Context: an optimization exercise on an open-source flow, tuned for small area and a short achievable clock period. The choices shown serve that exercise and are no tape-out recipe. In this exercise RTL edits were held to simulation tests only and were not proved equivalent to the original. Some runs may be left out. An edit can pass the tests and still lose a function that they never use.

--- design/flow/config.mk ---
export PLATFORM = sky130hd
export DESIGN_NAME = sort2in1
export DESIGN_NICKNAME = sort2in1
export VERILOG_FILES = /design/flow/design.v
export SDC_FILE = /design/flow/constraint.sdc
export NUM_CORES = 4
export LEC_CHECK = 0
export CAP_MARGIN = 20
export CORE_MARGIN = 2
export CORE_UTILIZATION = 40
export SLEW_MARGIN = 20
--- design/flow/constraint.sdc ---
create_clock -name core_clock -period 6.5 [get_ports {clk}]
set_input_delay 1.3000 -clock core_clock [delete_from_list [all_inputs] [get_ports {clk}]]
set_output_delay 1.3000 -clock core_clock [all_outputs]
set_load 0.01 [all_outputs]
--- design/flow/design.v ---
module sort2in1 
#(parameter W =12 ) 
(
    input clk,
    input synrst,
    input DataEn,
    input [W-1:0]DataIn,
    output     [W-1:0] DataMax,
    output reg [W+4-1:0]DataSumOut
    );
    reg [W-1:0]R00;
    reg [W-1:0]R01;
    reg [W-1:0]R02;
    reg [W-1:0]R03;
    reg [W-1:0]R04;
    reg [W-1:0]R05;
    reg [W-1:0]R06;
    reg [W-1:0]R07;
    reg [W-1:0]R08;
    reg [W-1:0]R09;
    reg [W-1:0]R10;
    reg [W-1:0]R11;
    reg [W-1:0]R12;
    reg [W-1:0]R13;
    reg [W-1:0]R14;
    reg [W-1:0]R15;
    reg [W-1:0]R00_next;
    reg [W-1:0]R01_next;
    reg [W-1:0]R02_next;
    reg [W-1:0]R03_next;
    reg [W-1:0]R04_next;
    reg [W-1:0]R05_next;
    reg [W-1:0]R06_next;
    reg [W-1:0]R07_next;
    reg [W-1:0]R08_next;
    reg [W-1:0]R09_next;
    reg [W-1:0]R10_next;
    reg [W-1:0]R11_next;
    reg [W-1:0]R12_next;
    reg [W-1:0]R13_next;
    reg [W-1:0]R14_next;
    reg [W-1:0]R15_next;
assign DataMax=R15;
always@(posedge clk)
    if(synrst)begin
        R00<=0;
        R01<=0;
        R02<=0;
        R03<=0;
        R04<=0;
        R05<=0;
        R06<=0;
        R07<=0;
        R08<=0;
        R09<=0;
        R10<=0;
        R11<=0;
        R12<=0;
        R13<=0;
        R14<=0;
        R15<=0;
    end
    else if(DataEn)begin
        R00<=R00_next;
        R01<=R01_next;
        R02<=R02_next;
        R03<=R03_next;
        R04<=R04_next;
        R05<=R05_next;
        R06<=R06_next;
        R07<=R07_next;
        R08<=R08_next;
        R09<=R09_next;
        R10<=R10_next;
        R11<=R11_next;
        R12<=R12_next;
        R13<=R13_next;
        R14<=R14_next;
        R15<=R15_next;
    end
wire  R00_flag=DataIn>=R00;
wire  R01_flag=DataIn>=R01;
wire  R02_flag=DataIn>=R02;
wire  R03_flag=DataIn>=R03;
wire  R04_flag=DataIn>=R04;
wire  R05_flag=DataIn>=R05;
wire  R06_flag=DataIn>=R06;
wire  R07_flag=DataIn>=R07;
wire  R08_flag=DataIn>=R08;
wire  R09_flag=DataIn>=R09;
wire  R10_flag=DataIn>=R10;
wire  R11_flag=DataIn>=R11;
wire  R12_flag=DataIn>=R12;
wire  R13_flag=DataIn>=R13;
wire  R14_flag=DataIn>=R14;
wire  R15_flag=DataIn>=R15;
wire R00_shift_flag;
wire R01_shift_flag;
wire R02_shift_flag;
wire R03_shift_flag;
wire R04_shift_flag;
wire R05_shift_flag;
wire R06_shift_flag;
wire R07_shift_flag;
wire R08_shift_flag;
wire R09_shift_flag;
wire R10_shift_flag;
wire R11_shift_flag;
wire R12_shift_flag;
wire R13_shift_flag;
wire R14_shift_flag;
wire R15_shift_flag;
assign  R00_shift_flag=R01_shift_flag | R01_flag;
assign  R01_shift_flag=R02_shift_flag | R02_flag;
assign  R02_shift_flag=R03_shift_flag | R03_flag;
assign  R03_shift_flag=R04_shift_flag | R04_flag;
assign  R04_shift_flag=R05_shift_flag | R05_flag;
assign  R05_shift_flag=R06_shift_flag | R06_flag;
assign  R06_shift_flag=R07_shift_flag | R07_flag;
assign  R07_shift_flag=R08_shift_flag | R08_flag;
assign  R08_shift_flag=R09_shift_flag | R09_flag;
assign  R09_shift_flag=R10_shift_flag | R10_flag;
assign  R10_shift_flag=R11_shift_flag | R11_flag;
assign  R11_shift_flag=R12_shift_flag | R12_flag;
assign  R12_shift_flag=R13_shift_flag | R13_flag;
assign  R13_shift_flag=R14_shift_flag | R14_flag;
assign  R14_shift_flag=R15_shift_flag | R15_flag;
assign  R15_shift_flag=1'b0;
always @(*)                                     		 if(R15_flag)  R15_next = DataIn ; else R15_next=R15;
always @(*)  if(R14_shift_flag)  R14_next=R15;  else if(R14_flag)  R14_next = DataIn ; else R14_next=R14;
always @(*)  if(R13_shift_flag)  R13_next=R14;  else if(R13_flag)  R13_next = DataIn ; else R13_next=R13;
always @(*)  if(R12_shift_flag)  R12_next=R13;  else if(R12_flag)  R12_next = DataIn ; else R12_next=R12;
always @(*)  if(R11_shift_flag)  R11_next=R12;  else if(R11_flag)  R11_next = DataIn ; else R11_next=R11;
always @(*)  if(R10_shift_flag)  R10_next=R11;  else if(R10_flag)  R10_next = DataIn ; else R10_next=R10;
always @(*)  if(R09_shift_flag)  R09_next=R10;  else if(R09_flag)  R09_next = DataIn ; else R09_next=R09;
always @(*)  if(R08_shift_flag)  R08_next=R09;  else if(R08_flag)  R08_next = DataIn ; else R08_next=R08;
always @(*)  if(R07_shift_flag)  R07_next=R08;  else if(R07_flag)  R07_next = DataIn ; else R07_next=R07;
always @(*)  if(R06_shift_flag)  R06_next=R07;  else if(R06_flag)  R06_next = DataIn ; else R06_next=R06;
always @(*)  if(R05_shift_flag)  R05_next=R06;  else if(R05_flag)  R05_next = DataIn ; else R05_next=R05;
always @(*)  if(R04_shift_flag)  R04_next=R05;  else if(R04_flag)  R04_next = DataIn ; else R04_next=R04;
always @(*)  if(R03_shift_flag)  R03_next=R04;  else if(R03_flag)  R03_next = DataIn ; else R03_next=R03;
always @(*)  if(R02_shift_flag)  R02_next=R03;  else if(R02_flag)  R02_next = DataIn ; else R02_next=R02;
always @(*)  if(R01_shift_flag)  R01_next=R02;  else if(R01_flag)  R01_next = DataIn ; else R01_next=R01;
always @(*)  if(R00_shift_flag)  R00_next=R01;  else if(R00_flag)  R00_next = DataIn ; else R00_next=R00;
wire [W:0] s_0;
wire [W:0] s_1;
wire [W:0] s_2;
wire [W:0] s_3;
wire [W:0] s_4;
wire [W:0] s_5;
wire [W:0] s_6;
wire [W:0] s_7;
assign s_0={1'b0,R15}+{1'b0,R00};
assign s_1={1'b0,R14}+{1'b0,R01};
assign s_2={1'b0,R13}+{1'b0,R02};
assign s_3={1'b0,R12}+{1'b0,R03};
assign s_4={1'b0,R11}+{1'b0,R04};
assign s_5={1'b0,R10}+{1'b0,R05};
assign s_6={1'b0,R09}+{1'b0,R06};
assign s_7={1'b0,R08}+{1'b0,R07};
wire [W+1:0] s0_0;
wire [W+1:0] s0_1;
wire [W+1:0] s0_2;
wire [W+1:0] s0_3;
assign s0_0={1'b0,s_0}+{1'b0,s_7};
assign s0_1={1'b0,s_1}+{1'b0,s_6};
assign s0_2={1'b0,s_2}+{1'b0,s_5};
assign s0_3={1'b0,s_3}+{1'b0,s_4};
wire [W+2:0] s1_0;
wire [W+2:0] s1_1;
assign s1_0={1'b0,s0_0}+{1'b0,s0_3};
assign s1_1={1'b0,s0_1}+{1'b0,s0_2};
wire [W+3:0] s2_0;                   
assign s2_0={1'b0,s1_0}+{1'b0,s1_1}; 
always @(posedge clk)
	if(synrst)
		DataSumOut<='b0;
	else
		DataSumOut<=s2_0;
endmodule
--- design/flow/run.sh ---
#!/bin/bash
# synth_recipe.tcl (not shown) runs the flow's synth.tcl, then flattens the netlist and writes it again
# the make line also repeats each setting of config.mk as NAME=value (left out here)
make -C /OpenROAD-flow-scripts/flow DESIGN_CONFIG=/design/flow/config.mk WORK_HOME=/design/flow/orfs CLKGATE_MAP_FILE= SYNTH_SCRIPT=/design/flow/synth_recipe.tcl finish
==> notes.md, run 1 <==
met1 GRT Util=33.2%; Post-Synth XOR/XNOR Area=0.520%; number of antenna violations at the first check in global routing=1; Chip Width=219 um; residual antenna-violating net count after detailed routing=0; distinct cell type count of the synthesized netlist=70; Synth Area in Adders=32.4%; length of routed wiring on met1=25300 um; max FFs per register=16; amount of wire on met2 after detailed routing=27000 um; fraction of layout cells with a size suffix above 1=6.86%; violation count after the first detailed-route iteration=1150; number of synthesized register bits=208; Min-Delay Path Depth=2; final-report max-slew violation count=0; average footprint of a synthesized cell=8.70 um2; Hold EP=R10[1]; chip height=219 um; number of buffers added for setup after CTS=0; crit path kind=register to register; count of antenna diodes in the layout=0; end of the critical path=DataSumOut[14]; area share of the largest cell type after synthesis=22.5%; run status=no timing/DRC/antenna violations; Max clock buf depth=3; total global-route track usage=24.5%; fraction of area in registers=20.1%; Worst Hold Class=register to register; placeable core area=0.0456 mm2; uppermost layer routed=met4; ranking of synthesized cells by area=sky130_fd_sc_hd__dfxtp_1 22%, sky130_fd_sc_hd__fa_1 18%, sky130_fd_sc_hd__ha_1 15%, sky130_fd_sc_hd__inv_1 7.6%, sky130_fd_sc_hd__mux2i_1 5.4%; endpoint of the worst register-to-register path=DataSumOut[14]; Worst Path Required=6.92 ns; Top reg by flops=DataSumOut
Run 1, CTS result over the die:
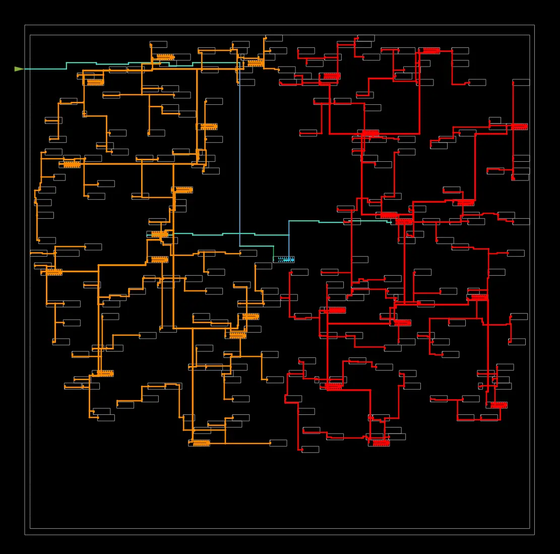
number of sinks on the clock net: 208
number of clock buffers inserted by TritonCTS: 27
maximum level of the CTS H-tree: 1

Run 1, the clock network:
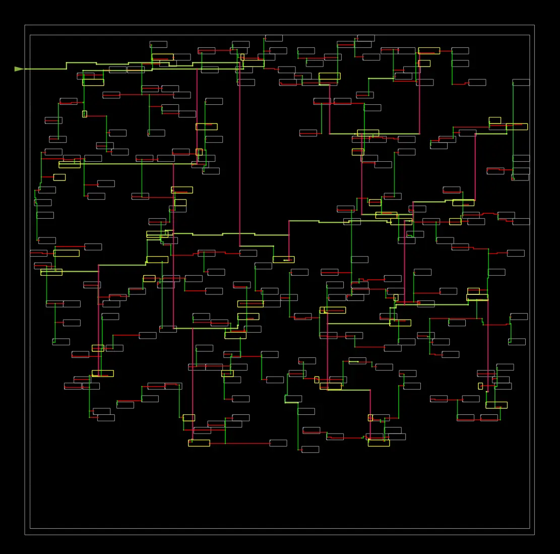
Seq cells: 208
setup clock skew after layout: 0.0206 ns
clock network latency to the later pin of the worst-skew pair: 0.57 ns

Run 1, M4 wires:
Scale bar: 50 um.
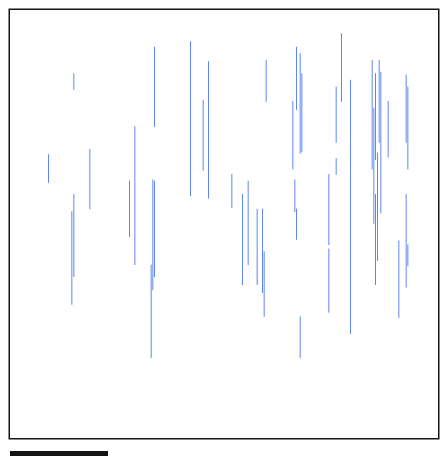
main direction: vertical
wire length on this layer: 1920 um
longest straight run: 130 um
DRT Wirelength: 57600 um
Via Count: 15400

Run 1, metal 1:
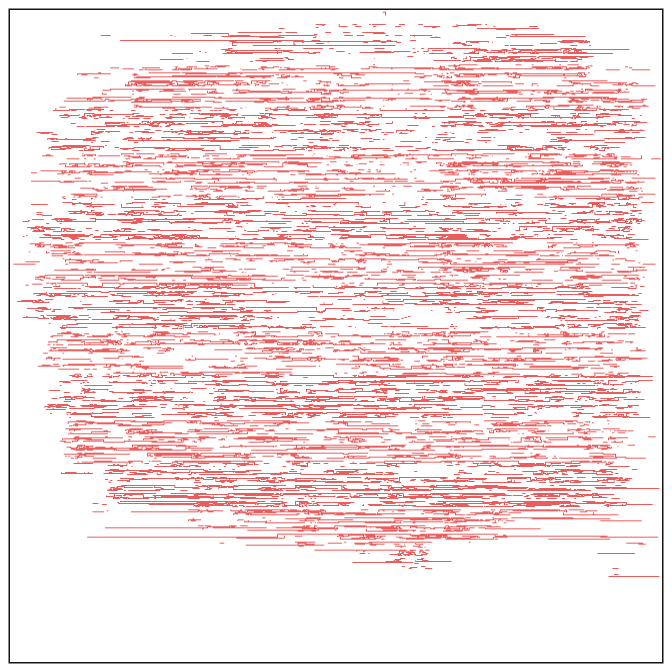

--- run 2 (diff from run 1) ---
==> design/flow/design.v (replaced) <==
module sort2in1
#(parameter W = 12)
(
    input clk,
    input synrst,
    input DataEn,
    input [W-1:0] DataIn,
    output [W-1:0] DataMax,
    output reg [W+4-1:0] DataSumOut
);
    reg [W-1:0] Rn [0:15];
    wire [W-1:0] R [0:15];
    reg [W-1:0] Delta;
    wire [16:0] flag;
    assign flag[16] = 1'b0;
    wire go = DataEn & ~synrst;
    genvar i;
    generate
        for (i = 0; i < 16; i = i + 1) begin : g_slot
            assign flag[i] = DataIn >= R[i];
            wire [W-1:0] up = (i == 15) ? {W{1'b0}} : R[(i == 15) ? 15 : i + 1];
            wire s_up   = go & flag[i+1];
            wire s_in   = go & flag[i] & ~flag[i+1];
            wire s_hold = ~synrst & ~(DataEn & flag[i]);
            assign R[i] = ~Rn[i];
            always @(posedge clk)
                Rn[i] <= ~(({W{s_up}} & up) | ({W{s_in}} & DataIn) | ({W{s_hold}} & R[i]));
        end
    endgenerate
    assign DataMax = R[15];
    always @(posedge clk)
        if (synrst || !(DataEn && flag[0]))
            Delta <= {W{1'b0}};
        else
            Delta <= DataIn - R[0];
    always @(posedge clk)
        if (synrst)
            DataSumOut <= {(W+4){1'b0}};
        else
            DataSumOut <= DataSumOut + {4'b0, Delta};
endmodule
Run 2, metal 1:
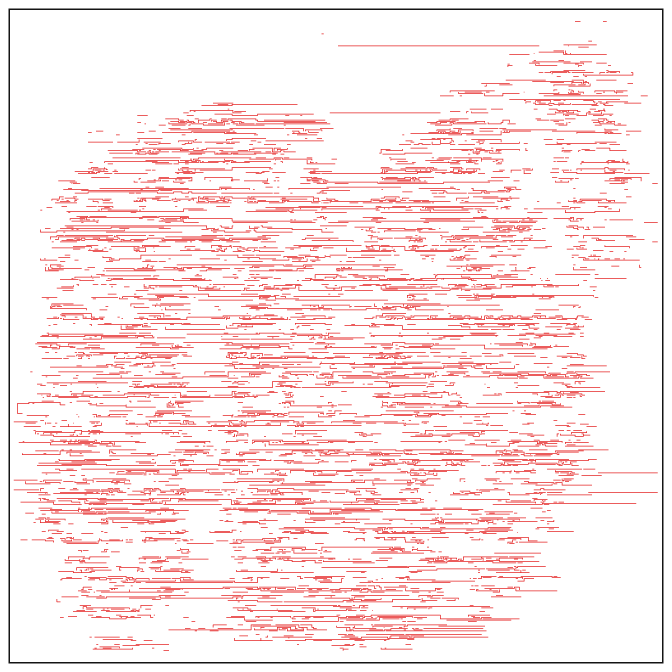
wire length on this layer: 16000 um
nets with wire on the layer: 1577
main direction: horizontal
share of all routed wire: 46%
longest straight run: 56.1 um
met1 GRT Util: 26.9%
DRT Wirelength: 34800 um
Via Count: 10800

Run 2, met3 routing:
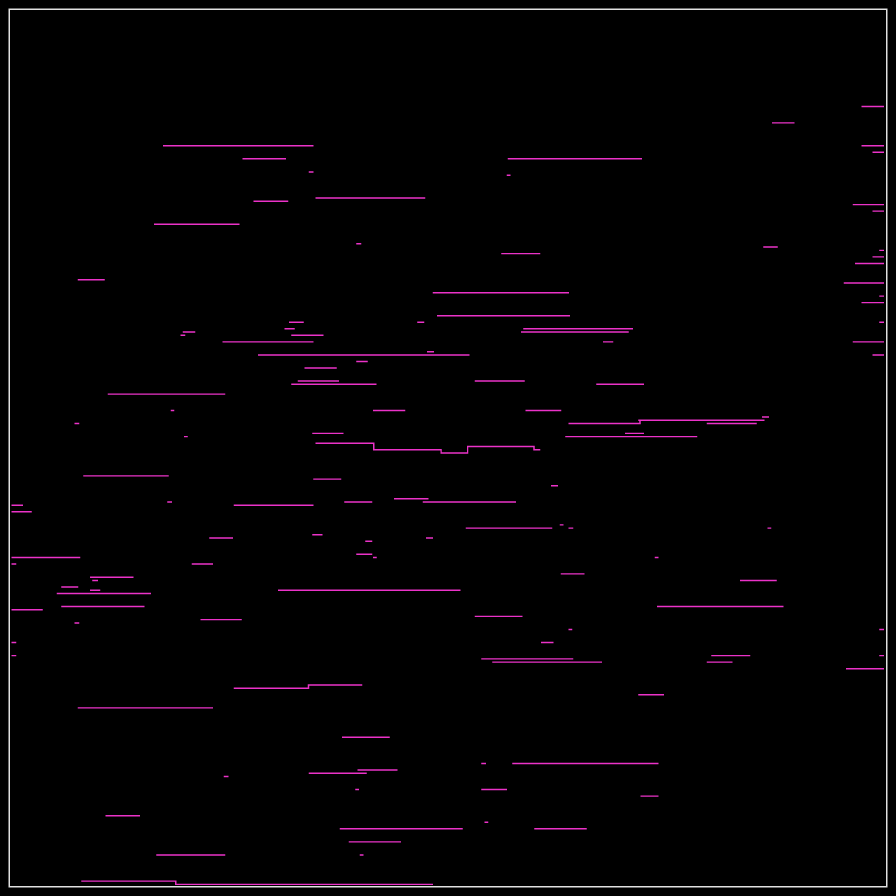
share of all routed wire: 3.5%
longest straight run: 53.4 um
nets with wire on the layer: 76
main direction: horizontal
M3 GR Usage: 2.49%

==> run 2 against run 1 <==
Clock skew is 0.0086 ns lower. Largest cell class unchanged. Global-route usage is 3.7 points lower.
==> notes.md, run 2 <==
Top reg by flops=Rn (was DataSumOut); Post-Synth XOR/XNOR Area=1.31% (was 0.520%); largest fanout of any net on the critical path=17 (was 4); Synth Area in Adders=20.4% (was 32.4%); distinct cell type count of the synthesized netlist=59 (was 70); crit path kind=input port to register (was register to register); number of synthesized register bits=220 (was 208); number of clock buffers inserted by TritonCTS=26 (was 27); Min-Delay Path Depth=2 (unchanged); clock network latency to the later pin of the worst-skew pair=0.54 ns (was 0.57 ns); placeable core area=0.0314 mm2 (was 0.0456 mm2); count of antenna diodes in the layout=0 (unchanged); Chip Width=182 um (was 219 um); setup clock skew after layout=0.0120 ns (was 0.0206 ns); Worst Hold Class=register to register (unchanged); run status=no timing/DRC/antenna violations (unchanged); area share of the largest cell type after synthesis=34.6% (was 22.5%); total global-route track usage=20.9% (was 24.5%); chip height=182 um (was 219 um); max FFs per register=192 (was 16); Seq cells=220 (was 208); number of antenna violations at the first check in global routing=0 (was 1); fraction of area in registers=30.7% (was 20.1%); amount of wire on met2 after detailed routing=16700 um (was 27000 um); Worst Path Required=6.89 ns (was 6.92 ns); number of buffers added for setup after CTS=0 (unchanged); final worst path period share=68.0% (was 93.5%); violation count after the first detailed-route iteration=529 (was 1150); ranking of synthesized cells by area=sky130_fd_sc_hd__dfxtp_1 35%, sky130_fd_sc_hd__ha_1 20%, sky130_fd_sc_hd__a21oi_1 7.1%, sky130_fd_sc_hd__o22ai_1 4.8%, sky130_fd_sc_hd__nor2_1 4.5% (was sky130_fd_sc_hd__dfxtp_1 22%, sky130_fd_sc_hd__fa_1 18%, sky130_fd_sc_hd__ha_1 15%, sky130_fd_sc_hd__inv_1 7.6%, sky130_fd_sc_hd__mux2i_1 5.4%); length of routed wiring on met1=16000 um (was 25300 um); residual antenna-violating net count after detailed routing=0 (unchanged); number of sinks on the clock net=220 (was 208); Hold EP=Rn[13][1] (was R10[1]); fraction of layout cells with a size suffix above 1=8.92% (was 6.86%); endpoint of the worst register-to-register path=Rn[1][5] (was DataSumOut[14]); final-report max-slew violation count=0 (unchanged); number of synthesis warnings=2 (was 1)
Run 2, M4 wires:
Scale bar: 50 um.
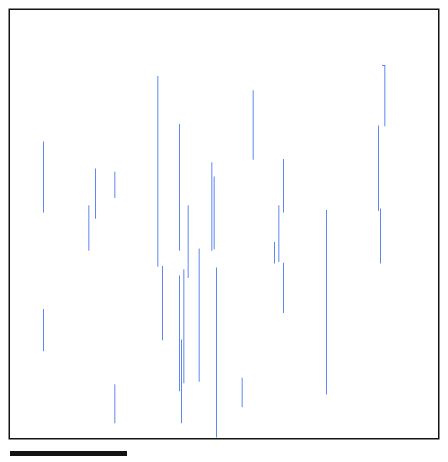
nets with wire on the layer: 12
share of all routed wire: 2.7%
longest straight run: 80.9 um
main direction: vertical

--- run 3 (diff from run 2) ---
--- a/design/flow/design.v
+++ b/design/flow/design.v
@@ -11,13 +11,32 @@
     reg [W-1:0] Rn [0:15];
     wire [W-1:0] R [0:15];
     reg [W-1:0] Delta;
+    function automatic ge12(input [11:0] a, input [11:0] b);
+        reg [11:0] g, l;
+        reg [5:0] g1, l1;
+        reg [2:0] g2, l2;
+        integer k;
+        begin
+            g = a & ~b;
+            l = ~a & b;
+            for (k = 0; k < 6; k = k + 1) begin
+                g1[k] = g[2*k+1] | (~l[2*k+1] & g[2*k]);
+                l1[k] = l[2*k+1] | (~g[2*k+1] & l[2*k]);
+            end
+            for (k = 0; k < 3; k = k + 1) begin
+                g2[k] = g1[2*k+1] | (~l1[2*k+1] & g1[2*k]);
+                l2[k] = l1[2*k+1] | (~g1[2*k+1] & l1[2*k]);
+            end
+            ge12 = g2[2] | (~l2[2] & (g2[1] | (~l2[1] & ~l2[0])));
+        end
+    endfunction
     wire [16:0] flag;
     assign flag[16] = 1'b0;
     wire go = DataEn & ~synrst;
     genvar i;
     generate
         for (i = 0; i < 16; i = i + 1) begin : g_slot
-            assign flag[i] = DataIn >= R[i];
+            assign flag[i] = ge12(DataIn, R[i]);
             wire [W-1:0] up = (i == 15) ? {W{1'b0}} : R[(i == 15) ? 15 : i + 1];
             wire s_up   = go & flag[i+1];
             wire s_in   = go & flag[i] & ~flag[i+1];
==> run 3 against run 2 <==
Synthesized cell count up 20%. Non-clock buffer count up 8. Critical path depth down 4. Area after synthesis up 5.9%. First-iteration DRC count up 130%. Cell area up 3.6%. Worst hold slack worse by 0.0028 ns. Still clean.
==> notes.md, run 3 <==
run status=no timing/DRC/antenna violations (unchanged); Synth Area in Adders=4.78% (was 20.4%); max FFs per register=192 (unchanged); number of synthesis warnings=2 (unchanged); number of clock buffers inserted by TritonCTS=25 (was 26); average footprint of a synthesized cell=7.94 um2 (was 9.02 um2); endpoint of the worst register-to-register path=Rn[10][9] (was Rn[1][5]); crit path kind=input port to register (unchanged); number of synthesized register bits=220 (unchanged); chip height=187 um (was 182 um); Initial DRT Pass Iterations=7 (was 5); number of antenna violations at the first check in global routing=0 (unchanged); final-report max-slew violation count=0 (unchanged); violation count after the first detailed-route iteration=1207 (was 529); amount of wire on met2 after detailed routing=20900 um (was 16700 um); Max clock buf depth=3 (unchanged); clock network latency to the later pin of the worst-skew pair=0.54 ns (about the same); count of antenna diodes in the layout=0 (unchanged); length of routed wiring on met1=20200 um (was 16000 um); uppermost layer routed=met4 (unchanged); maximum level of the CTS H-tree=1 (unchanged); Post-Synth XOR/XNOR Area=0.975% (was 1.31%); Seq cells=220 (unchanged); largest fanout of any net on the critical path=23 (was 17); Min-Delay Path Depth=2 (unchanged); Top reg by flops=Rn (unchanged); Worst Hold Class=register to register (unchanged); Worst Path Required=6.87 ns (was 6.89 ns); final worst path period share=76.1% (was 68.0%); residual antenna-violating net count after detailed routing=0 (unchanged); end of the critical path=Rn[10][9] (was Rn[0][6]); area share of the largest cell type after synthesis=32.7% (was 34.6%); fraction of layout cells with a size suffix above 1=10.0% (was 8.92%); fraction of area in registers=29.6% (was 30.7%); Chip Width=187 um (was 182 um); Hold EP=Rn[15][11] (was Rn[13][1]); number of sinks on the clock net=220 (unchanged)
Run 3, the clock network:
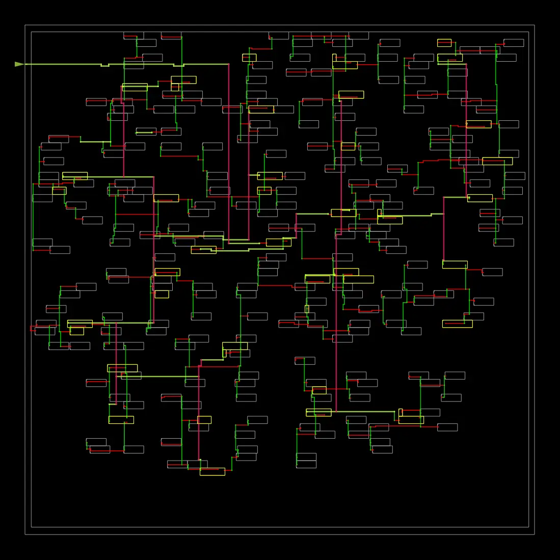
clock tree buffer count of the final layout: 39

Run 3, metal 1:
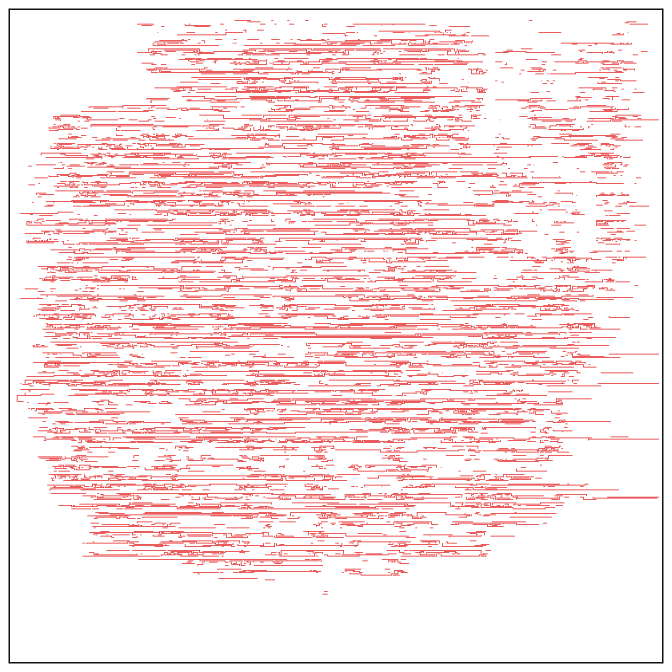
wire length on this layer: 20.2 mm
nets with wire on the layer: 1634
main direction: horizontal
longest straight run: 55.7 um
DRT Wirelength: 46500 um
met1 GRT Util: 34.8%

Run 3, met3 routing:
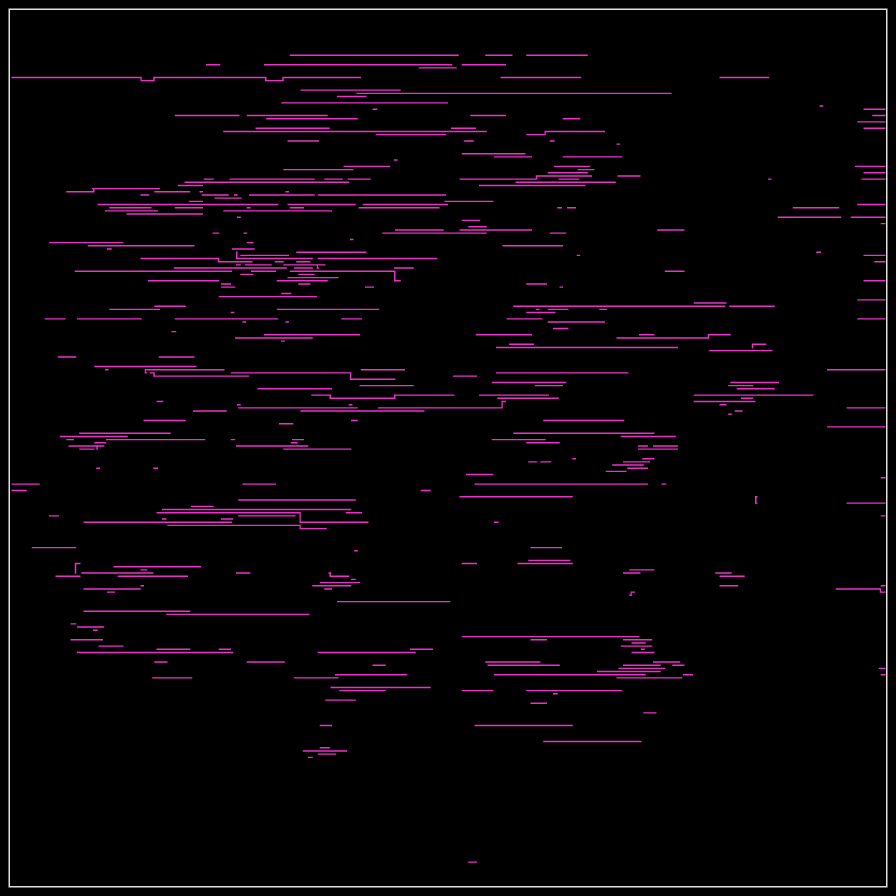
share of all routed wire: 7.5%
wire length on this layer: 3490 um
main direction: horizontal
Via Count: 13500
M3 GR Usage: 3.11%

--- run 4 (diff from run 3) ---
==> design/flow/design.v (replaced) <==
module s2i_ge #(parameter W = 12) (
    input  [W-1:0] a,
    input  [W-1:0] bn,
    output         ge
);
    wire [11:0] g = a & bn;
    wire [11:0] l = ~a & ~bn;
    wire [5:0] g1, l1;
    wire [2:0] g2, l2;
    genvar k;
    generate
        for (k = 0; k < 6; k = k + 1) begin : g_l1
            assign g1[k] = g[2*k+1] | (~l[2*k+1] & g[2*k]);
            assign l1[k] = l[2*k+1] | (~g[2*k+1] & l[2*k]);
        end
        for (k = 0; k < 3; k = k + 1) begin : g_l2
            assign g2[k] = g1[2*k+1] | (~l1[2*k+1] & g1[2*k]);
            assign l2[k] = l1[2*k+1] | (~g1[2*k+1] & l1[2*k]);
        end
    endgenerate
    assign ge = g2[2] | (~l2[2] & (g2[1] | (~l2[1] & ~l2[0])));
endmodule
module s2i_sel #(parameter W = 12) (
    input          s_up,
    input          s_in,
    input          s_hold,
    input  [W-1:0] up,
    input  [W-1:0] din,
    input  [W-1:0] cur,
    output [W-1:0] nxt_n
);
    assign nxt_n = ~(({W{s_up}} & up) | ({W{s_in}} & din) | ({W{s_hold}} & cur));
endmodule
module sort2in1
#(parameter W = 12)
(
    input clk,
    input synrst,
    input DataEn,
    input [W-1:0] DataIn,
    output [W-1:0] DataMax,
    output reg [W+4-1:0] DataSumOut
);
    reg  [W-1:0] Rn [0:15];
    wire [W-1:0] R  [0:15];
    reg  [W-1:0] Delta;
    wire [16:0] flag;
    assign flag[16] = 1'b0;
    wire go = DataEn & ~synrst;
    genvar i;
    generate
        for (i = 0; i < 16; i = i + 1) begin : g_slot
            wire [W-1:0] nxt_n;
            wire [W-1:0] up = (i == 15) ? {W{1'b0}} : R[(i == 15) ? 15 : i + 1];
            assign R[i] = ~Rn[i];
            s2i_ge #(.W(W)) u_ge (.a(DataIn), .bn(Rn[i]), .ge(flag[i]));
            s2i_sel #(.W(W)) u_sel (
                .s_up(go & flag[i+1]),
                .s_in(go & flag[i] & ~flag[i+1]),
                .s_hold(~synrst & ~(DataEn & flag[i])),
                .up(up), .din(DataIn), .cur(R[i]), .nxt_n(nxt_n));
            always @(posedge clk)
                Rn[i] <= nxt_n;
        end
    endgenerate
    assign DataMax = R[15];
    always @(posedge clk)
        if (synrst || !(DataEn && flag[0]))
            Delta <= {W{1'b0}};
        else
            Delta <= DataIn - R[0];
    always @(posedge clk)
        if (synrst)
            DataSumOut <= {(W+4){1'b0}};
        else
            DataSumOut <= DataSumOut + {4'b0, Delta};
endmodule
--- a/design/flow/config.mk
+++ b/design/flow/config.mk
@@ -8,4 +8,6 @@
 export CAP_MARGIN = 20
 export CORE_MARGIN = 2
 export CORE_UTILIZATION = 40
+export SETUP_SLACK_MARGIN = 3.5
 export SLEW_MARGIN = 20
+export SYNTH_HIERARCHICAL = 1
Run 4, the clock network:
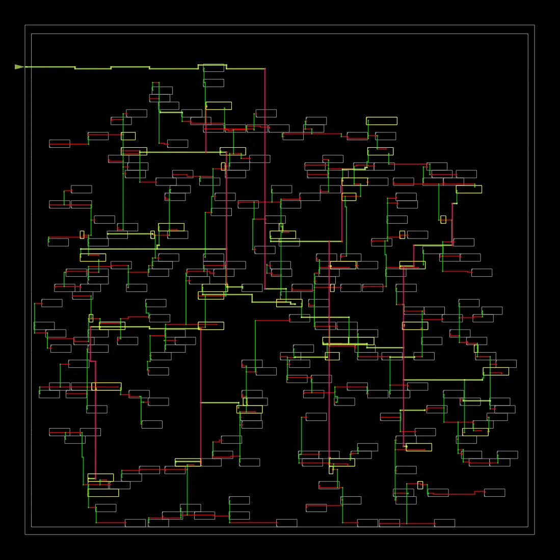
number of clock buffers inserted by TritonCTS: 26
Seq cells: 220
number of sinks on the clock net: 220

Run 4, the metal 2 layer:
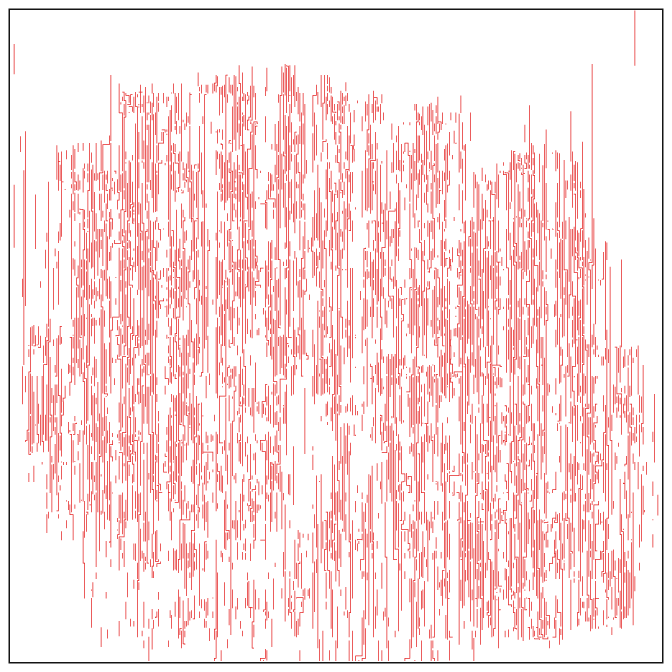
nets with wire on the layer: 1485
longest straight run: 71.1 um
global-route met2 utilization: 40.7%
Via Count: 13800
DRT Wirelength: 47400 um

Run 4, metal 1:
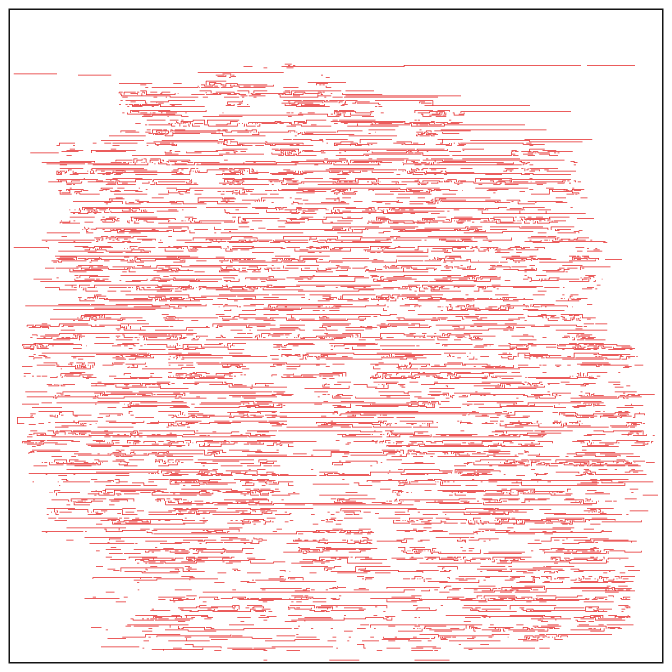
share of all routed wire: 41%
longest straight run: 56.4 um
met1 GRT Util: 31.9%

==> run 4 against run 3 <==
Clock-buffer cell count grew 1. Cell area grew 17%. Fmax rose by 58%. Cell count down 4.7%. Wire length is 2.0% higher. Sequential share of layout area decreased by 4.4 points. Core utilization up 11 points. Worst setup slack gained 1.8 ns. Register-to-register slack better by 1.1 ns. Clock skew shrank 0.014 ns. Global-route usage shrank 1.5 points. Critical endpoint is now Rn[4][1].
==> notes.md, run 4 <==
Worst Hold Class=register to register (unchanged); Hold EP=Rn[13][11] (was Rn[15][11]); max FFs per register=192 (unchanged); clock tree buffer count of the final layout=40 (was 39); Top reg by flops=Rn (unchanged); uppermost layer routed=met4 (unchanged); number of buffers added for setup after CTS=53 (was 0); ranking of synthesized cells by area=sky130_fd_sc_hd__dfxtp_1 34%, sky130_fd_sc_hd__a222oi_1 15%, sky130_fd_sc_hd__inv_1 6.2%, sky130_fd_sc_hd__a21oi_1 4.9%, sky130_fd_sc_hd__o21ai_0 4.7% (was sky130_fd_sc_hd__dfxtp_1 33%, sky130_fd_sc_hd__nor2_1 5.4%, sky130_fd_sc_hd__a221oi_1 4.9%, sky130_fd_sc_hd__inv_1 4.2%, sky130_fd_sc_hd__ha_1 3.3%); average footprint of a synthesized cell=8.85 um2 (was 7.94 um2); area share of the largest cell type after synthesis=34.5% (was 32.7%); chip height=183 um (was 187 um); length of routed wiring on met1=19700 um (was 20200 um); setup clock skew after layout=0.00852 ns (was 0.0229 ns); residual antenna-violating net count after detailed routing=0 (unchanged); amount of wire on met2 after detailed routing=22400 um (was 20900 um); number of antenna violations at the first check in global routing=0 (unchanged); largest fanout of any net on the critical path=11 (was 23); crit path kind=input port to register (unchanged); fraction of layout cells with a size suffix above 1=23.4% (was 10.0%); Synth Area in Adders=3.98% (was 4.78%); Max clock buf depth=3 (unchanged); maximum level of the CTS H-tree=1 (unchanged); Worst Path Required=6.91 ns (was 6.87 ns); Initial DRT Pass Iterations=12 (was 7); number of synthesized register bits=220 (unchanged); final worst path period share=48.0% (was 76.1%); clock network latency to the later pin of the worst-skew pair=0.54 ns (about the same); final-report max-slew violation count=0 (unchanged); run status=no timing/DRC/antenna violations (unchanged); Min-Delay Path Depth=2 (unchanged); M3 GR Usage=3.05% (was 3.11%); placeable core area=0.0315 mm2 (was 0.0334 mm2); number of synthesis warnings=9 (was 2); distinct cell type count of the synthesized netlist=54 (was 77)
--- run 5 (diff from run 4) ---
--- a/design/flow/config.mk
+++ b/design/flow/config.mk
@@ -8,6 +8,6 @@
 export CAP_MARGIN = 20
 export CORE_MARGIN = 2
 export CORE_UTILIZATION = 40
-export SETUP_SLACK_MARGIN = 3.5
+export SETUP_SLACK_MARGIN = 2.5
 export SLEW_MARGIN = 20
 export SYNTH_HIERARCHICAL = 1
Run 5, met3 routing:
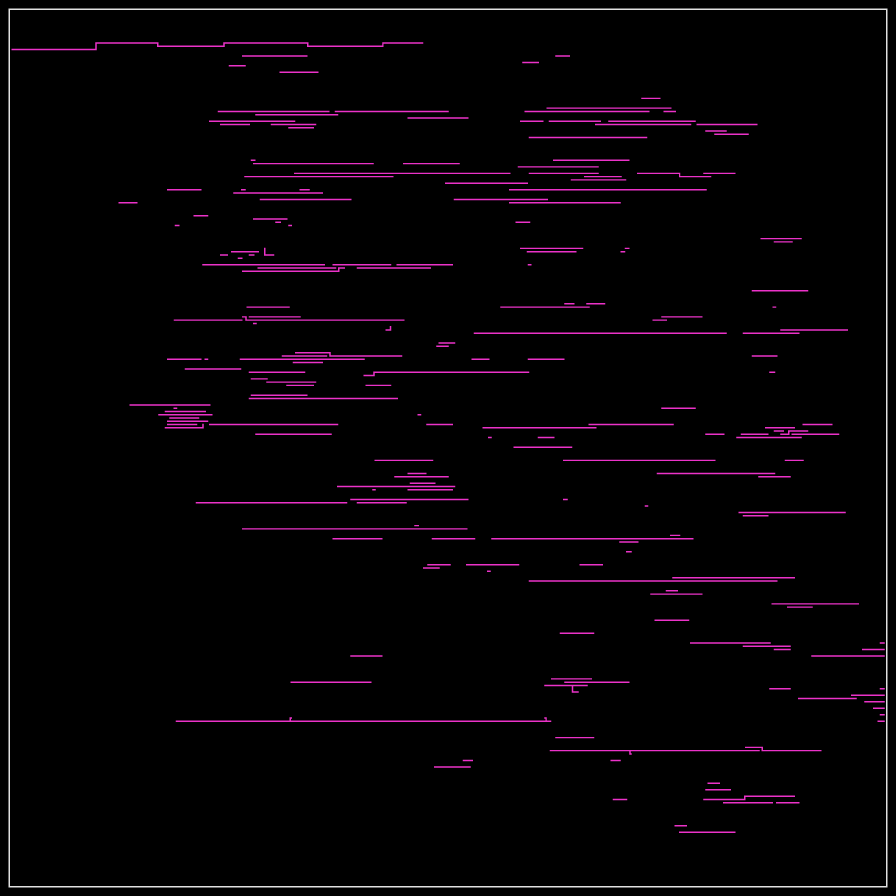
wire length on this layer: 2390 um
longest straight run: 78.0 um
share of all routed wire: 6.5%
M3 GR Usage: 2.47%
DRT Wirelength: 37000 um
Via Count: 12400

Run 5, CTS result over the die:
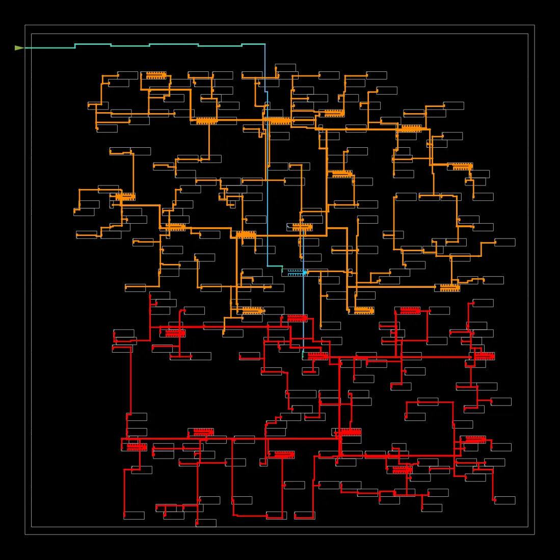
root buf cell: sky130_fd_sc_hd__clkbuf_16

==> run 5 against run 4 <==
Core utilization is 9.9 points lower. Largest cell class unchanged. Cell count down 6.2%. Wire length down 22%. Sequential cell count unchanged.
==> notes.md, run 5 <==
met1 GRT Util=29.2% (was 31.9%); maximum level of the CTS H-tree=1 (unchanged); average footprint of a synthesized cell=8.85 um2 (unchanged); clock tree buffer count of the final layout=39 (was 40); Worst Path Required=6.86 ns (was 6.91 ns); Post-Synth XOR/XNOR Area=0.480% (unchanged); Seq cells=220 (unchanged); Top reg by flops=Rn (unchanged); final-report max-slew violation count=0 (unchanged); Initial DRT Pass Iterations=10 (was 12); total global-route track usage=21.3% (was 24.2%); end of the critical path=Rn[12][10] (was Rn[4][1]); Min-Delay Path Depth=2 (unchanged); count of antenna diodes in the layout=0 (unchanged); global-route met2 utilization=36.2% (was 40.7%); fraction of layout cells with a size suffix above 1=9.05% (was 23.4%); Hold EP=Rn[0][11] (was Rn[13][11]); number of buffers added for setup after CTS=0 (was 53); largest fanout of any net on the critical path=49 (was 11); run status=no timing/DRC/antenna violations (unchanged); amount of wire on met2 after detailed routing=17400 um (was 22400 um); number of antenna violations at the first check in global routing=0 (unchanged); max FFs per register=192 (unchanged); Max clock buf depth=3 (unchanged); chip height=183 um (unchanged); endpoint of the worst register-to-register path=Rn[12][10] (was Rn[4][1]); number of clock buffers inserted by TritonCTS=26 (unchanged); Chip Width=183 um (unchanged); number of synthesis warnings=9 (unchanged); placeable core area=0.0315 mm2 (unchanged); area share of the largest cell type after synthesis=34.5% (unchanged); distinct cell type count of the synthesized netlist=54 (unchanged); number of sinks on the clock net=220 (unchanged); violation count after the first detailed-route iteration=1708 (was 2029)
Run 5, the clock network:
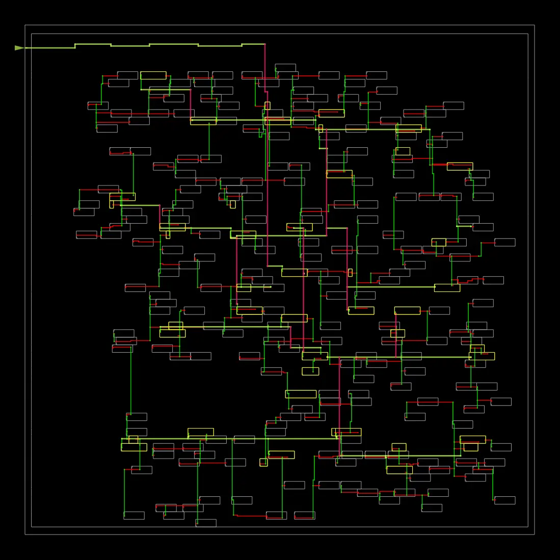
setup clock skew after layout: 0.0187 ns
clock network latency to the later pin of the worst-skew pair: 0.54 ns

Run 5, the metal 2 layer:
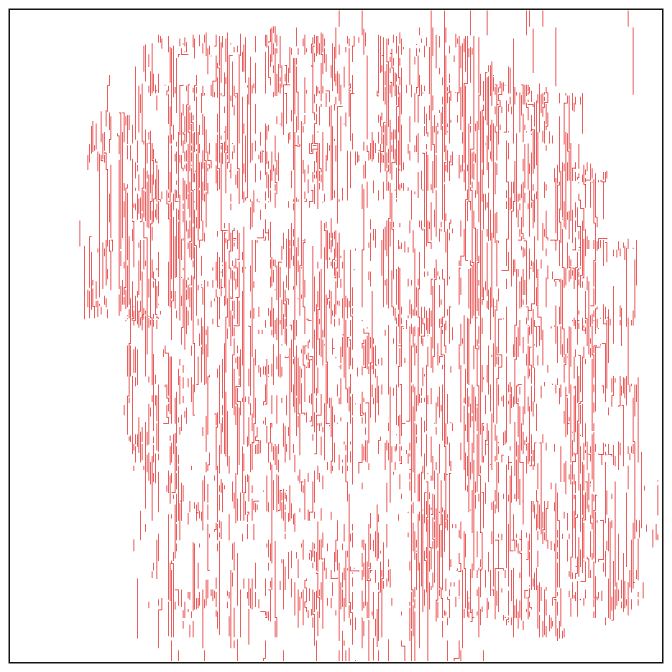

--- run 6 (diff from run 5) ---
==> design/flow/design.v (replaced) <==
module s2i_take #(parameter W = 12) (
    input          go,
    input  [W-1:0] a,
    input  [W-1:0] bn,
    output         take
);
    wire [W:0] c;
    assign c[0] = 1'b1;
    genvar k;
    generate
        for (k = 0; k < W; k = k + 1) begin : g_bit
            assign c[k+1] = (a[k] & bn[k]) | (a[k] & c[k]) | (bn[k] & c[k]);
        end
    endgenerate
    assign take = go & c[W];
endmodule
module s2i_sel #(parameter W = 12) (
    input          s_up,
    input          s_in,
    input          s_hold,
    input  [W-1:0] up,
    input  [W-1:0] din,
    input  [W-1:0] cur,
    output [W-1:0] nxt_n
);
    assign nxt_n = ~(({W{s_up}} & up) | ({W{s_in}} & din) | ({W{s_hold}} & cur));
endmodule
module sort2in1
#(parameter W = 12)
(
    input clk,
    input synrst,
    input DataEn,
    input [W-1:0] DataIn,
    output [W-1:0] DataMax,
    output reg [W+4-1:0] DataSumOut
);
    reg  [W-1:0] Rn [0:14];
    reg  [W-1:0] R15;
    wire [W-1:0] R  [0:15];
    wire [W-1:0] RnAll [0:15];
    reg  [W-1:0] Delta;
    wire [16:0] take;
    assign take[16] = 1'b0;
    wire go = DataEn & ~synrst;
    genvar i;
    generate
        for (i = 0; i < 15; i = i + 1) begin : g_slot
            wire [W-1:0] nxt_n;
            assign R[i] = ~Rn[i];
            assign RnAll[i] = Rn[i];
            s2i_sel #(.W(W)) u_sel (
                .s_up(take[i+1]),
                .s_in(take[i] & ~take[i+1]),
                .s_hold(~synrst & ~take[i]),
                .up(R[i+1]), .din(DataIn), .cur(R[i]), .nxt_n(nxt_n));
            always @(posedge clk)
                Rn[i] <= nxt_n;
        end
        for (i = 0; i < 16; i = i + 1) begin : g_cmp
            s2i_take #(.W(W)) u_take (.go(go), .a(DataIn), .bn(RnAll[i]), .take(take[i]));
        end
    endgenerate
    assign R[15] = R15;
    assign RnAll[15] = ~R15;
    always @(posedge clk)
        if (synrst)
            R15 <= {W{1'b0}};
        else if (take[15])
            R15 <= DataIn;
    assign DataMax = R15;
    always @(posedge clk)
        if (take[0])
            Delta <= DataIn - R[0];
        else
            Delta <= {W{1'b0}};
    always @(posedge clk)
        if (synrst)
            DataSumOut <= {(W+4){1'b0}};
        else
            DataSumOut <= DataSumOut + {4'b0, Delta};
endmodule
--- a/design/flow/config.mk
+++ b/design/flow/config.mk
@@ -8,6 +8,7 @@
 export CAP_MARGIN = 20
 export CORE_MARGIN = 2
 export CORE_UTILIZATION = 40
-export SETUP_SLACK_MARGIN = 2.5
+export CTS_BUF_LIST = sky130_fd_sc_hd__clkbuf_4 sky130_fd_sc_hd__clkbuf_8
+export SETUP_SLACK_MARGIN = 3.5
 export SLEW_MARGIN = 20
 export SYNTH_HIERARCHICAL = 1
Run 6, the metal 2 layer:
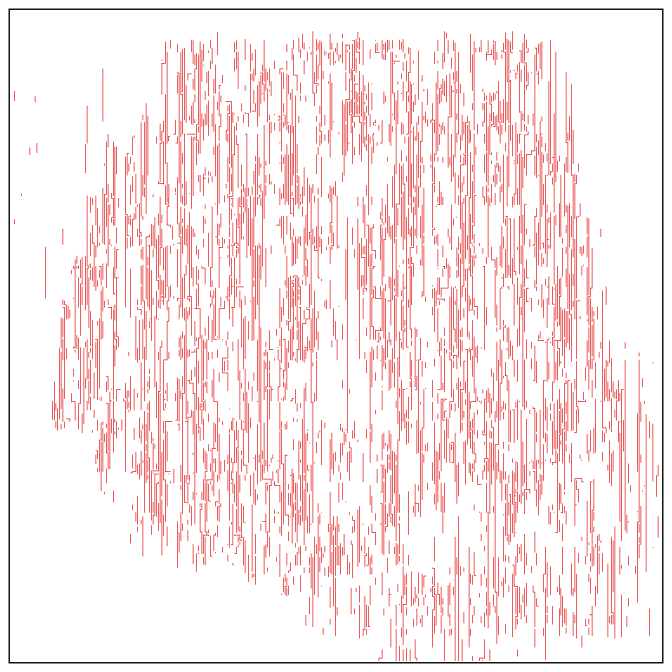
main direction: vertical
share of all routed wire: 43%
Via Count: 11200
global-route met2 utilization: 33.1%

Run 6, M4 wires:
Scale bar: 50 um.
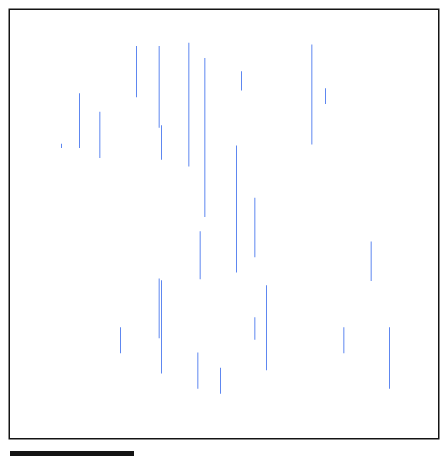
longest straight run: 63.9 um
share of all routed wire: 1.6%
nets with wire on the layer: 17
DRT Wirelength: 35100 um

Run 6, the clock network:
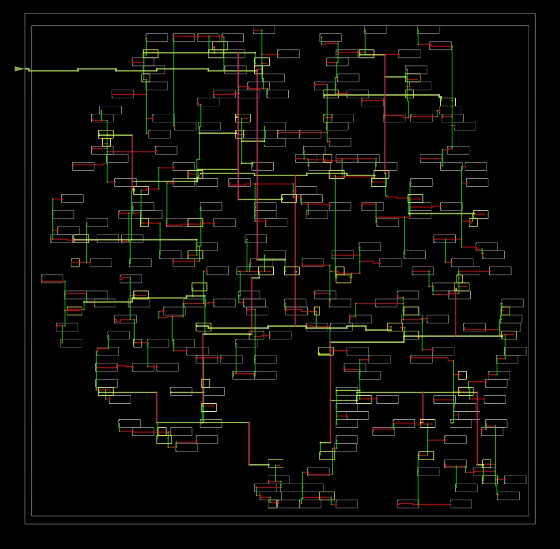
number of clock buffers inserted by TritonCTS: 40
clock tree buffer count of the final layout: 64
clock network latency to the later pin of the worst-skew pair: 0.56 ns

==> run 6 against run 5 <==
Critical path depth unchanged. Fmax up 30%. Highest routed layer is now met5.
==> notes.md, run 6 <==
run status=no timing/DRC/antenna violations (unchanged); count of antenna diodes in the layout=0 (unchanged); chip height=173 um (was 183 um); endpoint of the worst register-to-register path=DataSumOut[14] (was Rn[12][10]); Worst Path Required=6.87 ns (was 6.86 ns); Post-Synth XOR/XNOR Area=0.691% (was 0.480%); ranking of synthesized cells by area=sky130_fd_sc_hd__dfxtp_1 39%, sky130_fd_sc_hd__a222oi_1 16%, sky130_fd_sc_hd__inv_1 6.6%, sky130_fd_sc_hd__o21ai_0 4.5%, sky130_fd_sc_hd__a21oi_1 4.0% (was sky130_fd_sc_hd__dfxtp_1 34%, sky130_fd_sc_hd__a222oi_1 15%, sky130_fd_sc_hd__inv_1 6.2%, sky130_fd_sc_hd__a21oi_1 4.9%, sky130_fd_sc_hd__o21ai_0 4.7%); root buf cell=sky130_fd_sc_hd__clkbuf_8 (was sky130_fd_sc_hd__clkbuf_16); longest individual stage delay on the worst path=0.73 ns (was 0.81 ns); Chip Width=173 um (was 183 um); total global-route track usage=22.5% (was 21.3%); crit path kind=input port to register (unchanged); distinct cell type count of the synthesized netlist=56 (was 54); Min-Delay Path Depth=2 (unchanged); final worst path period share=45.1% (was 58.5%); Hold EP=Rn[4][1] (was Rn[0][11]); placeable core area=0.0279 mm2 (was 0.0315 mm2); number of antenna violations at the first check in global routing=1 (was 0); largest fanout of any net on the critical path=29 (was 49); area share of the largest cell type after synthesis=38.6% (was 34.5%); vias per inst=6.30 (was 6.51); met1 GRT Util=33.0% (was 29.2%); setup clock skew after layout=0.0315 ns (was 0.0187 ns); Synth Area in Adders=2.88% (was 3.98%); average footprint of a synthesized cell=8.72 um2 (was 8.85 um2); global-route wire length before repair=56000 um (was 59100 um); violation count after the first detailed-route iteration=1963 (was 1708); number of synthesized register bits=220 (unchanged); final-report max-slew violation count=0 (unchanged); number of sinks on the clock net=220 (unchanged); critical path cell sequence=buf_2, buf_4, a31oi_1, o21ai_0, o211ai_1, a31oi_2, nor2_1, a222oi_1 (was clkbuf_4, o21ai_0, a211oi_1, a2111oi_1, o211ai_1, maj3_2, a21oi_1, a222oi_1); M3 GR Usage=4.86% (was 2.47%); max FFs per register=180 (was 192); GRT busiest layer=met2 (unchanged); Top reg by flops=Rn (unchanged); instance count of the mapped netlist=1307 (was 1443); fraction of layout cells with a size suffix above 1=12.0% (was 9.05%); number of synthesis warnings=9 (unchanged); number of buffers added for setup after CTS=5 (was 0); most used cells in the layout excluding fill and tap cells=220 x sky130_fd_sc_hd__dfxtp_1, 199 x sky130_fd_sc_hd__inv_1, 180 x sky130_fd_sc_hd__a222oi_1 (was 220 x sky130_fd_sc_hd__dfxtp_1, 211 x sky130_fd_sc_hd__inv_1, 192 x sky130_fd_sc_hd__a222oi_1); Max clock buf depth=3 (unchanged); DRC violations left=0 (unchanged); maximum number of pins on one net before global-route repair=66 (was 99); end of the critical path=Rn[0][10] (was Rn[12][10]); amount of wire on met2 after detailed routing=15000 um (was 17400 um); Post-Route Setup TNS=0 ns (unchanged); maximum level of the CTS H-tree=2 (was 1); Seq cells=220 (unchanged); residual antenna-violating net count after detailed routing=0 (unchanged)
--- run 7 (diff from run 6) ---
==> design/flow/design.v (replaced) <==
module s2i_ge #(parameter W = 12) (
    input  [W-1:0] a,
    input  [W-1:0] bn,
    output         ge
);
    wire [W:0] c;
    assign c[0] = 1'b1;
    genvar k;
    generate
        for (k = 0; k < W; k = k + 1) begin : g_bit
            assign c[k+1] = (a[k] & bn[k]) | (a[k] & c[k]) | (bn[k] & c[k]);
        end
    endgenerate
    assign ge = c[W];
endmodule
module s2i_ctl (
    input  rst,
    input  vld,
    input  ge_here,
    input  ge_above,
    output s_up,
    output s_in,
    output s_hold
);
    assign s_up   = ~rst & vld & ge_above;
    assign s_in   = ~rst & vld & ge_here & ~ge_above;
    assign s_hold = ~rst & ~(vld & ge_here);
endmodule
module s2i_sel #(parameter W = 12) (
    input          s_up,
    input          s_in,
    input          s_hold,
    input  [W-1:0] up,
    input  [W-1:0] din,
    input  [W-1:0] cur,
    output [W-1:0] nxt_n
);
    assign nxt_n = ~(({W{s_up}} & up) | ({W{s_in}} & din) | ({W{s_hold}} & cur));
endmodule
module sort2in1
#(parameter W = 12)
(
    input clk,
    input synrst,
    input DataEn,
    input [W-1:0] DataIn,
    output [W-1:0] DataMax,
    output reg [W+4-1:0] DataSumOut
);
    reg  [W-1:0] Pend;
    reg          PendVld;
    reg  [W-1:0] Max;
    reg  [W-1:0] Rn [0:15];
    wire [W-1:0] R  [0:16];
    assign R[16] = {W{1'b0}};
    always @(posedge clk) begin
        Pend    <= DataIn;
        PendVld <= DataEn & ~synrst;
    end
    wire max_ge;
    s2i_ge #(.W(W)) u_max_ge (.a(DataIn), .bn(~Max), .ge(max_ge));
    always @(posedge clk)
        if (synrst)
            Max <= {W{1'b0}};
        else if (DataEn && max_ge)
            Max <= DataIn;
    assign DataMax = Max;
    wire [16:0] ge;
    assign ge[16] = 1'b0;
    genvar i;
    generate
        for (i = 0; i < 16; i = i + 1) begin : g_slot
            wire [W-1:0] nxt_n;
            assign R[i] = ~Rn[i];
            s2i_ge #(.W(W)) u_ge (.a(Pend), .bn(Rn[i]), .ge(ge[i]));
            wire s_up, s_in, s_hold;
            s2i_ctl u_ctl (
                .rst(synrst), .vld(PendVld), .ge_here(ge[i]), .ge_above(ge[i+1]),
                .s_up(s_up), .s_in(s_in), .s_hold(s_hold));
            s2i_sel #(.W(W)) u_sel (
                .s_up(s_up), .s_in(s_in), .s_hold(s_hold),
                .up(R[i+1]), .din(Pend), .cur(R[i]), .nxt_n(nxt_n));
            always @(posedge clk)
                Rn[i] <= nxt_n;
        end
    endgenerate
    wire [W+3:0] sum_take = DataSumOut + {4'b0, Pend} + {4'hF, Rn[0]} + 16'd1;
    always @(posedge clk)
        if (synrst)
            DataSumOut <= {(W+4){1'b0}};
        else if (PendVld && ge[0])
            DataSumOut <= sum_take;
endmodule
--- a/design/flow/config.mk
+++ b/design/flow/config.mk
@@ -9,6 +9,6 @@
 export CORE_MARGIN = 2
 export CORE_UTILIZATION = 40
 export CTS_BUF_LIST = sky130_fd_sc_hd__clkbuf_4 sky130_fd_sc_hd__clkbuf_8
-export SETUP_SLACK_MARGIN = 3.5
+export SETUP_SLACK_MARGIN = 4.0
 export SLEW_MARGIN = 20
 export SYNTH_HIERARCHICAL = 1
Run 7, the metal 2 layer:
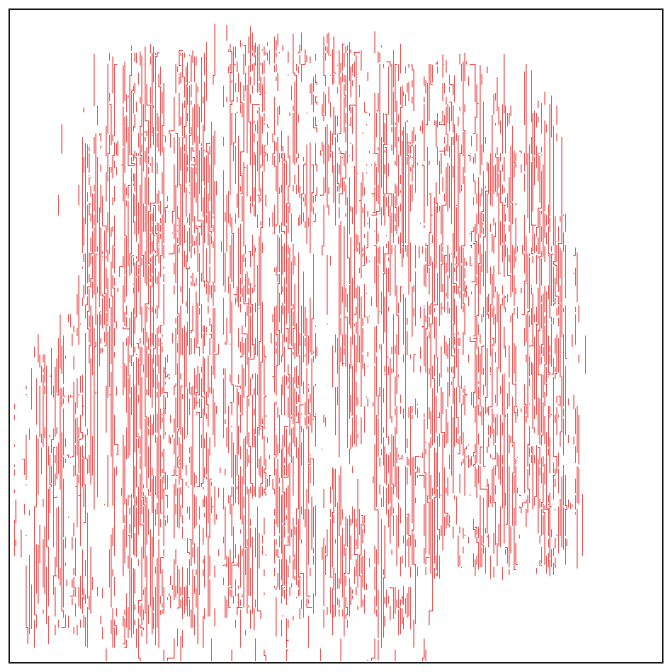
nets with wire on the layer: 1265
wire length on this layer: 19800 um
Via Count: 12100
global-route met2 utilization: 42.9%

Run 7, met3 routing:
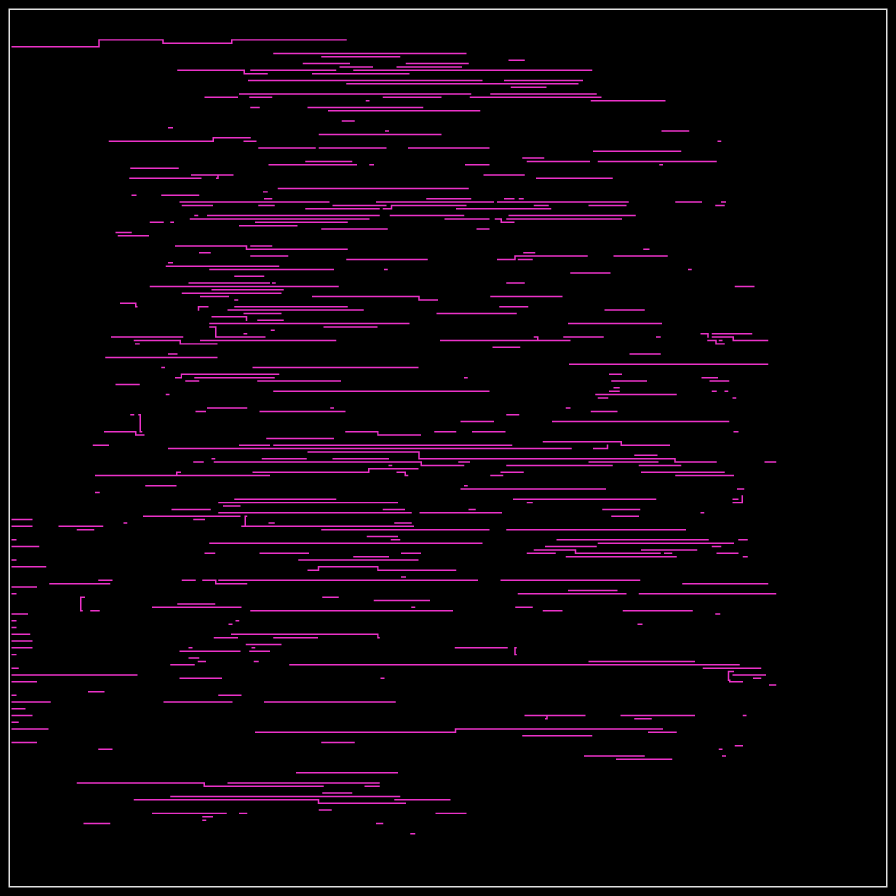
wire length on this layer: 4460 um
longest straight run: 90.4 um
share of all routed wire: 10%
M3 GR Usage: 5.53%
DRT Wirelength: 43500 um

==> run 7 against run 6 <==
Die area is 4.1% higher. Clock skew is 0.0078 ns lower. Synthesized cell count is 1.5% lower. Still clean on timing, DRC and antenna. Wire length is 24% higher. Worst hold slack worse by 0.014 ns. Core utilization is 1.9 points higher.
==> notes.md, run 7 <==
residual antenna-violating net count after detailed routing=0 (unchanged); Chip Width=176 um (was 173 um); clock network latency to the later pin of the worst-skew pair=0.57 ns (was 0.56 ns); fraction of layout cells with a size suffix above 1=20.7% (was 12.0%); Hold EP=Max[9] (was Rn[4][1]); ranking of synthesized cells by area=sky130_fd_sc_hd__dfxtp_1 39%, sky130_fd_sc_hd__a222oi_1 18%, sky130_fd_sc_hd__inv_1 6.8%, sky130_fd_sc_hd__o22ai_1 3.6%, sky130_fd_sc_hd__buf_6 3.0% (was sky130_fd_sc_hd__dfxtp_1 39%, sky130_fd_sc_hd__a222oi_1 16%, sky130_fd_sc_hd__inv_1 6.6%, sky130_fd_sc_hd__o21ai_0 4.5%, sky130_fd_sc_hd__a21oi_1 4.0%); number of antenna violations at the first check in global routing=0 (was 1); number of synthesized register bits=233 (was 220); violation count after the first detailed-route iteration=2183 (was 1963); placeable core area=0.0295 mm2 (was 0.0279 mm2); max FFs per register=192 (was 180); fraction of area in registers=32.6% (was 33.3%); Post-Route Setup TNS=0 ns (unchanged); final worst path period share=39.2% (was 45.1%); uppermost layer routed=met4 (was met5); crit path kind=register to register (was input port to register); GRT busiest layer=met2 (unchanged); average footprint of a synthesized cell=9.23 um2 (was 8.72 um2); instance count of the mapped netlist=1287 (was 1307); vias per inst=6.65 (was 6.30); clock tree buffer count of the final layout=67 (was 64); Post-Synth XOR/XNOR Area=0.0737% (was 0.691%); Worst Hold Class=register to register (unchanged); chip height=176 um (was 173 um); distinct cell type count of the synthesized netlist=54 (was 56); maximum number of pins on one net before global-route repair=51 (was 66); area share of the largest cell type after synthesis=39.3% (was 38.6%); longest individual stage delay on the worst path=0.59 ns (was 0.73 ns); amount of wire on met2 after detailed routing=19800 um (was 15000 um); length of routed wiring on met1=17200 um (was 16000 um); Synth Area in Adders=3.71% (was 2.88%); number of synthesis warnings=9 (unchanged); endpoint of the worst register-to-register path=DataSumOut[12] (was DataSumOut[14]); Min-Delay Path Depth=2 (unchanged); run status=no timing/DRC/antenna violations (unchanged); count of antenna diodes in the layout=0 (unchanged); most used cells in the layout excluding fill and tap cells=213 x sky130_fd_sc_hd__inv_1, 209 x sky130_fd_sc_hd__a222oi_1, 198 x sky130_fd_sc_hd__dfxtp_1 (was 220 x sky130_fd_sc_hd__dfxtp_1, 199 x sky130_fd_sc_hd__inv_1, 180 x sky130_fd_sc_hd__a222oi_1); setup clock skew after layout=0.0237 ns (was 0.0315 ns); global-route wire length before repair=65100 um (was 56000 um); largest fanout of any net on the critical path=4 (was 29)
Run 7, CTS result over the die:
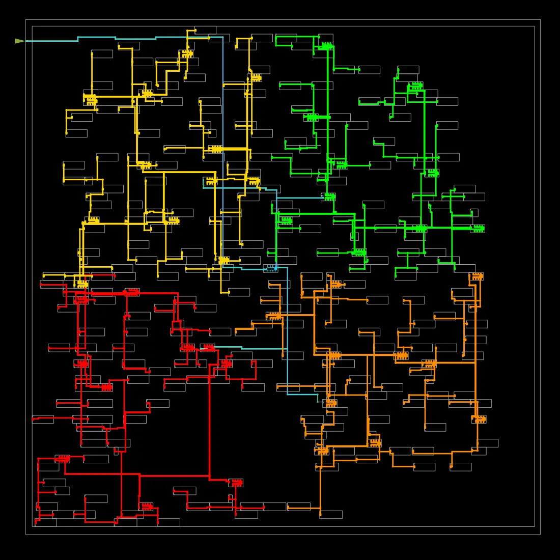
number of sinks on the clock net: 233
root buf cell: sky130_fd_sc_hd__clkbuf_8
Seq cells: 233
number of clock buffers inserted by TritonCTS: 43

--- run 8 (diff from run 7) ---
==> design/flow/flow/run.sh (new file) <==
#!/bin/bash
# Standard synthesis and layout; the only change is the cell used for the port
# buffers (a plain buf_2 instead of the delay buffer buffer_ports picks).
set -euo pipefail
bash standard.sh synth > synth.log 2>&1
BUFFER_PORTS_ARGS="-buffer_cell sky130_fd_sc_hd__buf_2" bash standard.sh finish > layout.log 2>&1
==> design/flow/standard.sh (new file) <==
#!/bin/bash
# synth_recipe.tcl (not shown) runs the flow's synth.tcl, then flattens the netlist and writes it again
# the make line also repeats each setting of config.mk as NAME=value (left out here)
make -C /OpenROAD-flow-scripts/flow DESIGN_CONFIG=/design/flow/config.mk WORK_HOME=/design/flow/orfs CLKGATE_MAP_FILE= SYNTH_SCRIPT=/design/flow/synth_recipe.tcl "${@:-finish}"
--- a/design/flow/config.mk
+++ b/design/flow/config.mk
@@ -8,7 +8,9 @@
 export CAP_MARGIN = 20
 export CORE_MARGIN = 2
 export CORE_UTILIZATION = 40
-export CTS_BUF_LIST = sky130_fd_sc_hd__clkbuf_4 sky130_fd_sc_hd__clkbuf_8
+export CTS_BUF_LIST = sky130_fd_sc_hd__clkbuf_8
+export CTS_CLUSTER_DIAMETER = 60
+export CTS_CLUSTER_SIZE = 12
 export SETUP_SLACK_MARGIN = 4.0
 export SLEW_MARGIN = 20
 export SYNTH_HIERARCHICAL = 1
removed: design/flow/run.sh
Run 8, the metal 2 layer:
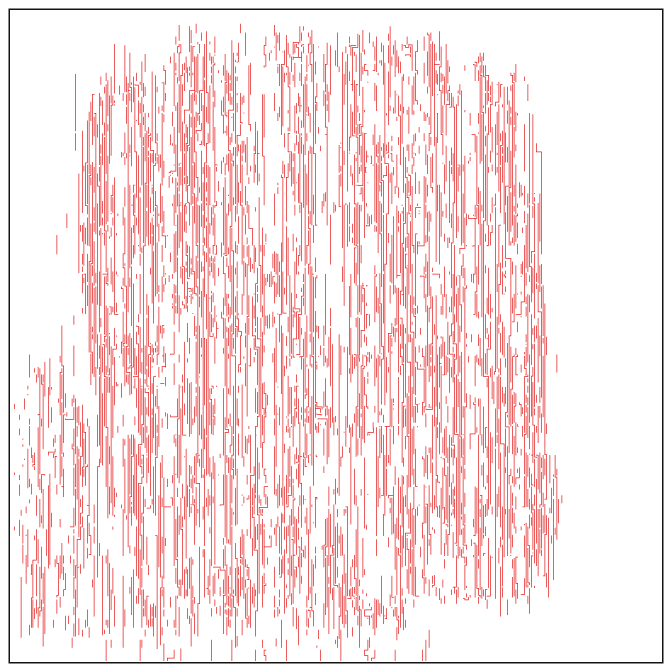
longest straight run: 83.5 um
share of all routed wire: 45%
wire length on this layer: 19000 um
global-route met2 utilization: 41.7%
Via Count: 11900
DRT Wirelength: 42000 um

Run 8, metal 1:
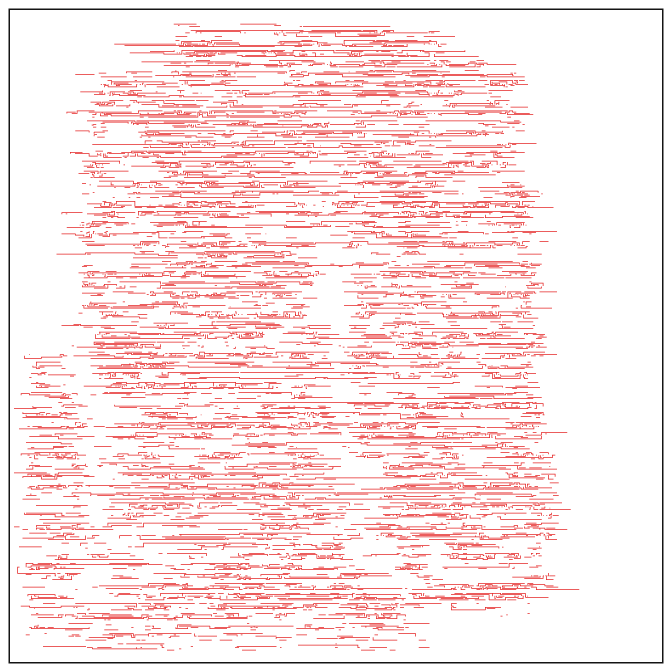
share of all routed wire: 40%
longest straight run: 49.7 um
wire length on this layer: 17000 um
met1 GRT Util: 34.9%

==> run 8 against run 7 <==
Fmax increased by 1.0%. Die area unchanged. Synthesized cell count unchanged. Critical path type unchanged.
==> notes.md, run 8 <==
DRC violations left=0 (unchanged); critical path cell sequence=fa_2, ha_4, nor2b_4, o31a_1, o2111ai_2, a21oi_2, or3_1, o311ai_1 (was fa_1, ha_4, nor2b_4, o31a_1, o2111ai_4, a21oi_2, or3_1, o311ai_1); max FFs per register=192 (unchanged); Post-Route Setup TNS=0 ns (unchanged); Worst Path Required=6.97 ns (was 6.95 ns); setup clock skew after layout=0.0151 ns (was 0.0237 ns); Worst Hold Class=register to register (unchanged); vias per inst=6.68 (was 6.65); Chip Width=176 um (unchanged); Min-Delay Path Depth=2 (unchanged); run status=no timing/DRC/antenna violations (unchanged); Post-Synth XOR/XNOR Area=0.0737% (unchanged); area share of the largest cell type after synthesis=39.3% (unchanged); maximum number of pins on one net before global-route repair=51 (unchanged); amount of wire on met2 after detailed routing=19000 um (was 19800 um); number of clock buffers inserted by TritonCTS=25 (was 43); maximum level of the CTS H-tree=1 (was 2); Hold EP=DataSumOut[0] (was Max[9]); ranking of synthesized cells by area=sky130_fd_sc_hd__dfxtp_1 39%, sky130_fd_sc_hd__a222oi_1 18%, sky130_fd_sc_hd__inv_1 6.8%, sky130_fd_sc_hd__o22ai_1 3.6%, sky130_fd_sc_hd__buf_6 3.0% (unchanged); root buf cell=sky130_fd_sc_hd__clkbuf_8 (unchanged); final-report max-slew violation count=0 (unchanged); Max clock buf depth=3 (unchanged)
Run 8, M4 wires:
Scale bar: 50 um.
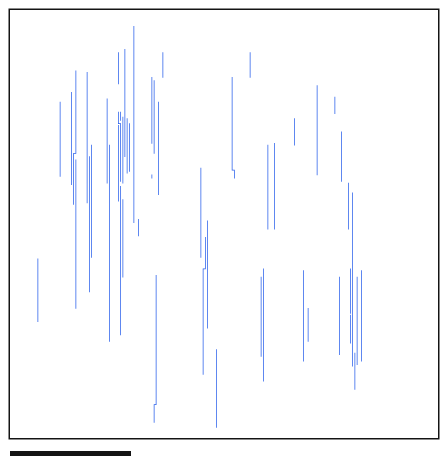
longest straight run: 80.9 um
main direction: vertical
share of all routed wire: 4.2%
nets with wire on the layer: 28

--- run 9 (diff from run 8) ---
--- a/design/flow/config.mk
+++ b/design/flow/config.mk
@@ -7,7 +7,7 @@
 export LEC_CHECK = 0
 export CAP_MARGIN = 20
 export CORE_MARGIN = 2
-export CORE_UTILIZATION = 40
+export CORE_UTILIZATION = 55
 export CTS_BUF_LIST = sky130_fd_sc_hd__clkbuf_8
 export CTS_CLUSTER_DIAMETER = 60
 export CTS_CLUSTER_SIZE = 12
Run 9, metal 1:
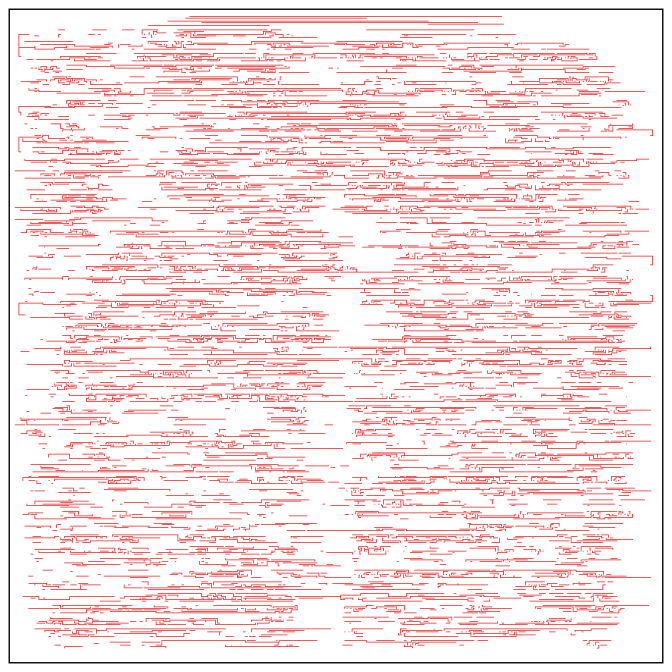
main direction: horizontal
wire length on this layer: 16000 um
nets with wire on the layer: 1353
share of all routed wire: 40%
Via Count: 11700
met1 GRT Util: 46.4%

Run 9, CTS result over the die:
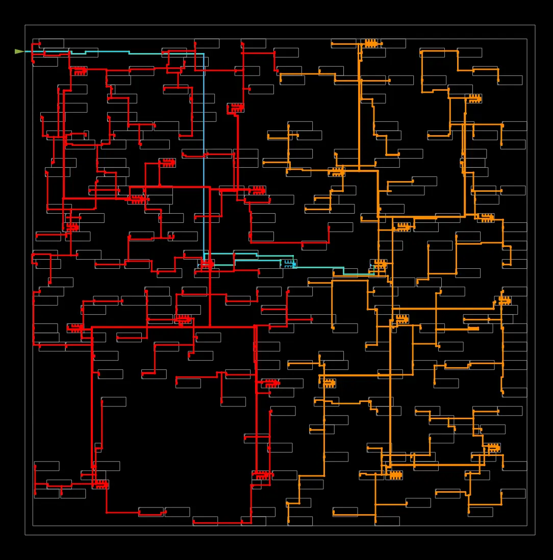
number of clock buffers inserted by TritonCTS: 24

==> run 9 against run 8 <==
Cell count shrank 7.1%. Synthesized cell count unchanged. Worst hold slack better by 0.010 ns. Clock skew up 0.0027 ns. Wire length decreased by 6.2%. Critical path depth stayed put. Critical path type unchanged. Largest cell class unchanged. Highest routed layer unchanged.
==> notes.md, run 9 <==
run status=no timing/DRC/antenna violations (unchanged); violation count after the first detailed-route iteration=1893 (was 2229); most used cells in the layout excluding fill and tap cells=220 x sky130_fd_sc_hd__inv_1, 216 x sky130_fd_sc_hd__dfxtp_1, 209 x sky130_fd_sc_hd__a222oi_1 (was 217 x sky130_fd_sc_hd__inv_1, 215 x sky130_fd_sc_hd__dfxtp_1, 209 x sky130_fd_sc_hd__a222oi_1); vias per inst=7.07 (was 6.68); Hold EP=Max[2] (was DataSumOut[0]); chip height=151 um (was 176 um); number of sinks on the clock net=233 (unchanged); largest fanout of any net on the critical path=4 (unchanged); ranking of synthesized cells by area=sky130_fd_sc_hd__dfxtp_1 39%, sky130_fd_sc_hd__a222oi_1 18%, sky130_fd_sc_hd__inv_1 6.8%, sky130_fd_sc_hd__o22ai_1 3.6%, sky130_fd_sc_hd__buf_6 3.0% (unchanged); critical path cell sequence=fa_1, ha_4, nor2b_4, o31a_1, o2111ai_4, a21oi_2, or3_1, o311ai_1 (was fa_2, ha_4, nor2b_4, o31a_1, o2111ai_2, a21oi_2, or3_1, o311ai_1); count of antenna diodes in the layout=0 (unchanged); Seq cells=233 (unchanged); Post-Synth XOR/XNOR Area=0.0737% (unchanged); root buf cell=sky130_fd_sc_hd__clkbuf_8 (unchanged); GRT busiest layer=met2 (unchanged); longest individual stage delay on the worst path=0.61 ns (about the same); Synth Area in Adders=3.71% (unchanged); maximum number of pins on one net before global-route repair=83 (was 51); amount of wire on met2 after detailed routing=17900 um (was 19000 um); global-route met2 utilization=54.1% (was 41.7%); number of synthesis warnings=9 (unchanged); area share of the largest cell type after synthesis=39.3% (unchanged); instance count of the mapped netlist=1287 (unchanged); Worst Path Required=6.96 ns (was 6.97 ns); total global-route track usage=34.1% (was 26.0%); final-report max-slew violation count=0 (unchanged); residual antenna-violating net count after detailed routing=0 (unchanged); M3 GR Usage=5.39% (was 4.18%); Max clock buf depth=3 (unchanged); length of routed wiring on met1=16000 um (was 17000 um); max FFs per register=192 (unchanged); DRT Wirelength=39500 um (was 42000 um); distinct cell type count of the synthesized netlist=54 (unchanged); Chip Width=151 um (was 176 um); number of antenna violations at the first check in global routing=0 (unchanged); global-route wire length before repair=61100 um (was 63900 um); Post-Route Setup TNS=0 ns (unchanged); maximum level of the CTS H-tree=1 (unchanged); endpoint of the worst register-to-register path=DataSumOut[12] (unchanged); fraction of area in registers=35.0% (was 34.1%); fraction of layout cells with a size suffix above 1=15.9% (was 17.4%); crit path kind=register to register (unchanged)
Run 9, the clock network:
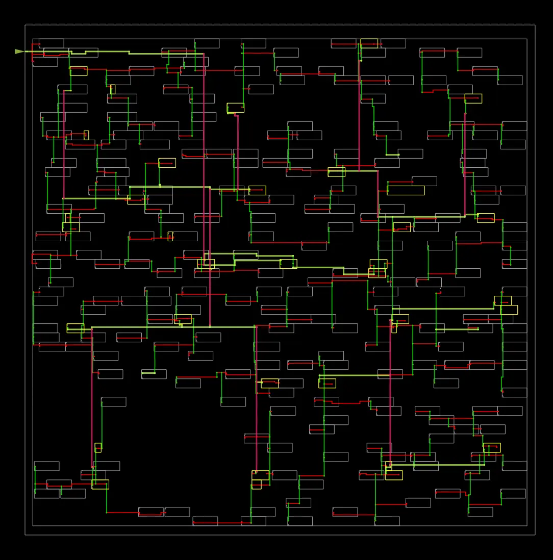
setup clock skew after layout: 0.0178 ns
clock network latency to the later pin of the worst-skew pair: 0.57 ns
clock tree buffer count of the final layout: 26

--- run 10 (diff from run 9) ---
--- a/design/flow/config.mk
+++ b/design/flow/config.mk
@@ -7,10 +7,10 @@
 export LEC_CHECK = 0
 export CAP_MARGIN = 20
 export CORE_MARGIN = 2
-export CORE_UTILIZATION = 55
+export CORE_UTILIZATION = 50
 export CTS_BUF_LIST = sky130_fd_sc_hd__clkbuf_8
 export CTS_CLUSTER_DIAMETER = 60
 export CTS_CLUSTER_SIZE = 12
-export SETUP_SLACK_MARGIN = 4.0
+export SETUP_SLACK_MARGIN = 4.1
 export SLEW_MARGIN = 20
 export SYNTH_HIERARCHICAL = 1
Run 10, the clock network:
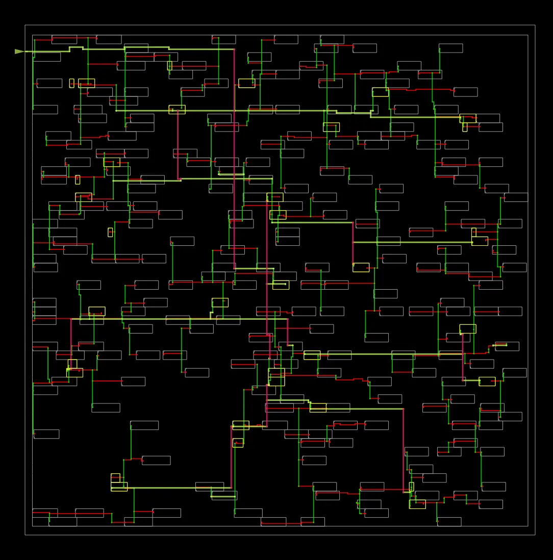
clock network latency to the later pin of the worst-skew pair: 0.58 ns
clock tree buffer count of the final layout: 25

Run 10, CTS result over the die:
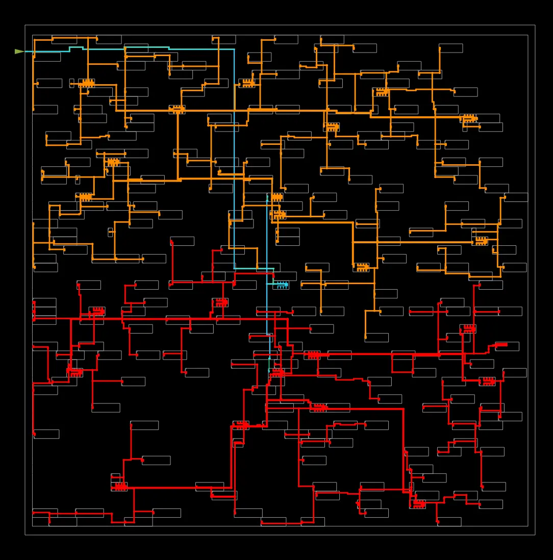

==> run 10 against run 9 <==
Via count grew 0.94%. Die area grew 9.7%. Area after synthesis is the same. Still clean. Clock-buffer cell count shrank 1. Critical path type unchanged. Wire length grew 3.0%. Cell area grew 3.7%.
==> notes.md, run 10 <==
residual antenna-violating net count after detailed routing=0 (unchanged); longest individual stage delay on the worst path=0.52 ns (was 0.61 ns); Synth Area in Adders=3.71% (unchanged); violation count after the first detailed-route iteration=1996 (was 1893); vias per inst=6.88 (was 7.07); run status=no timing/DRC/antenna violations (unchanged); ranking of synthesized cells by area=sky130_fd_sc_hd__dfxtp_1 39%, sky130_fd_sc_hd__a222oi_1 18%, sky130_fd_sc_hd__inv_1 6.8%, sky130_fd_sc_hd__o22ai_1 3.6%, sky130_fd_sc_hd__buf_6 3.0% (unchanged); placeable core area=0.0234 mm2 (was 0.0211 mm2); Initial DRT Pass Iterations=12 (was 10); M3 GR Usage=6.19% (was 5.39%); distinct cell type count of the synthesized netlist=54 (unchanged); Seq cells=233 (unchanged); root buf cell=sky130_fd_sc_hd__clkbuf_8 (unchanged); number of sinks on the clock net=233 (unchanged); number of buffers added for setup after CTS=33 (was 46); end of the critical path=DataSumOut[12] (unchanged); DRC violations left=0 (unchanged); Post-Synth XOR/XNOR Area=0.0737% (unchanged); crit path kind=register to register (unchanged); chip height=158 um (was 151 um); area share of the largest cell type after synthesis=39.3% (unchanged); most used cells in the layout excluding fill and tap cells=219 x sky130_fd_sc_hd__inv_1, 209 x sky130_fd_sc_hd__a222oi_1, 189 x sky130_fd_sc_hd__dfxtp_1 (was 220 x sky130_fd_sc_hd__inv_1, 216 x sky130_fd_sc_hd__dfxtp_1, 209 x sky130_fd_sc_hd__a222oi_1); endpoint of the worst register-to-register path=DataSumOut[12] (unchanged)
Run 10, M4 wires:
Scale bar: 50 um.
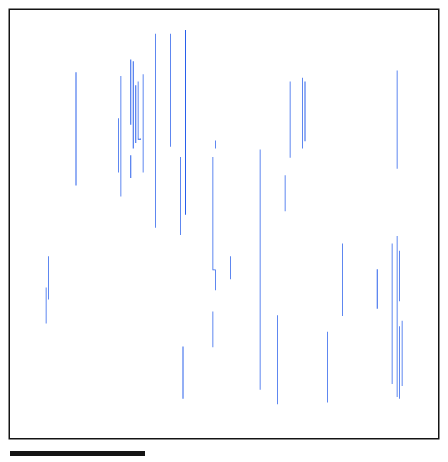
share of all routed wire: 2.6%
main direction: vertical
wire length on this layer: 1070 um
DRT Wirelength: 40600 um
Via Count: 11800

--- run 11 (diff from run 10) ---
==> design/flow/config.mk (replaced) <==
export PLATFORM = sky130hd
export DESIGN_NAME = sort2in1
export DESIGN_NICKNAME = sort2in1
export VERILOG_FILES = /design/flow/design.v
export SDC_FILE = /design/flow/constraint.sdc
export NUM_CORES = 4
export LEC_CHECK = 0
export CAP_MARGIN = 20
export CORE_MARGIN = 2
export CORE_UTILIZATION = 55
export CTS_BUF_LIST = sky130_fd_sc_hd__clkbuf_8
export CTS_CLUSTER_DIAMETER = 80
export CTS_CLUSTER_SIZE = 16
export SETUP_SLACK_MARGIN = 4.0
export SLEW_MARGIN = 20
export SYNTH_HIERARCHICAL = 1
==> run 11 against run 10 <==
Still clean on timing, DRC and antenna. Clock-buffer cell count is 5 lower. Area after synthesis is the same. Die area fell by 8.9%. Worst hold slack improved by 0.012 ns. Critical path type unchanged.
==> notes.md, run 11 <==
run status=no timing/DRC/antenna violations (unchanged); total global-route track usage=33.7% (was 30.7%); longest individual stage delay on the worst path=0.61 ns (was 0.52 ns); chip height=151 um (was 158 um); critical path cell sequence=fa_2, ha_4, nor2b_4, o31a_1, buf_4, o2111ai_4, a21oi_2, or3_1, o311ai_1 (was fa_1, ha_4, nor2b_4, o31a_1, o2111ai_4, a21oi_2, or3_1, o311ai_1); distinct cell type count of the synthesized netlist=54 (unchanged); vias per inst=7.07 (was 6.88); instance count of the mapped netlist=1287 (unchanged); Post-Synth XOR/XNOR Area=0.0737% (unchanged); length of routed wiring on met1=15900 um (was 16900 um); Worst Path Required=6.96 ns (about the same); ranking of synthesized cells by area=sky130_fd_sc_hd__dfxtp_1 39%, sky130_fd_sc_hd__a222oi_1 18%, sky130_fd_sc_hd__inv_1 6.8%, sky130_fd_sc_hd__o22ai_1 3.6%, sky130_fd_sc_hd__buf_6 3.0% (unchanged); largest fanout of any net on the critical path=4 (unchanged); met1 GRT Util=46.0% (was 41.3%); area share of the largest cell type after synthesis=39.3% (unchanged); end of the critical path=DataSumOut[12] (unchanged); maximum number of pins on one net before global-route repair=83 (was 55); number of antenna violations at the first check in global routing=0 (was 1); number of synthesis warnings=9 (unchanged); GRT busiest layer=met2 (unchanged); Chip Width=151 um (was 158 um); uppermost layer routed=met4 (was met5); setup clock skew after layout=0.0182 ns (was 0.0248 ns); max FFs per register=192 (unchanged); endpoint of the worst register-to-register path=DataSumOut[12] (unchanged); number of sinks on the clock net=233 (unchanged)
Run 11, met3 routing:
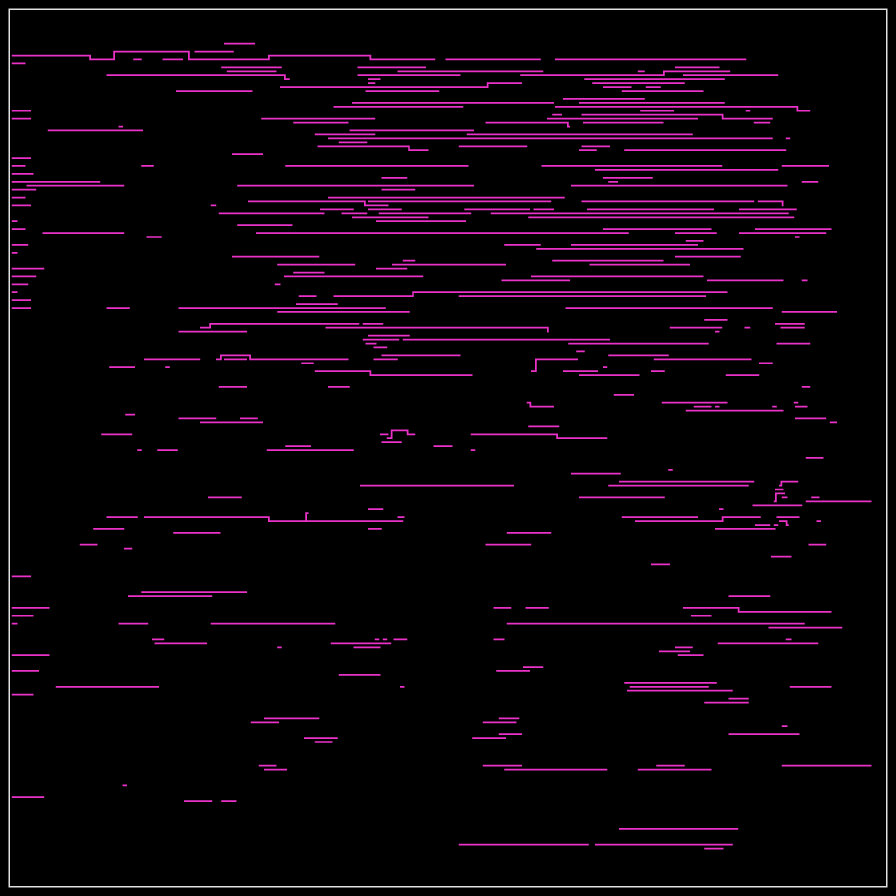
nets with wire on the layer: 189
longest straight run: 76.4 um
wire length on this layer: 3510 um
DRT Wirelength: 38700 um
Via Count: 11600
M3 GR Usage: 4.13%

Run 11, M4 wires:
Scale bar: 50 um.
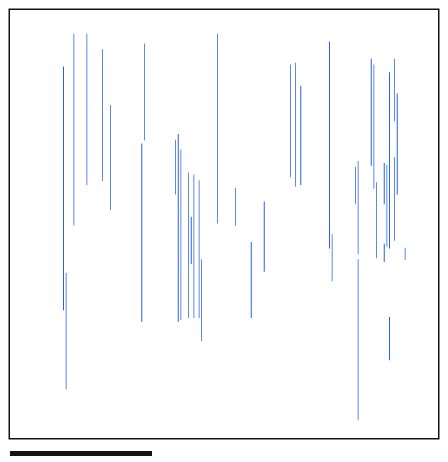
longest straight run: 85.7 um
main direction: vertical
nets with wire on the layer: 31

Run 11, the clock network:
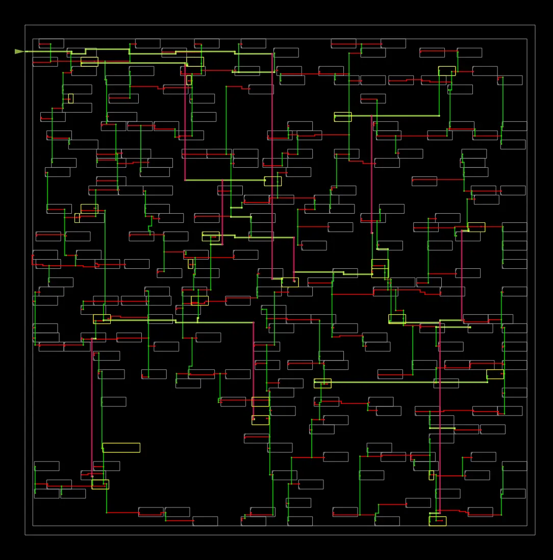
number of clock buffers inserted by TritonCTS: 18

Run 11, CTS result over the die:
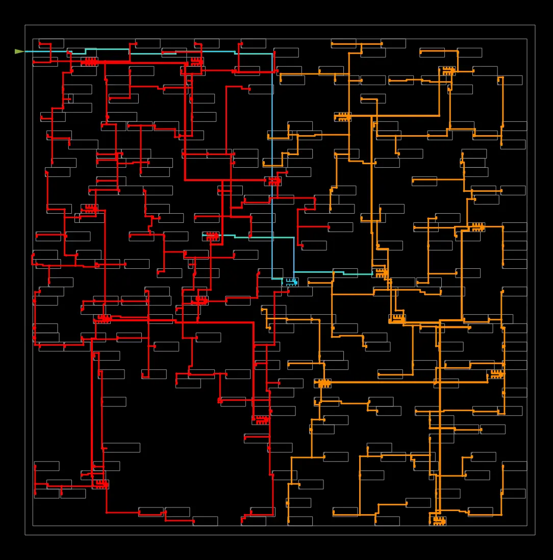

--- run 12 (diff from run 11) ---
--- a/design/flow/config.mk
+++ b/design/flow/config.mk
@@ -9,8 +9,8 @@
 export CORE_MARGIN = 2
 export CORE_UTILIZATION = 55
 export CTS_BUF_LIST = sky130_fd_sc_hd__clkbuf_8
-export CTS_CLUSTER_DIAMETER = 80
-export CTS_CLUSTER_SIZE = 16
+export CTS_CLUSTER_DIAMETER = 70
+export CTS_CLUSTER_SIZE = 14
 export SETUP_SLACK_MARGIN = 4.0
 export SLEW_MARGIN = 20
 export SYNTH_HIERARCHICAL = 1
Run 12, CTS result over the die:
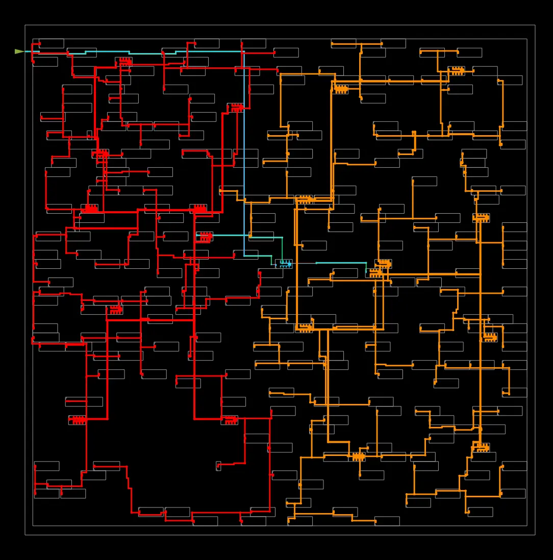
number of clock buffers inserted by TritonCTS: 20

Run 12, the clock network:
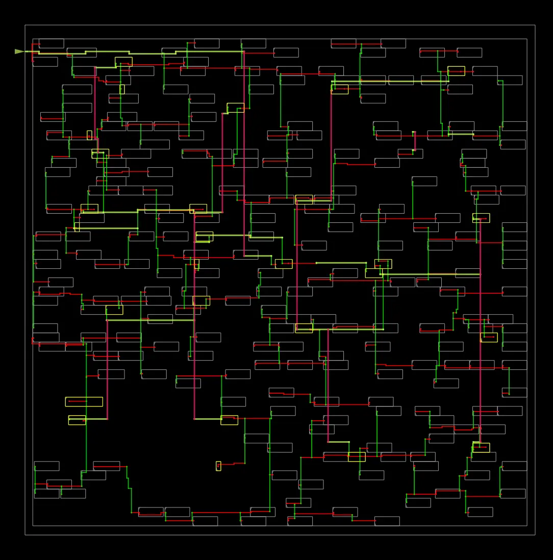
setup clock skew after layout: 0.0232 ns
clock network latency to the later pin of the worst-skew pair: 0.55 ns

==> run 12 against run 11 <==
Sequential share of layout area grew 0.12 points. Wire length grew 1.3%.
==> notes.md, run 12 <==
run status=no timing/DRC/antenna violations (unchanged); largest fanout of any net on the critical path=4 (unchanged); endpoint of the worst register-to-register path=DataSumOut[12] (unchanged); Hold EP=Max[2] (was Max[1]); number of synthesized register bits=233 (unchanged); amount of wire on met2 after detailed routing=18000 um (was 17800 um); end of the critical path=DataSumOut[12] (unchanged); residual antenna-violating net count after detailed routing=0 (unchanged); Worst Path Required=6.95 ns (was 6.96 ns); fraction of area in registers=35.3% (was 35.2%); number of antenna violations at the first check in global routing=0 (unchanged); average footprint of a synthesized cell=9.23 um2 (unchanged); M3 GR Usage=5.24% (was 4.13%); Min-Delay Path Depth=2 (unchanged); crit path kind=register to register (unchanged); Post-Synth XOR/XNOR Area=0.0737% (unchanged); Seq cells=233 (unchanged); max FFs per register=192 (unchanged); number of sinks on the clock net=233 (unchanged); GRT busiest layer=met2 (unchanged); DRC violations left=0 (unchanged); root buf cell=sky130_fd_sc_hd__clkbuf_8 (unchanged); maximum level of the CTS H-tree=1 (unchanged); Top reg by flops=Rn (unchanged); count of antenna diodes in the layout=0 (unchanged); total global-route track usage=34.0% (was 33.7%); global-route wire length before repair=60800 um (was 60700 um); longest individual stage delay on the worst path=0.61 ns (about the same); critical path cell sequence=fa_2, ha_4, nor2b_4, o31a_1, buf_6, o2111ai_4, a21oi_2, or3_1, o311ai_1 (was fa_2, ha_4, nor2b_4, o31a_1, buf_4, o2111ai_4, a21oi_2, or3_1, o311ai_1); most used cells in the layout excluding fill and tap cells=220 x sky130_fd_sc_hd__inv_1, 216 x sky130_fd_sc_hd__dfxtp_1, 209 x sky130_fd_sc_hd__a222oi_1 (was 220 x sky130_fd_sc_hd__inv_1, 214 x sky130_fd_sc_hd__dfxtp_1, 209 x sky130_fd_sc_hd__a222oi_1); uppermost layer routed=met4 (unchanged); chip height=151 um (unchanged); maximum number of pins on one net before global-route repair=83 (unchanged)
Run 12, the metal 2 layer:
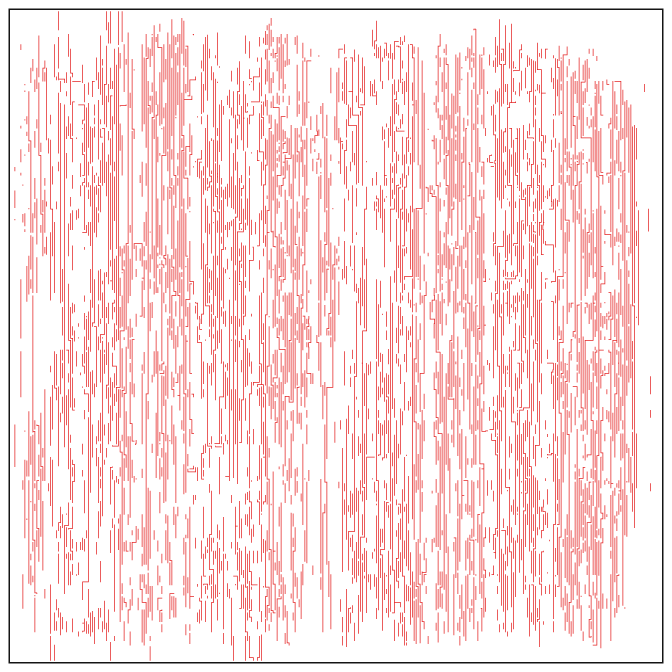
share of all routed wire: 46%
main direction: vertical
nets with wire on the layer: 1198
DRT Wirelength: 39200 um
global-route met2 utilization: 54.9%
Via Count: 11700

## what the ideal ports hide
The results above use ideal ports. As a check the final layouts listed here were re-extracted and re-timed, cells and wires unchanged.
Step 1 sets driving cells, clkbuf_16 on the clock port and buf_2 on the other inputs (assumed; they add their load-dependent delay and slew).
Step 2 times the ports against the registers' clock, not the clock port: input delays grow and output delays shrink by t, the midpoint of the rising clock arrivals with the driver on.
Slacks: ideal ports / drivers / drivers and shift; pairs: ideal ports / drivers.
run | t (ns) | setup slack, ns | latest minus earliest clock arrival (ns) | worst register clock-pin slew, ns
run 1 | 0.619 | 0.425 / 0.425 / 0.425 | 0.021 / 0.020 | 0.07 / 0.07
run 2 | 0.577 | 2.078 / 2.102 / 1.525 | 0.013 / 0.013 | 0.06 / 0.06
run 3 | 0.575 | 1.555 / 1.574 / 1.000 | 0.026 / 0.025 | 0.06 / 0.06
run 4 | 0.586 | 3.380 / 3.304 / 2.718 | 0.011 / 0.010 | 0.06 / 0.06
run 5 | 0.583 | 2.695 / 2.707 / 2.124 | 0.021 / 0.021 | 0.06 / 0.06
run 6 | 0.587 | 3.570 / 3.560 / 3.006 | 0.032 / 0.031 | 0.07 / 0.07
run 7 | 0.602 | 3.949 / 3.949 / 3.481 | 0.026 / 0.026 | 0.07 / 0.07
run 8 | 0.609 | 3.975 / 3.975 / 3.545 | 0.018 / 0.018 | 0.09 / 0.09
run 9 | 0.605 | 3.961 / 3.961 / 3.509 | 0.019 / 0.019 | 0.10 / 0.10
run 10 | 0.611 | 3.989 / 3.989 / 3.448 | 0.025 / 0.025 | 0.09 / 0.09
run 11 | 0.590 | 3.886 / 3.886 / 3.461 | 0.019 / 0.018 | 0.12 / 0.12
run 12 | 0.583 | 3.869 / 3.869 / 3.432 | 0.027 / 0.027 | 0.10 / 0.10
After both steps setup and hold are still met in every run listed. For run 4, which loses most, drivers alone change the setup slack by -0.076 ns; drivers and shift together by -0.662 ns.
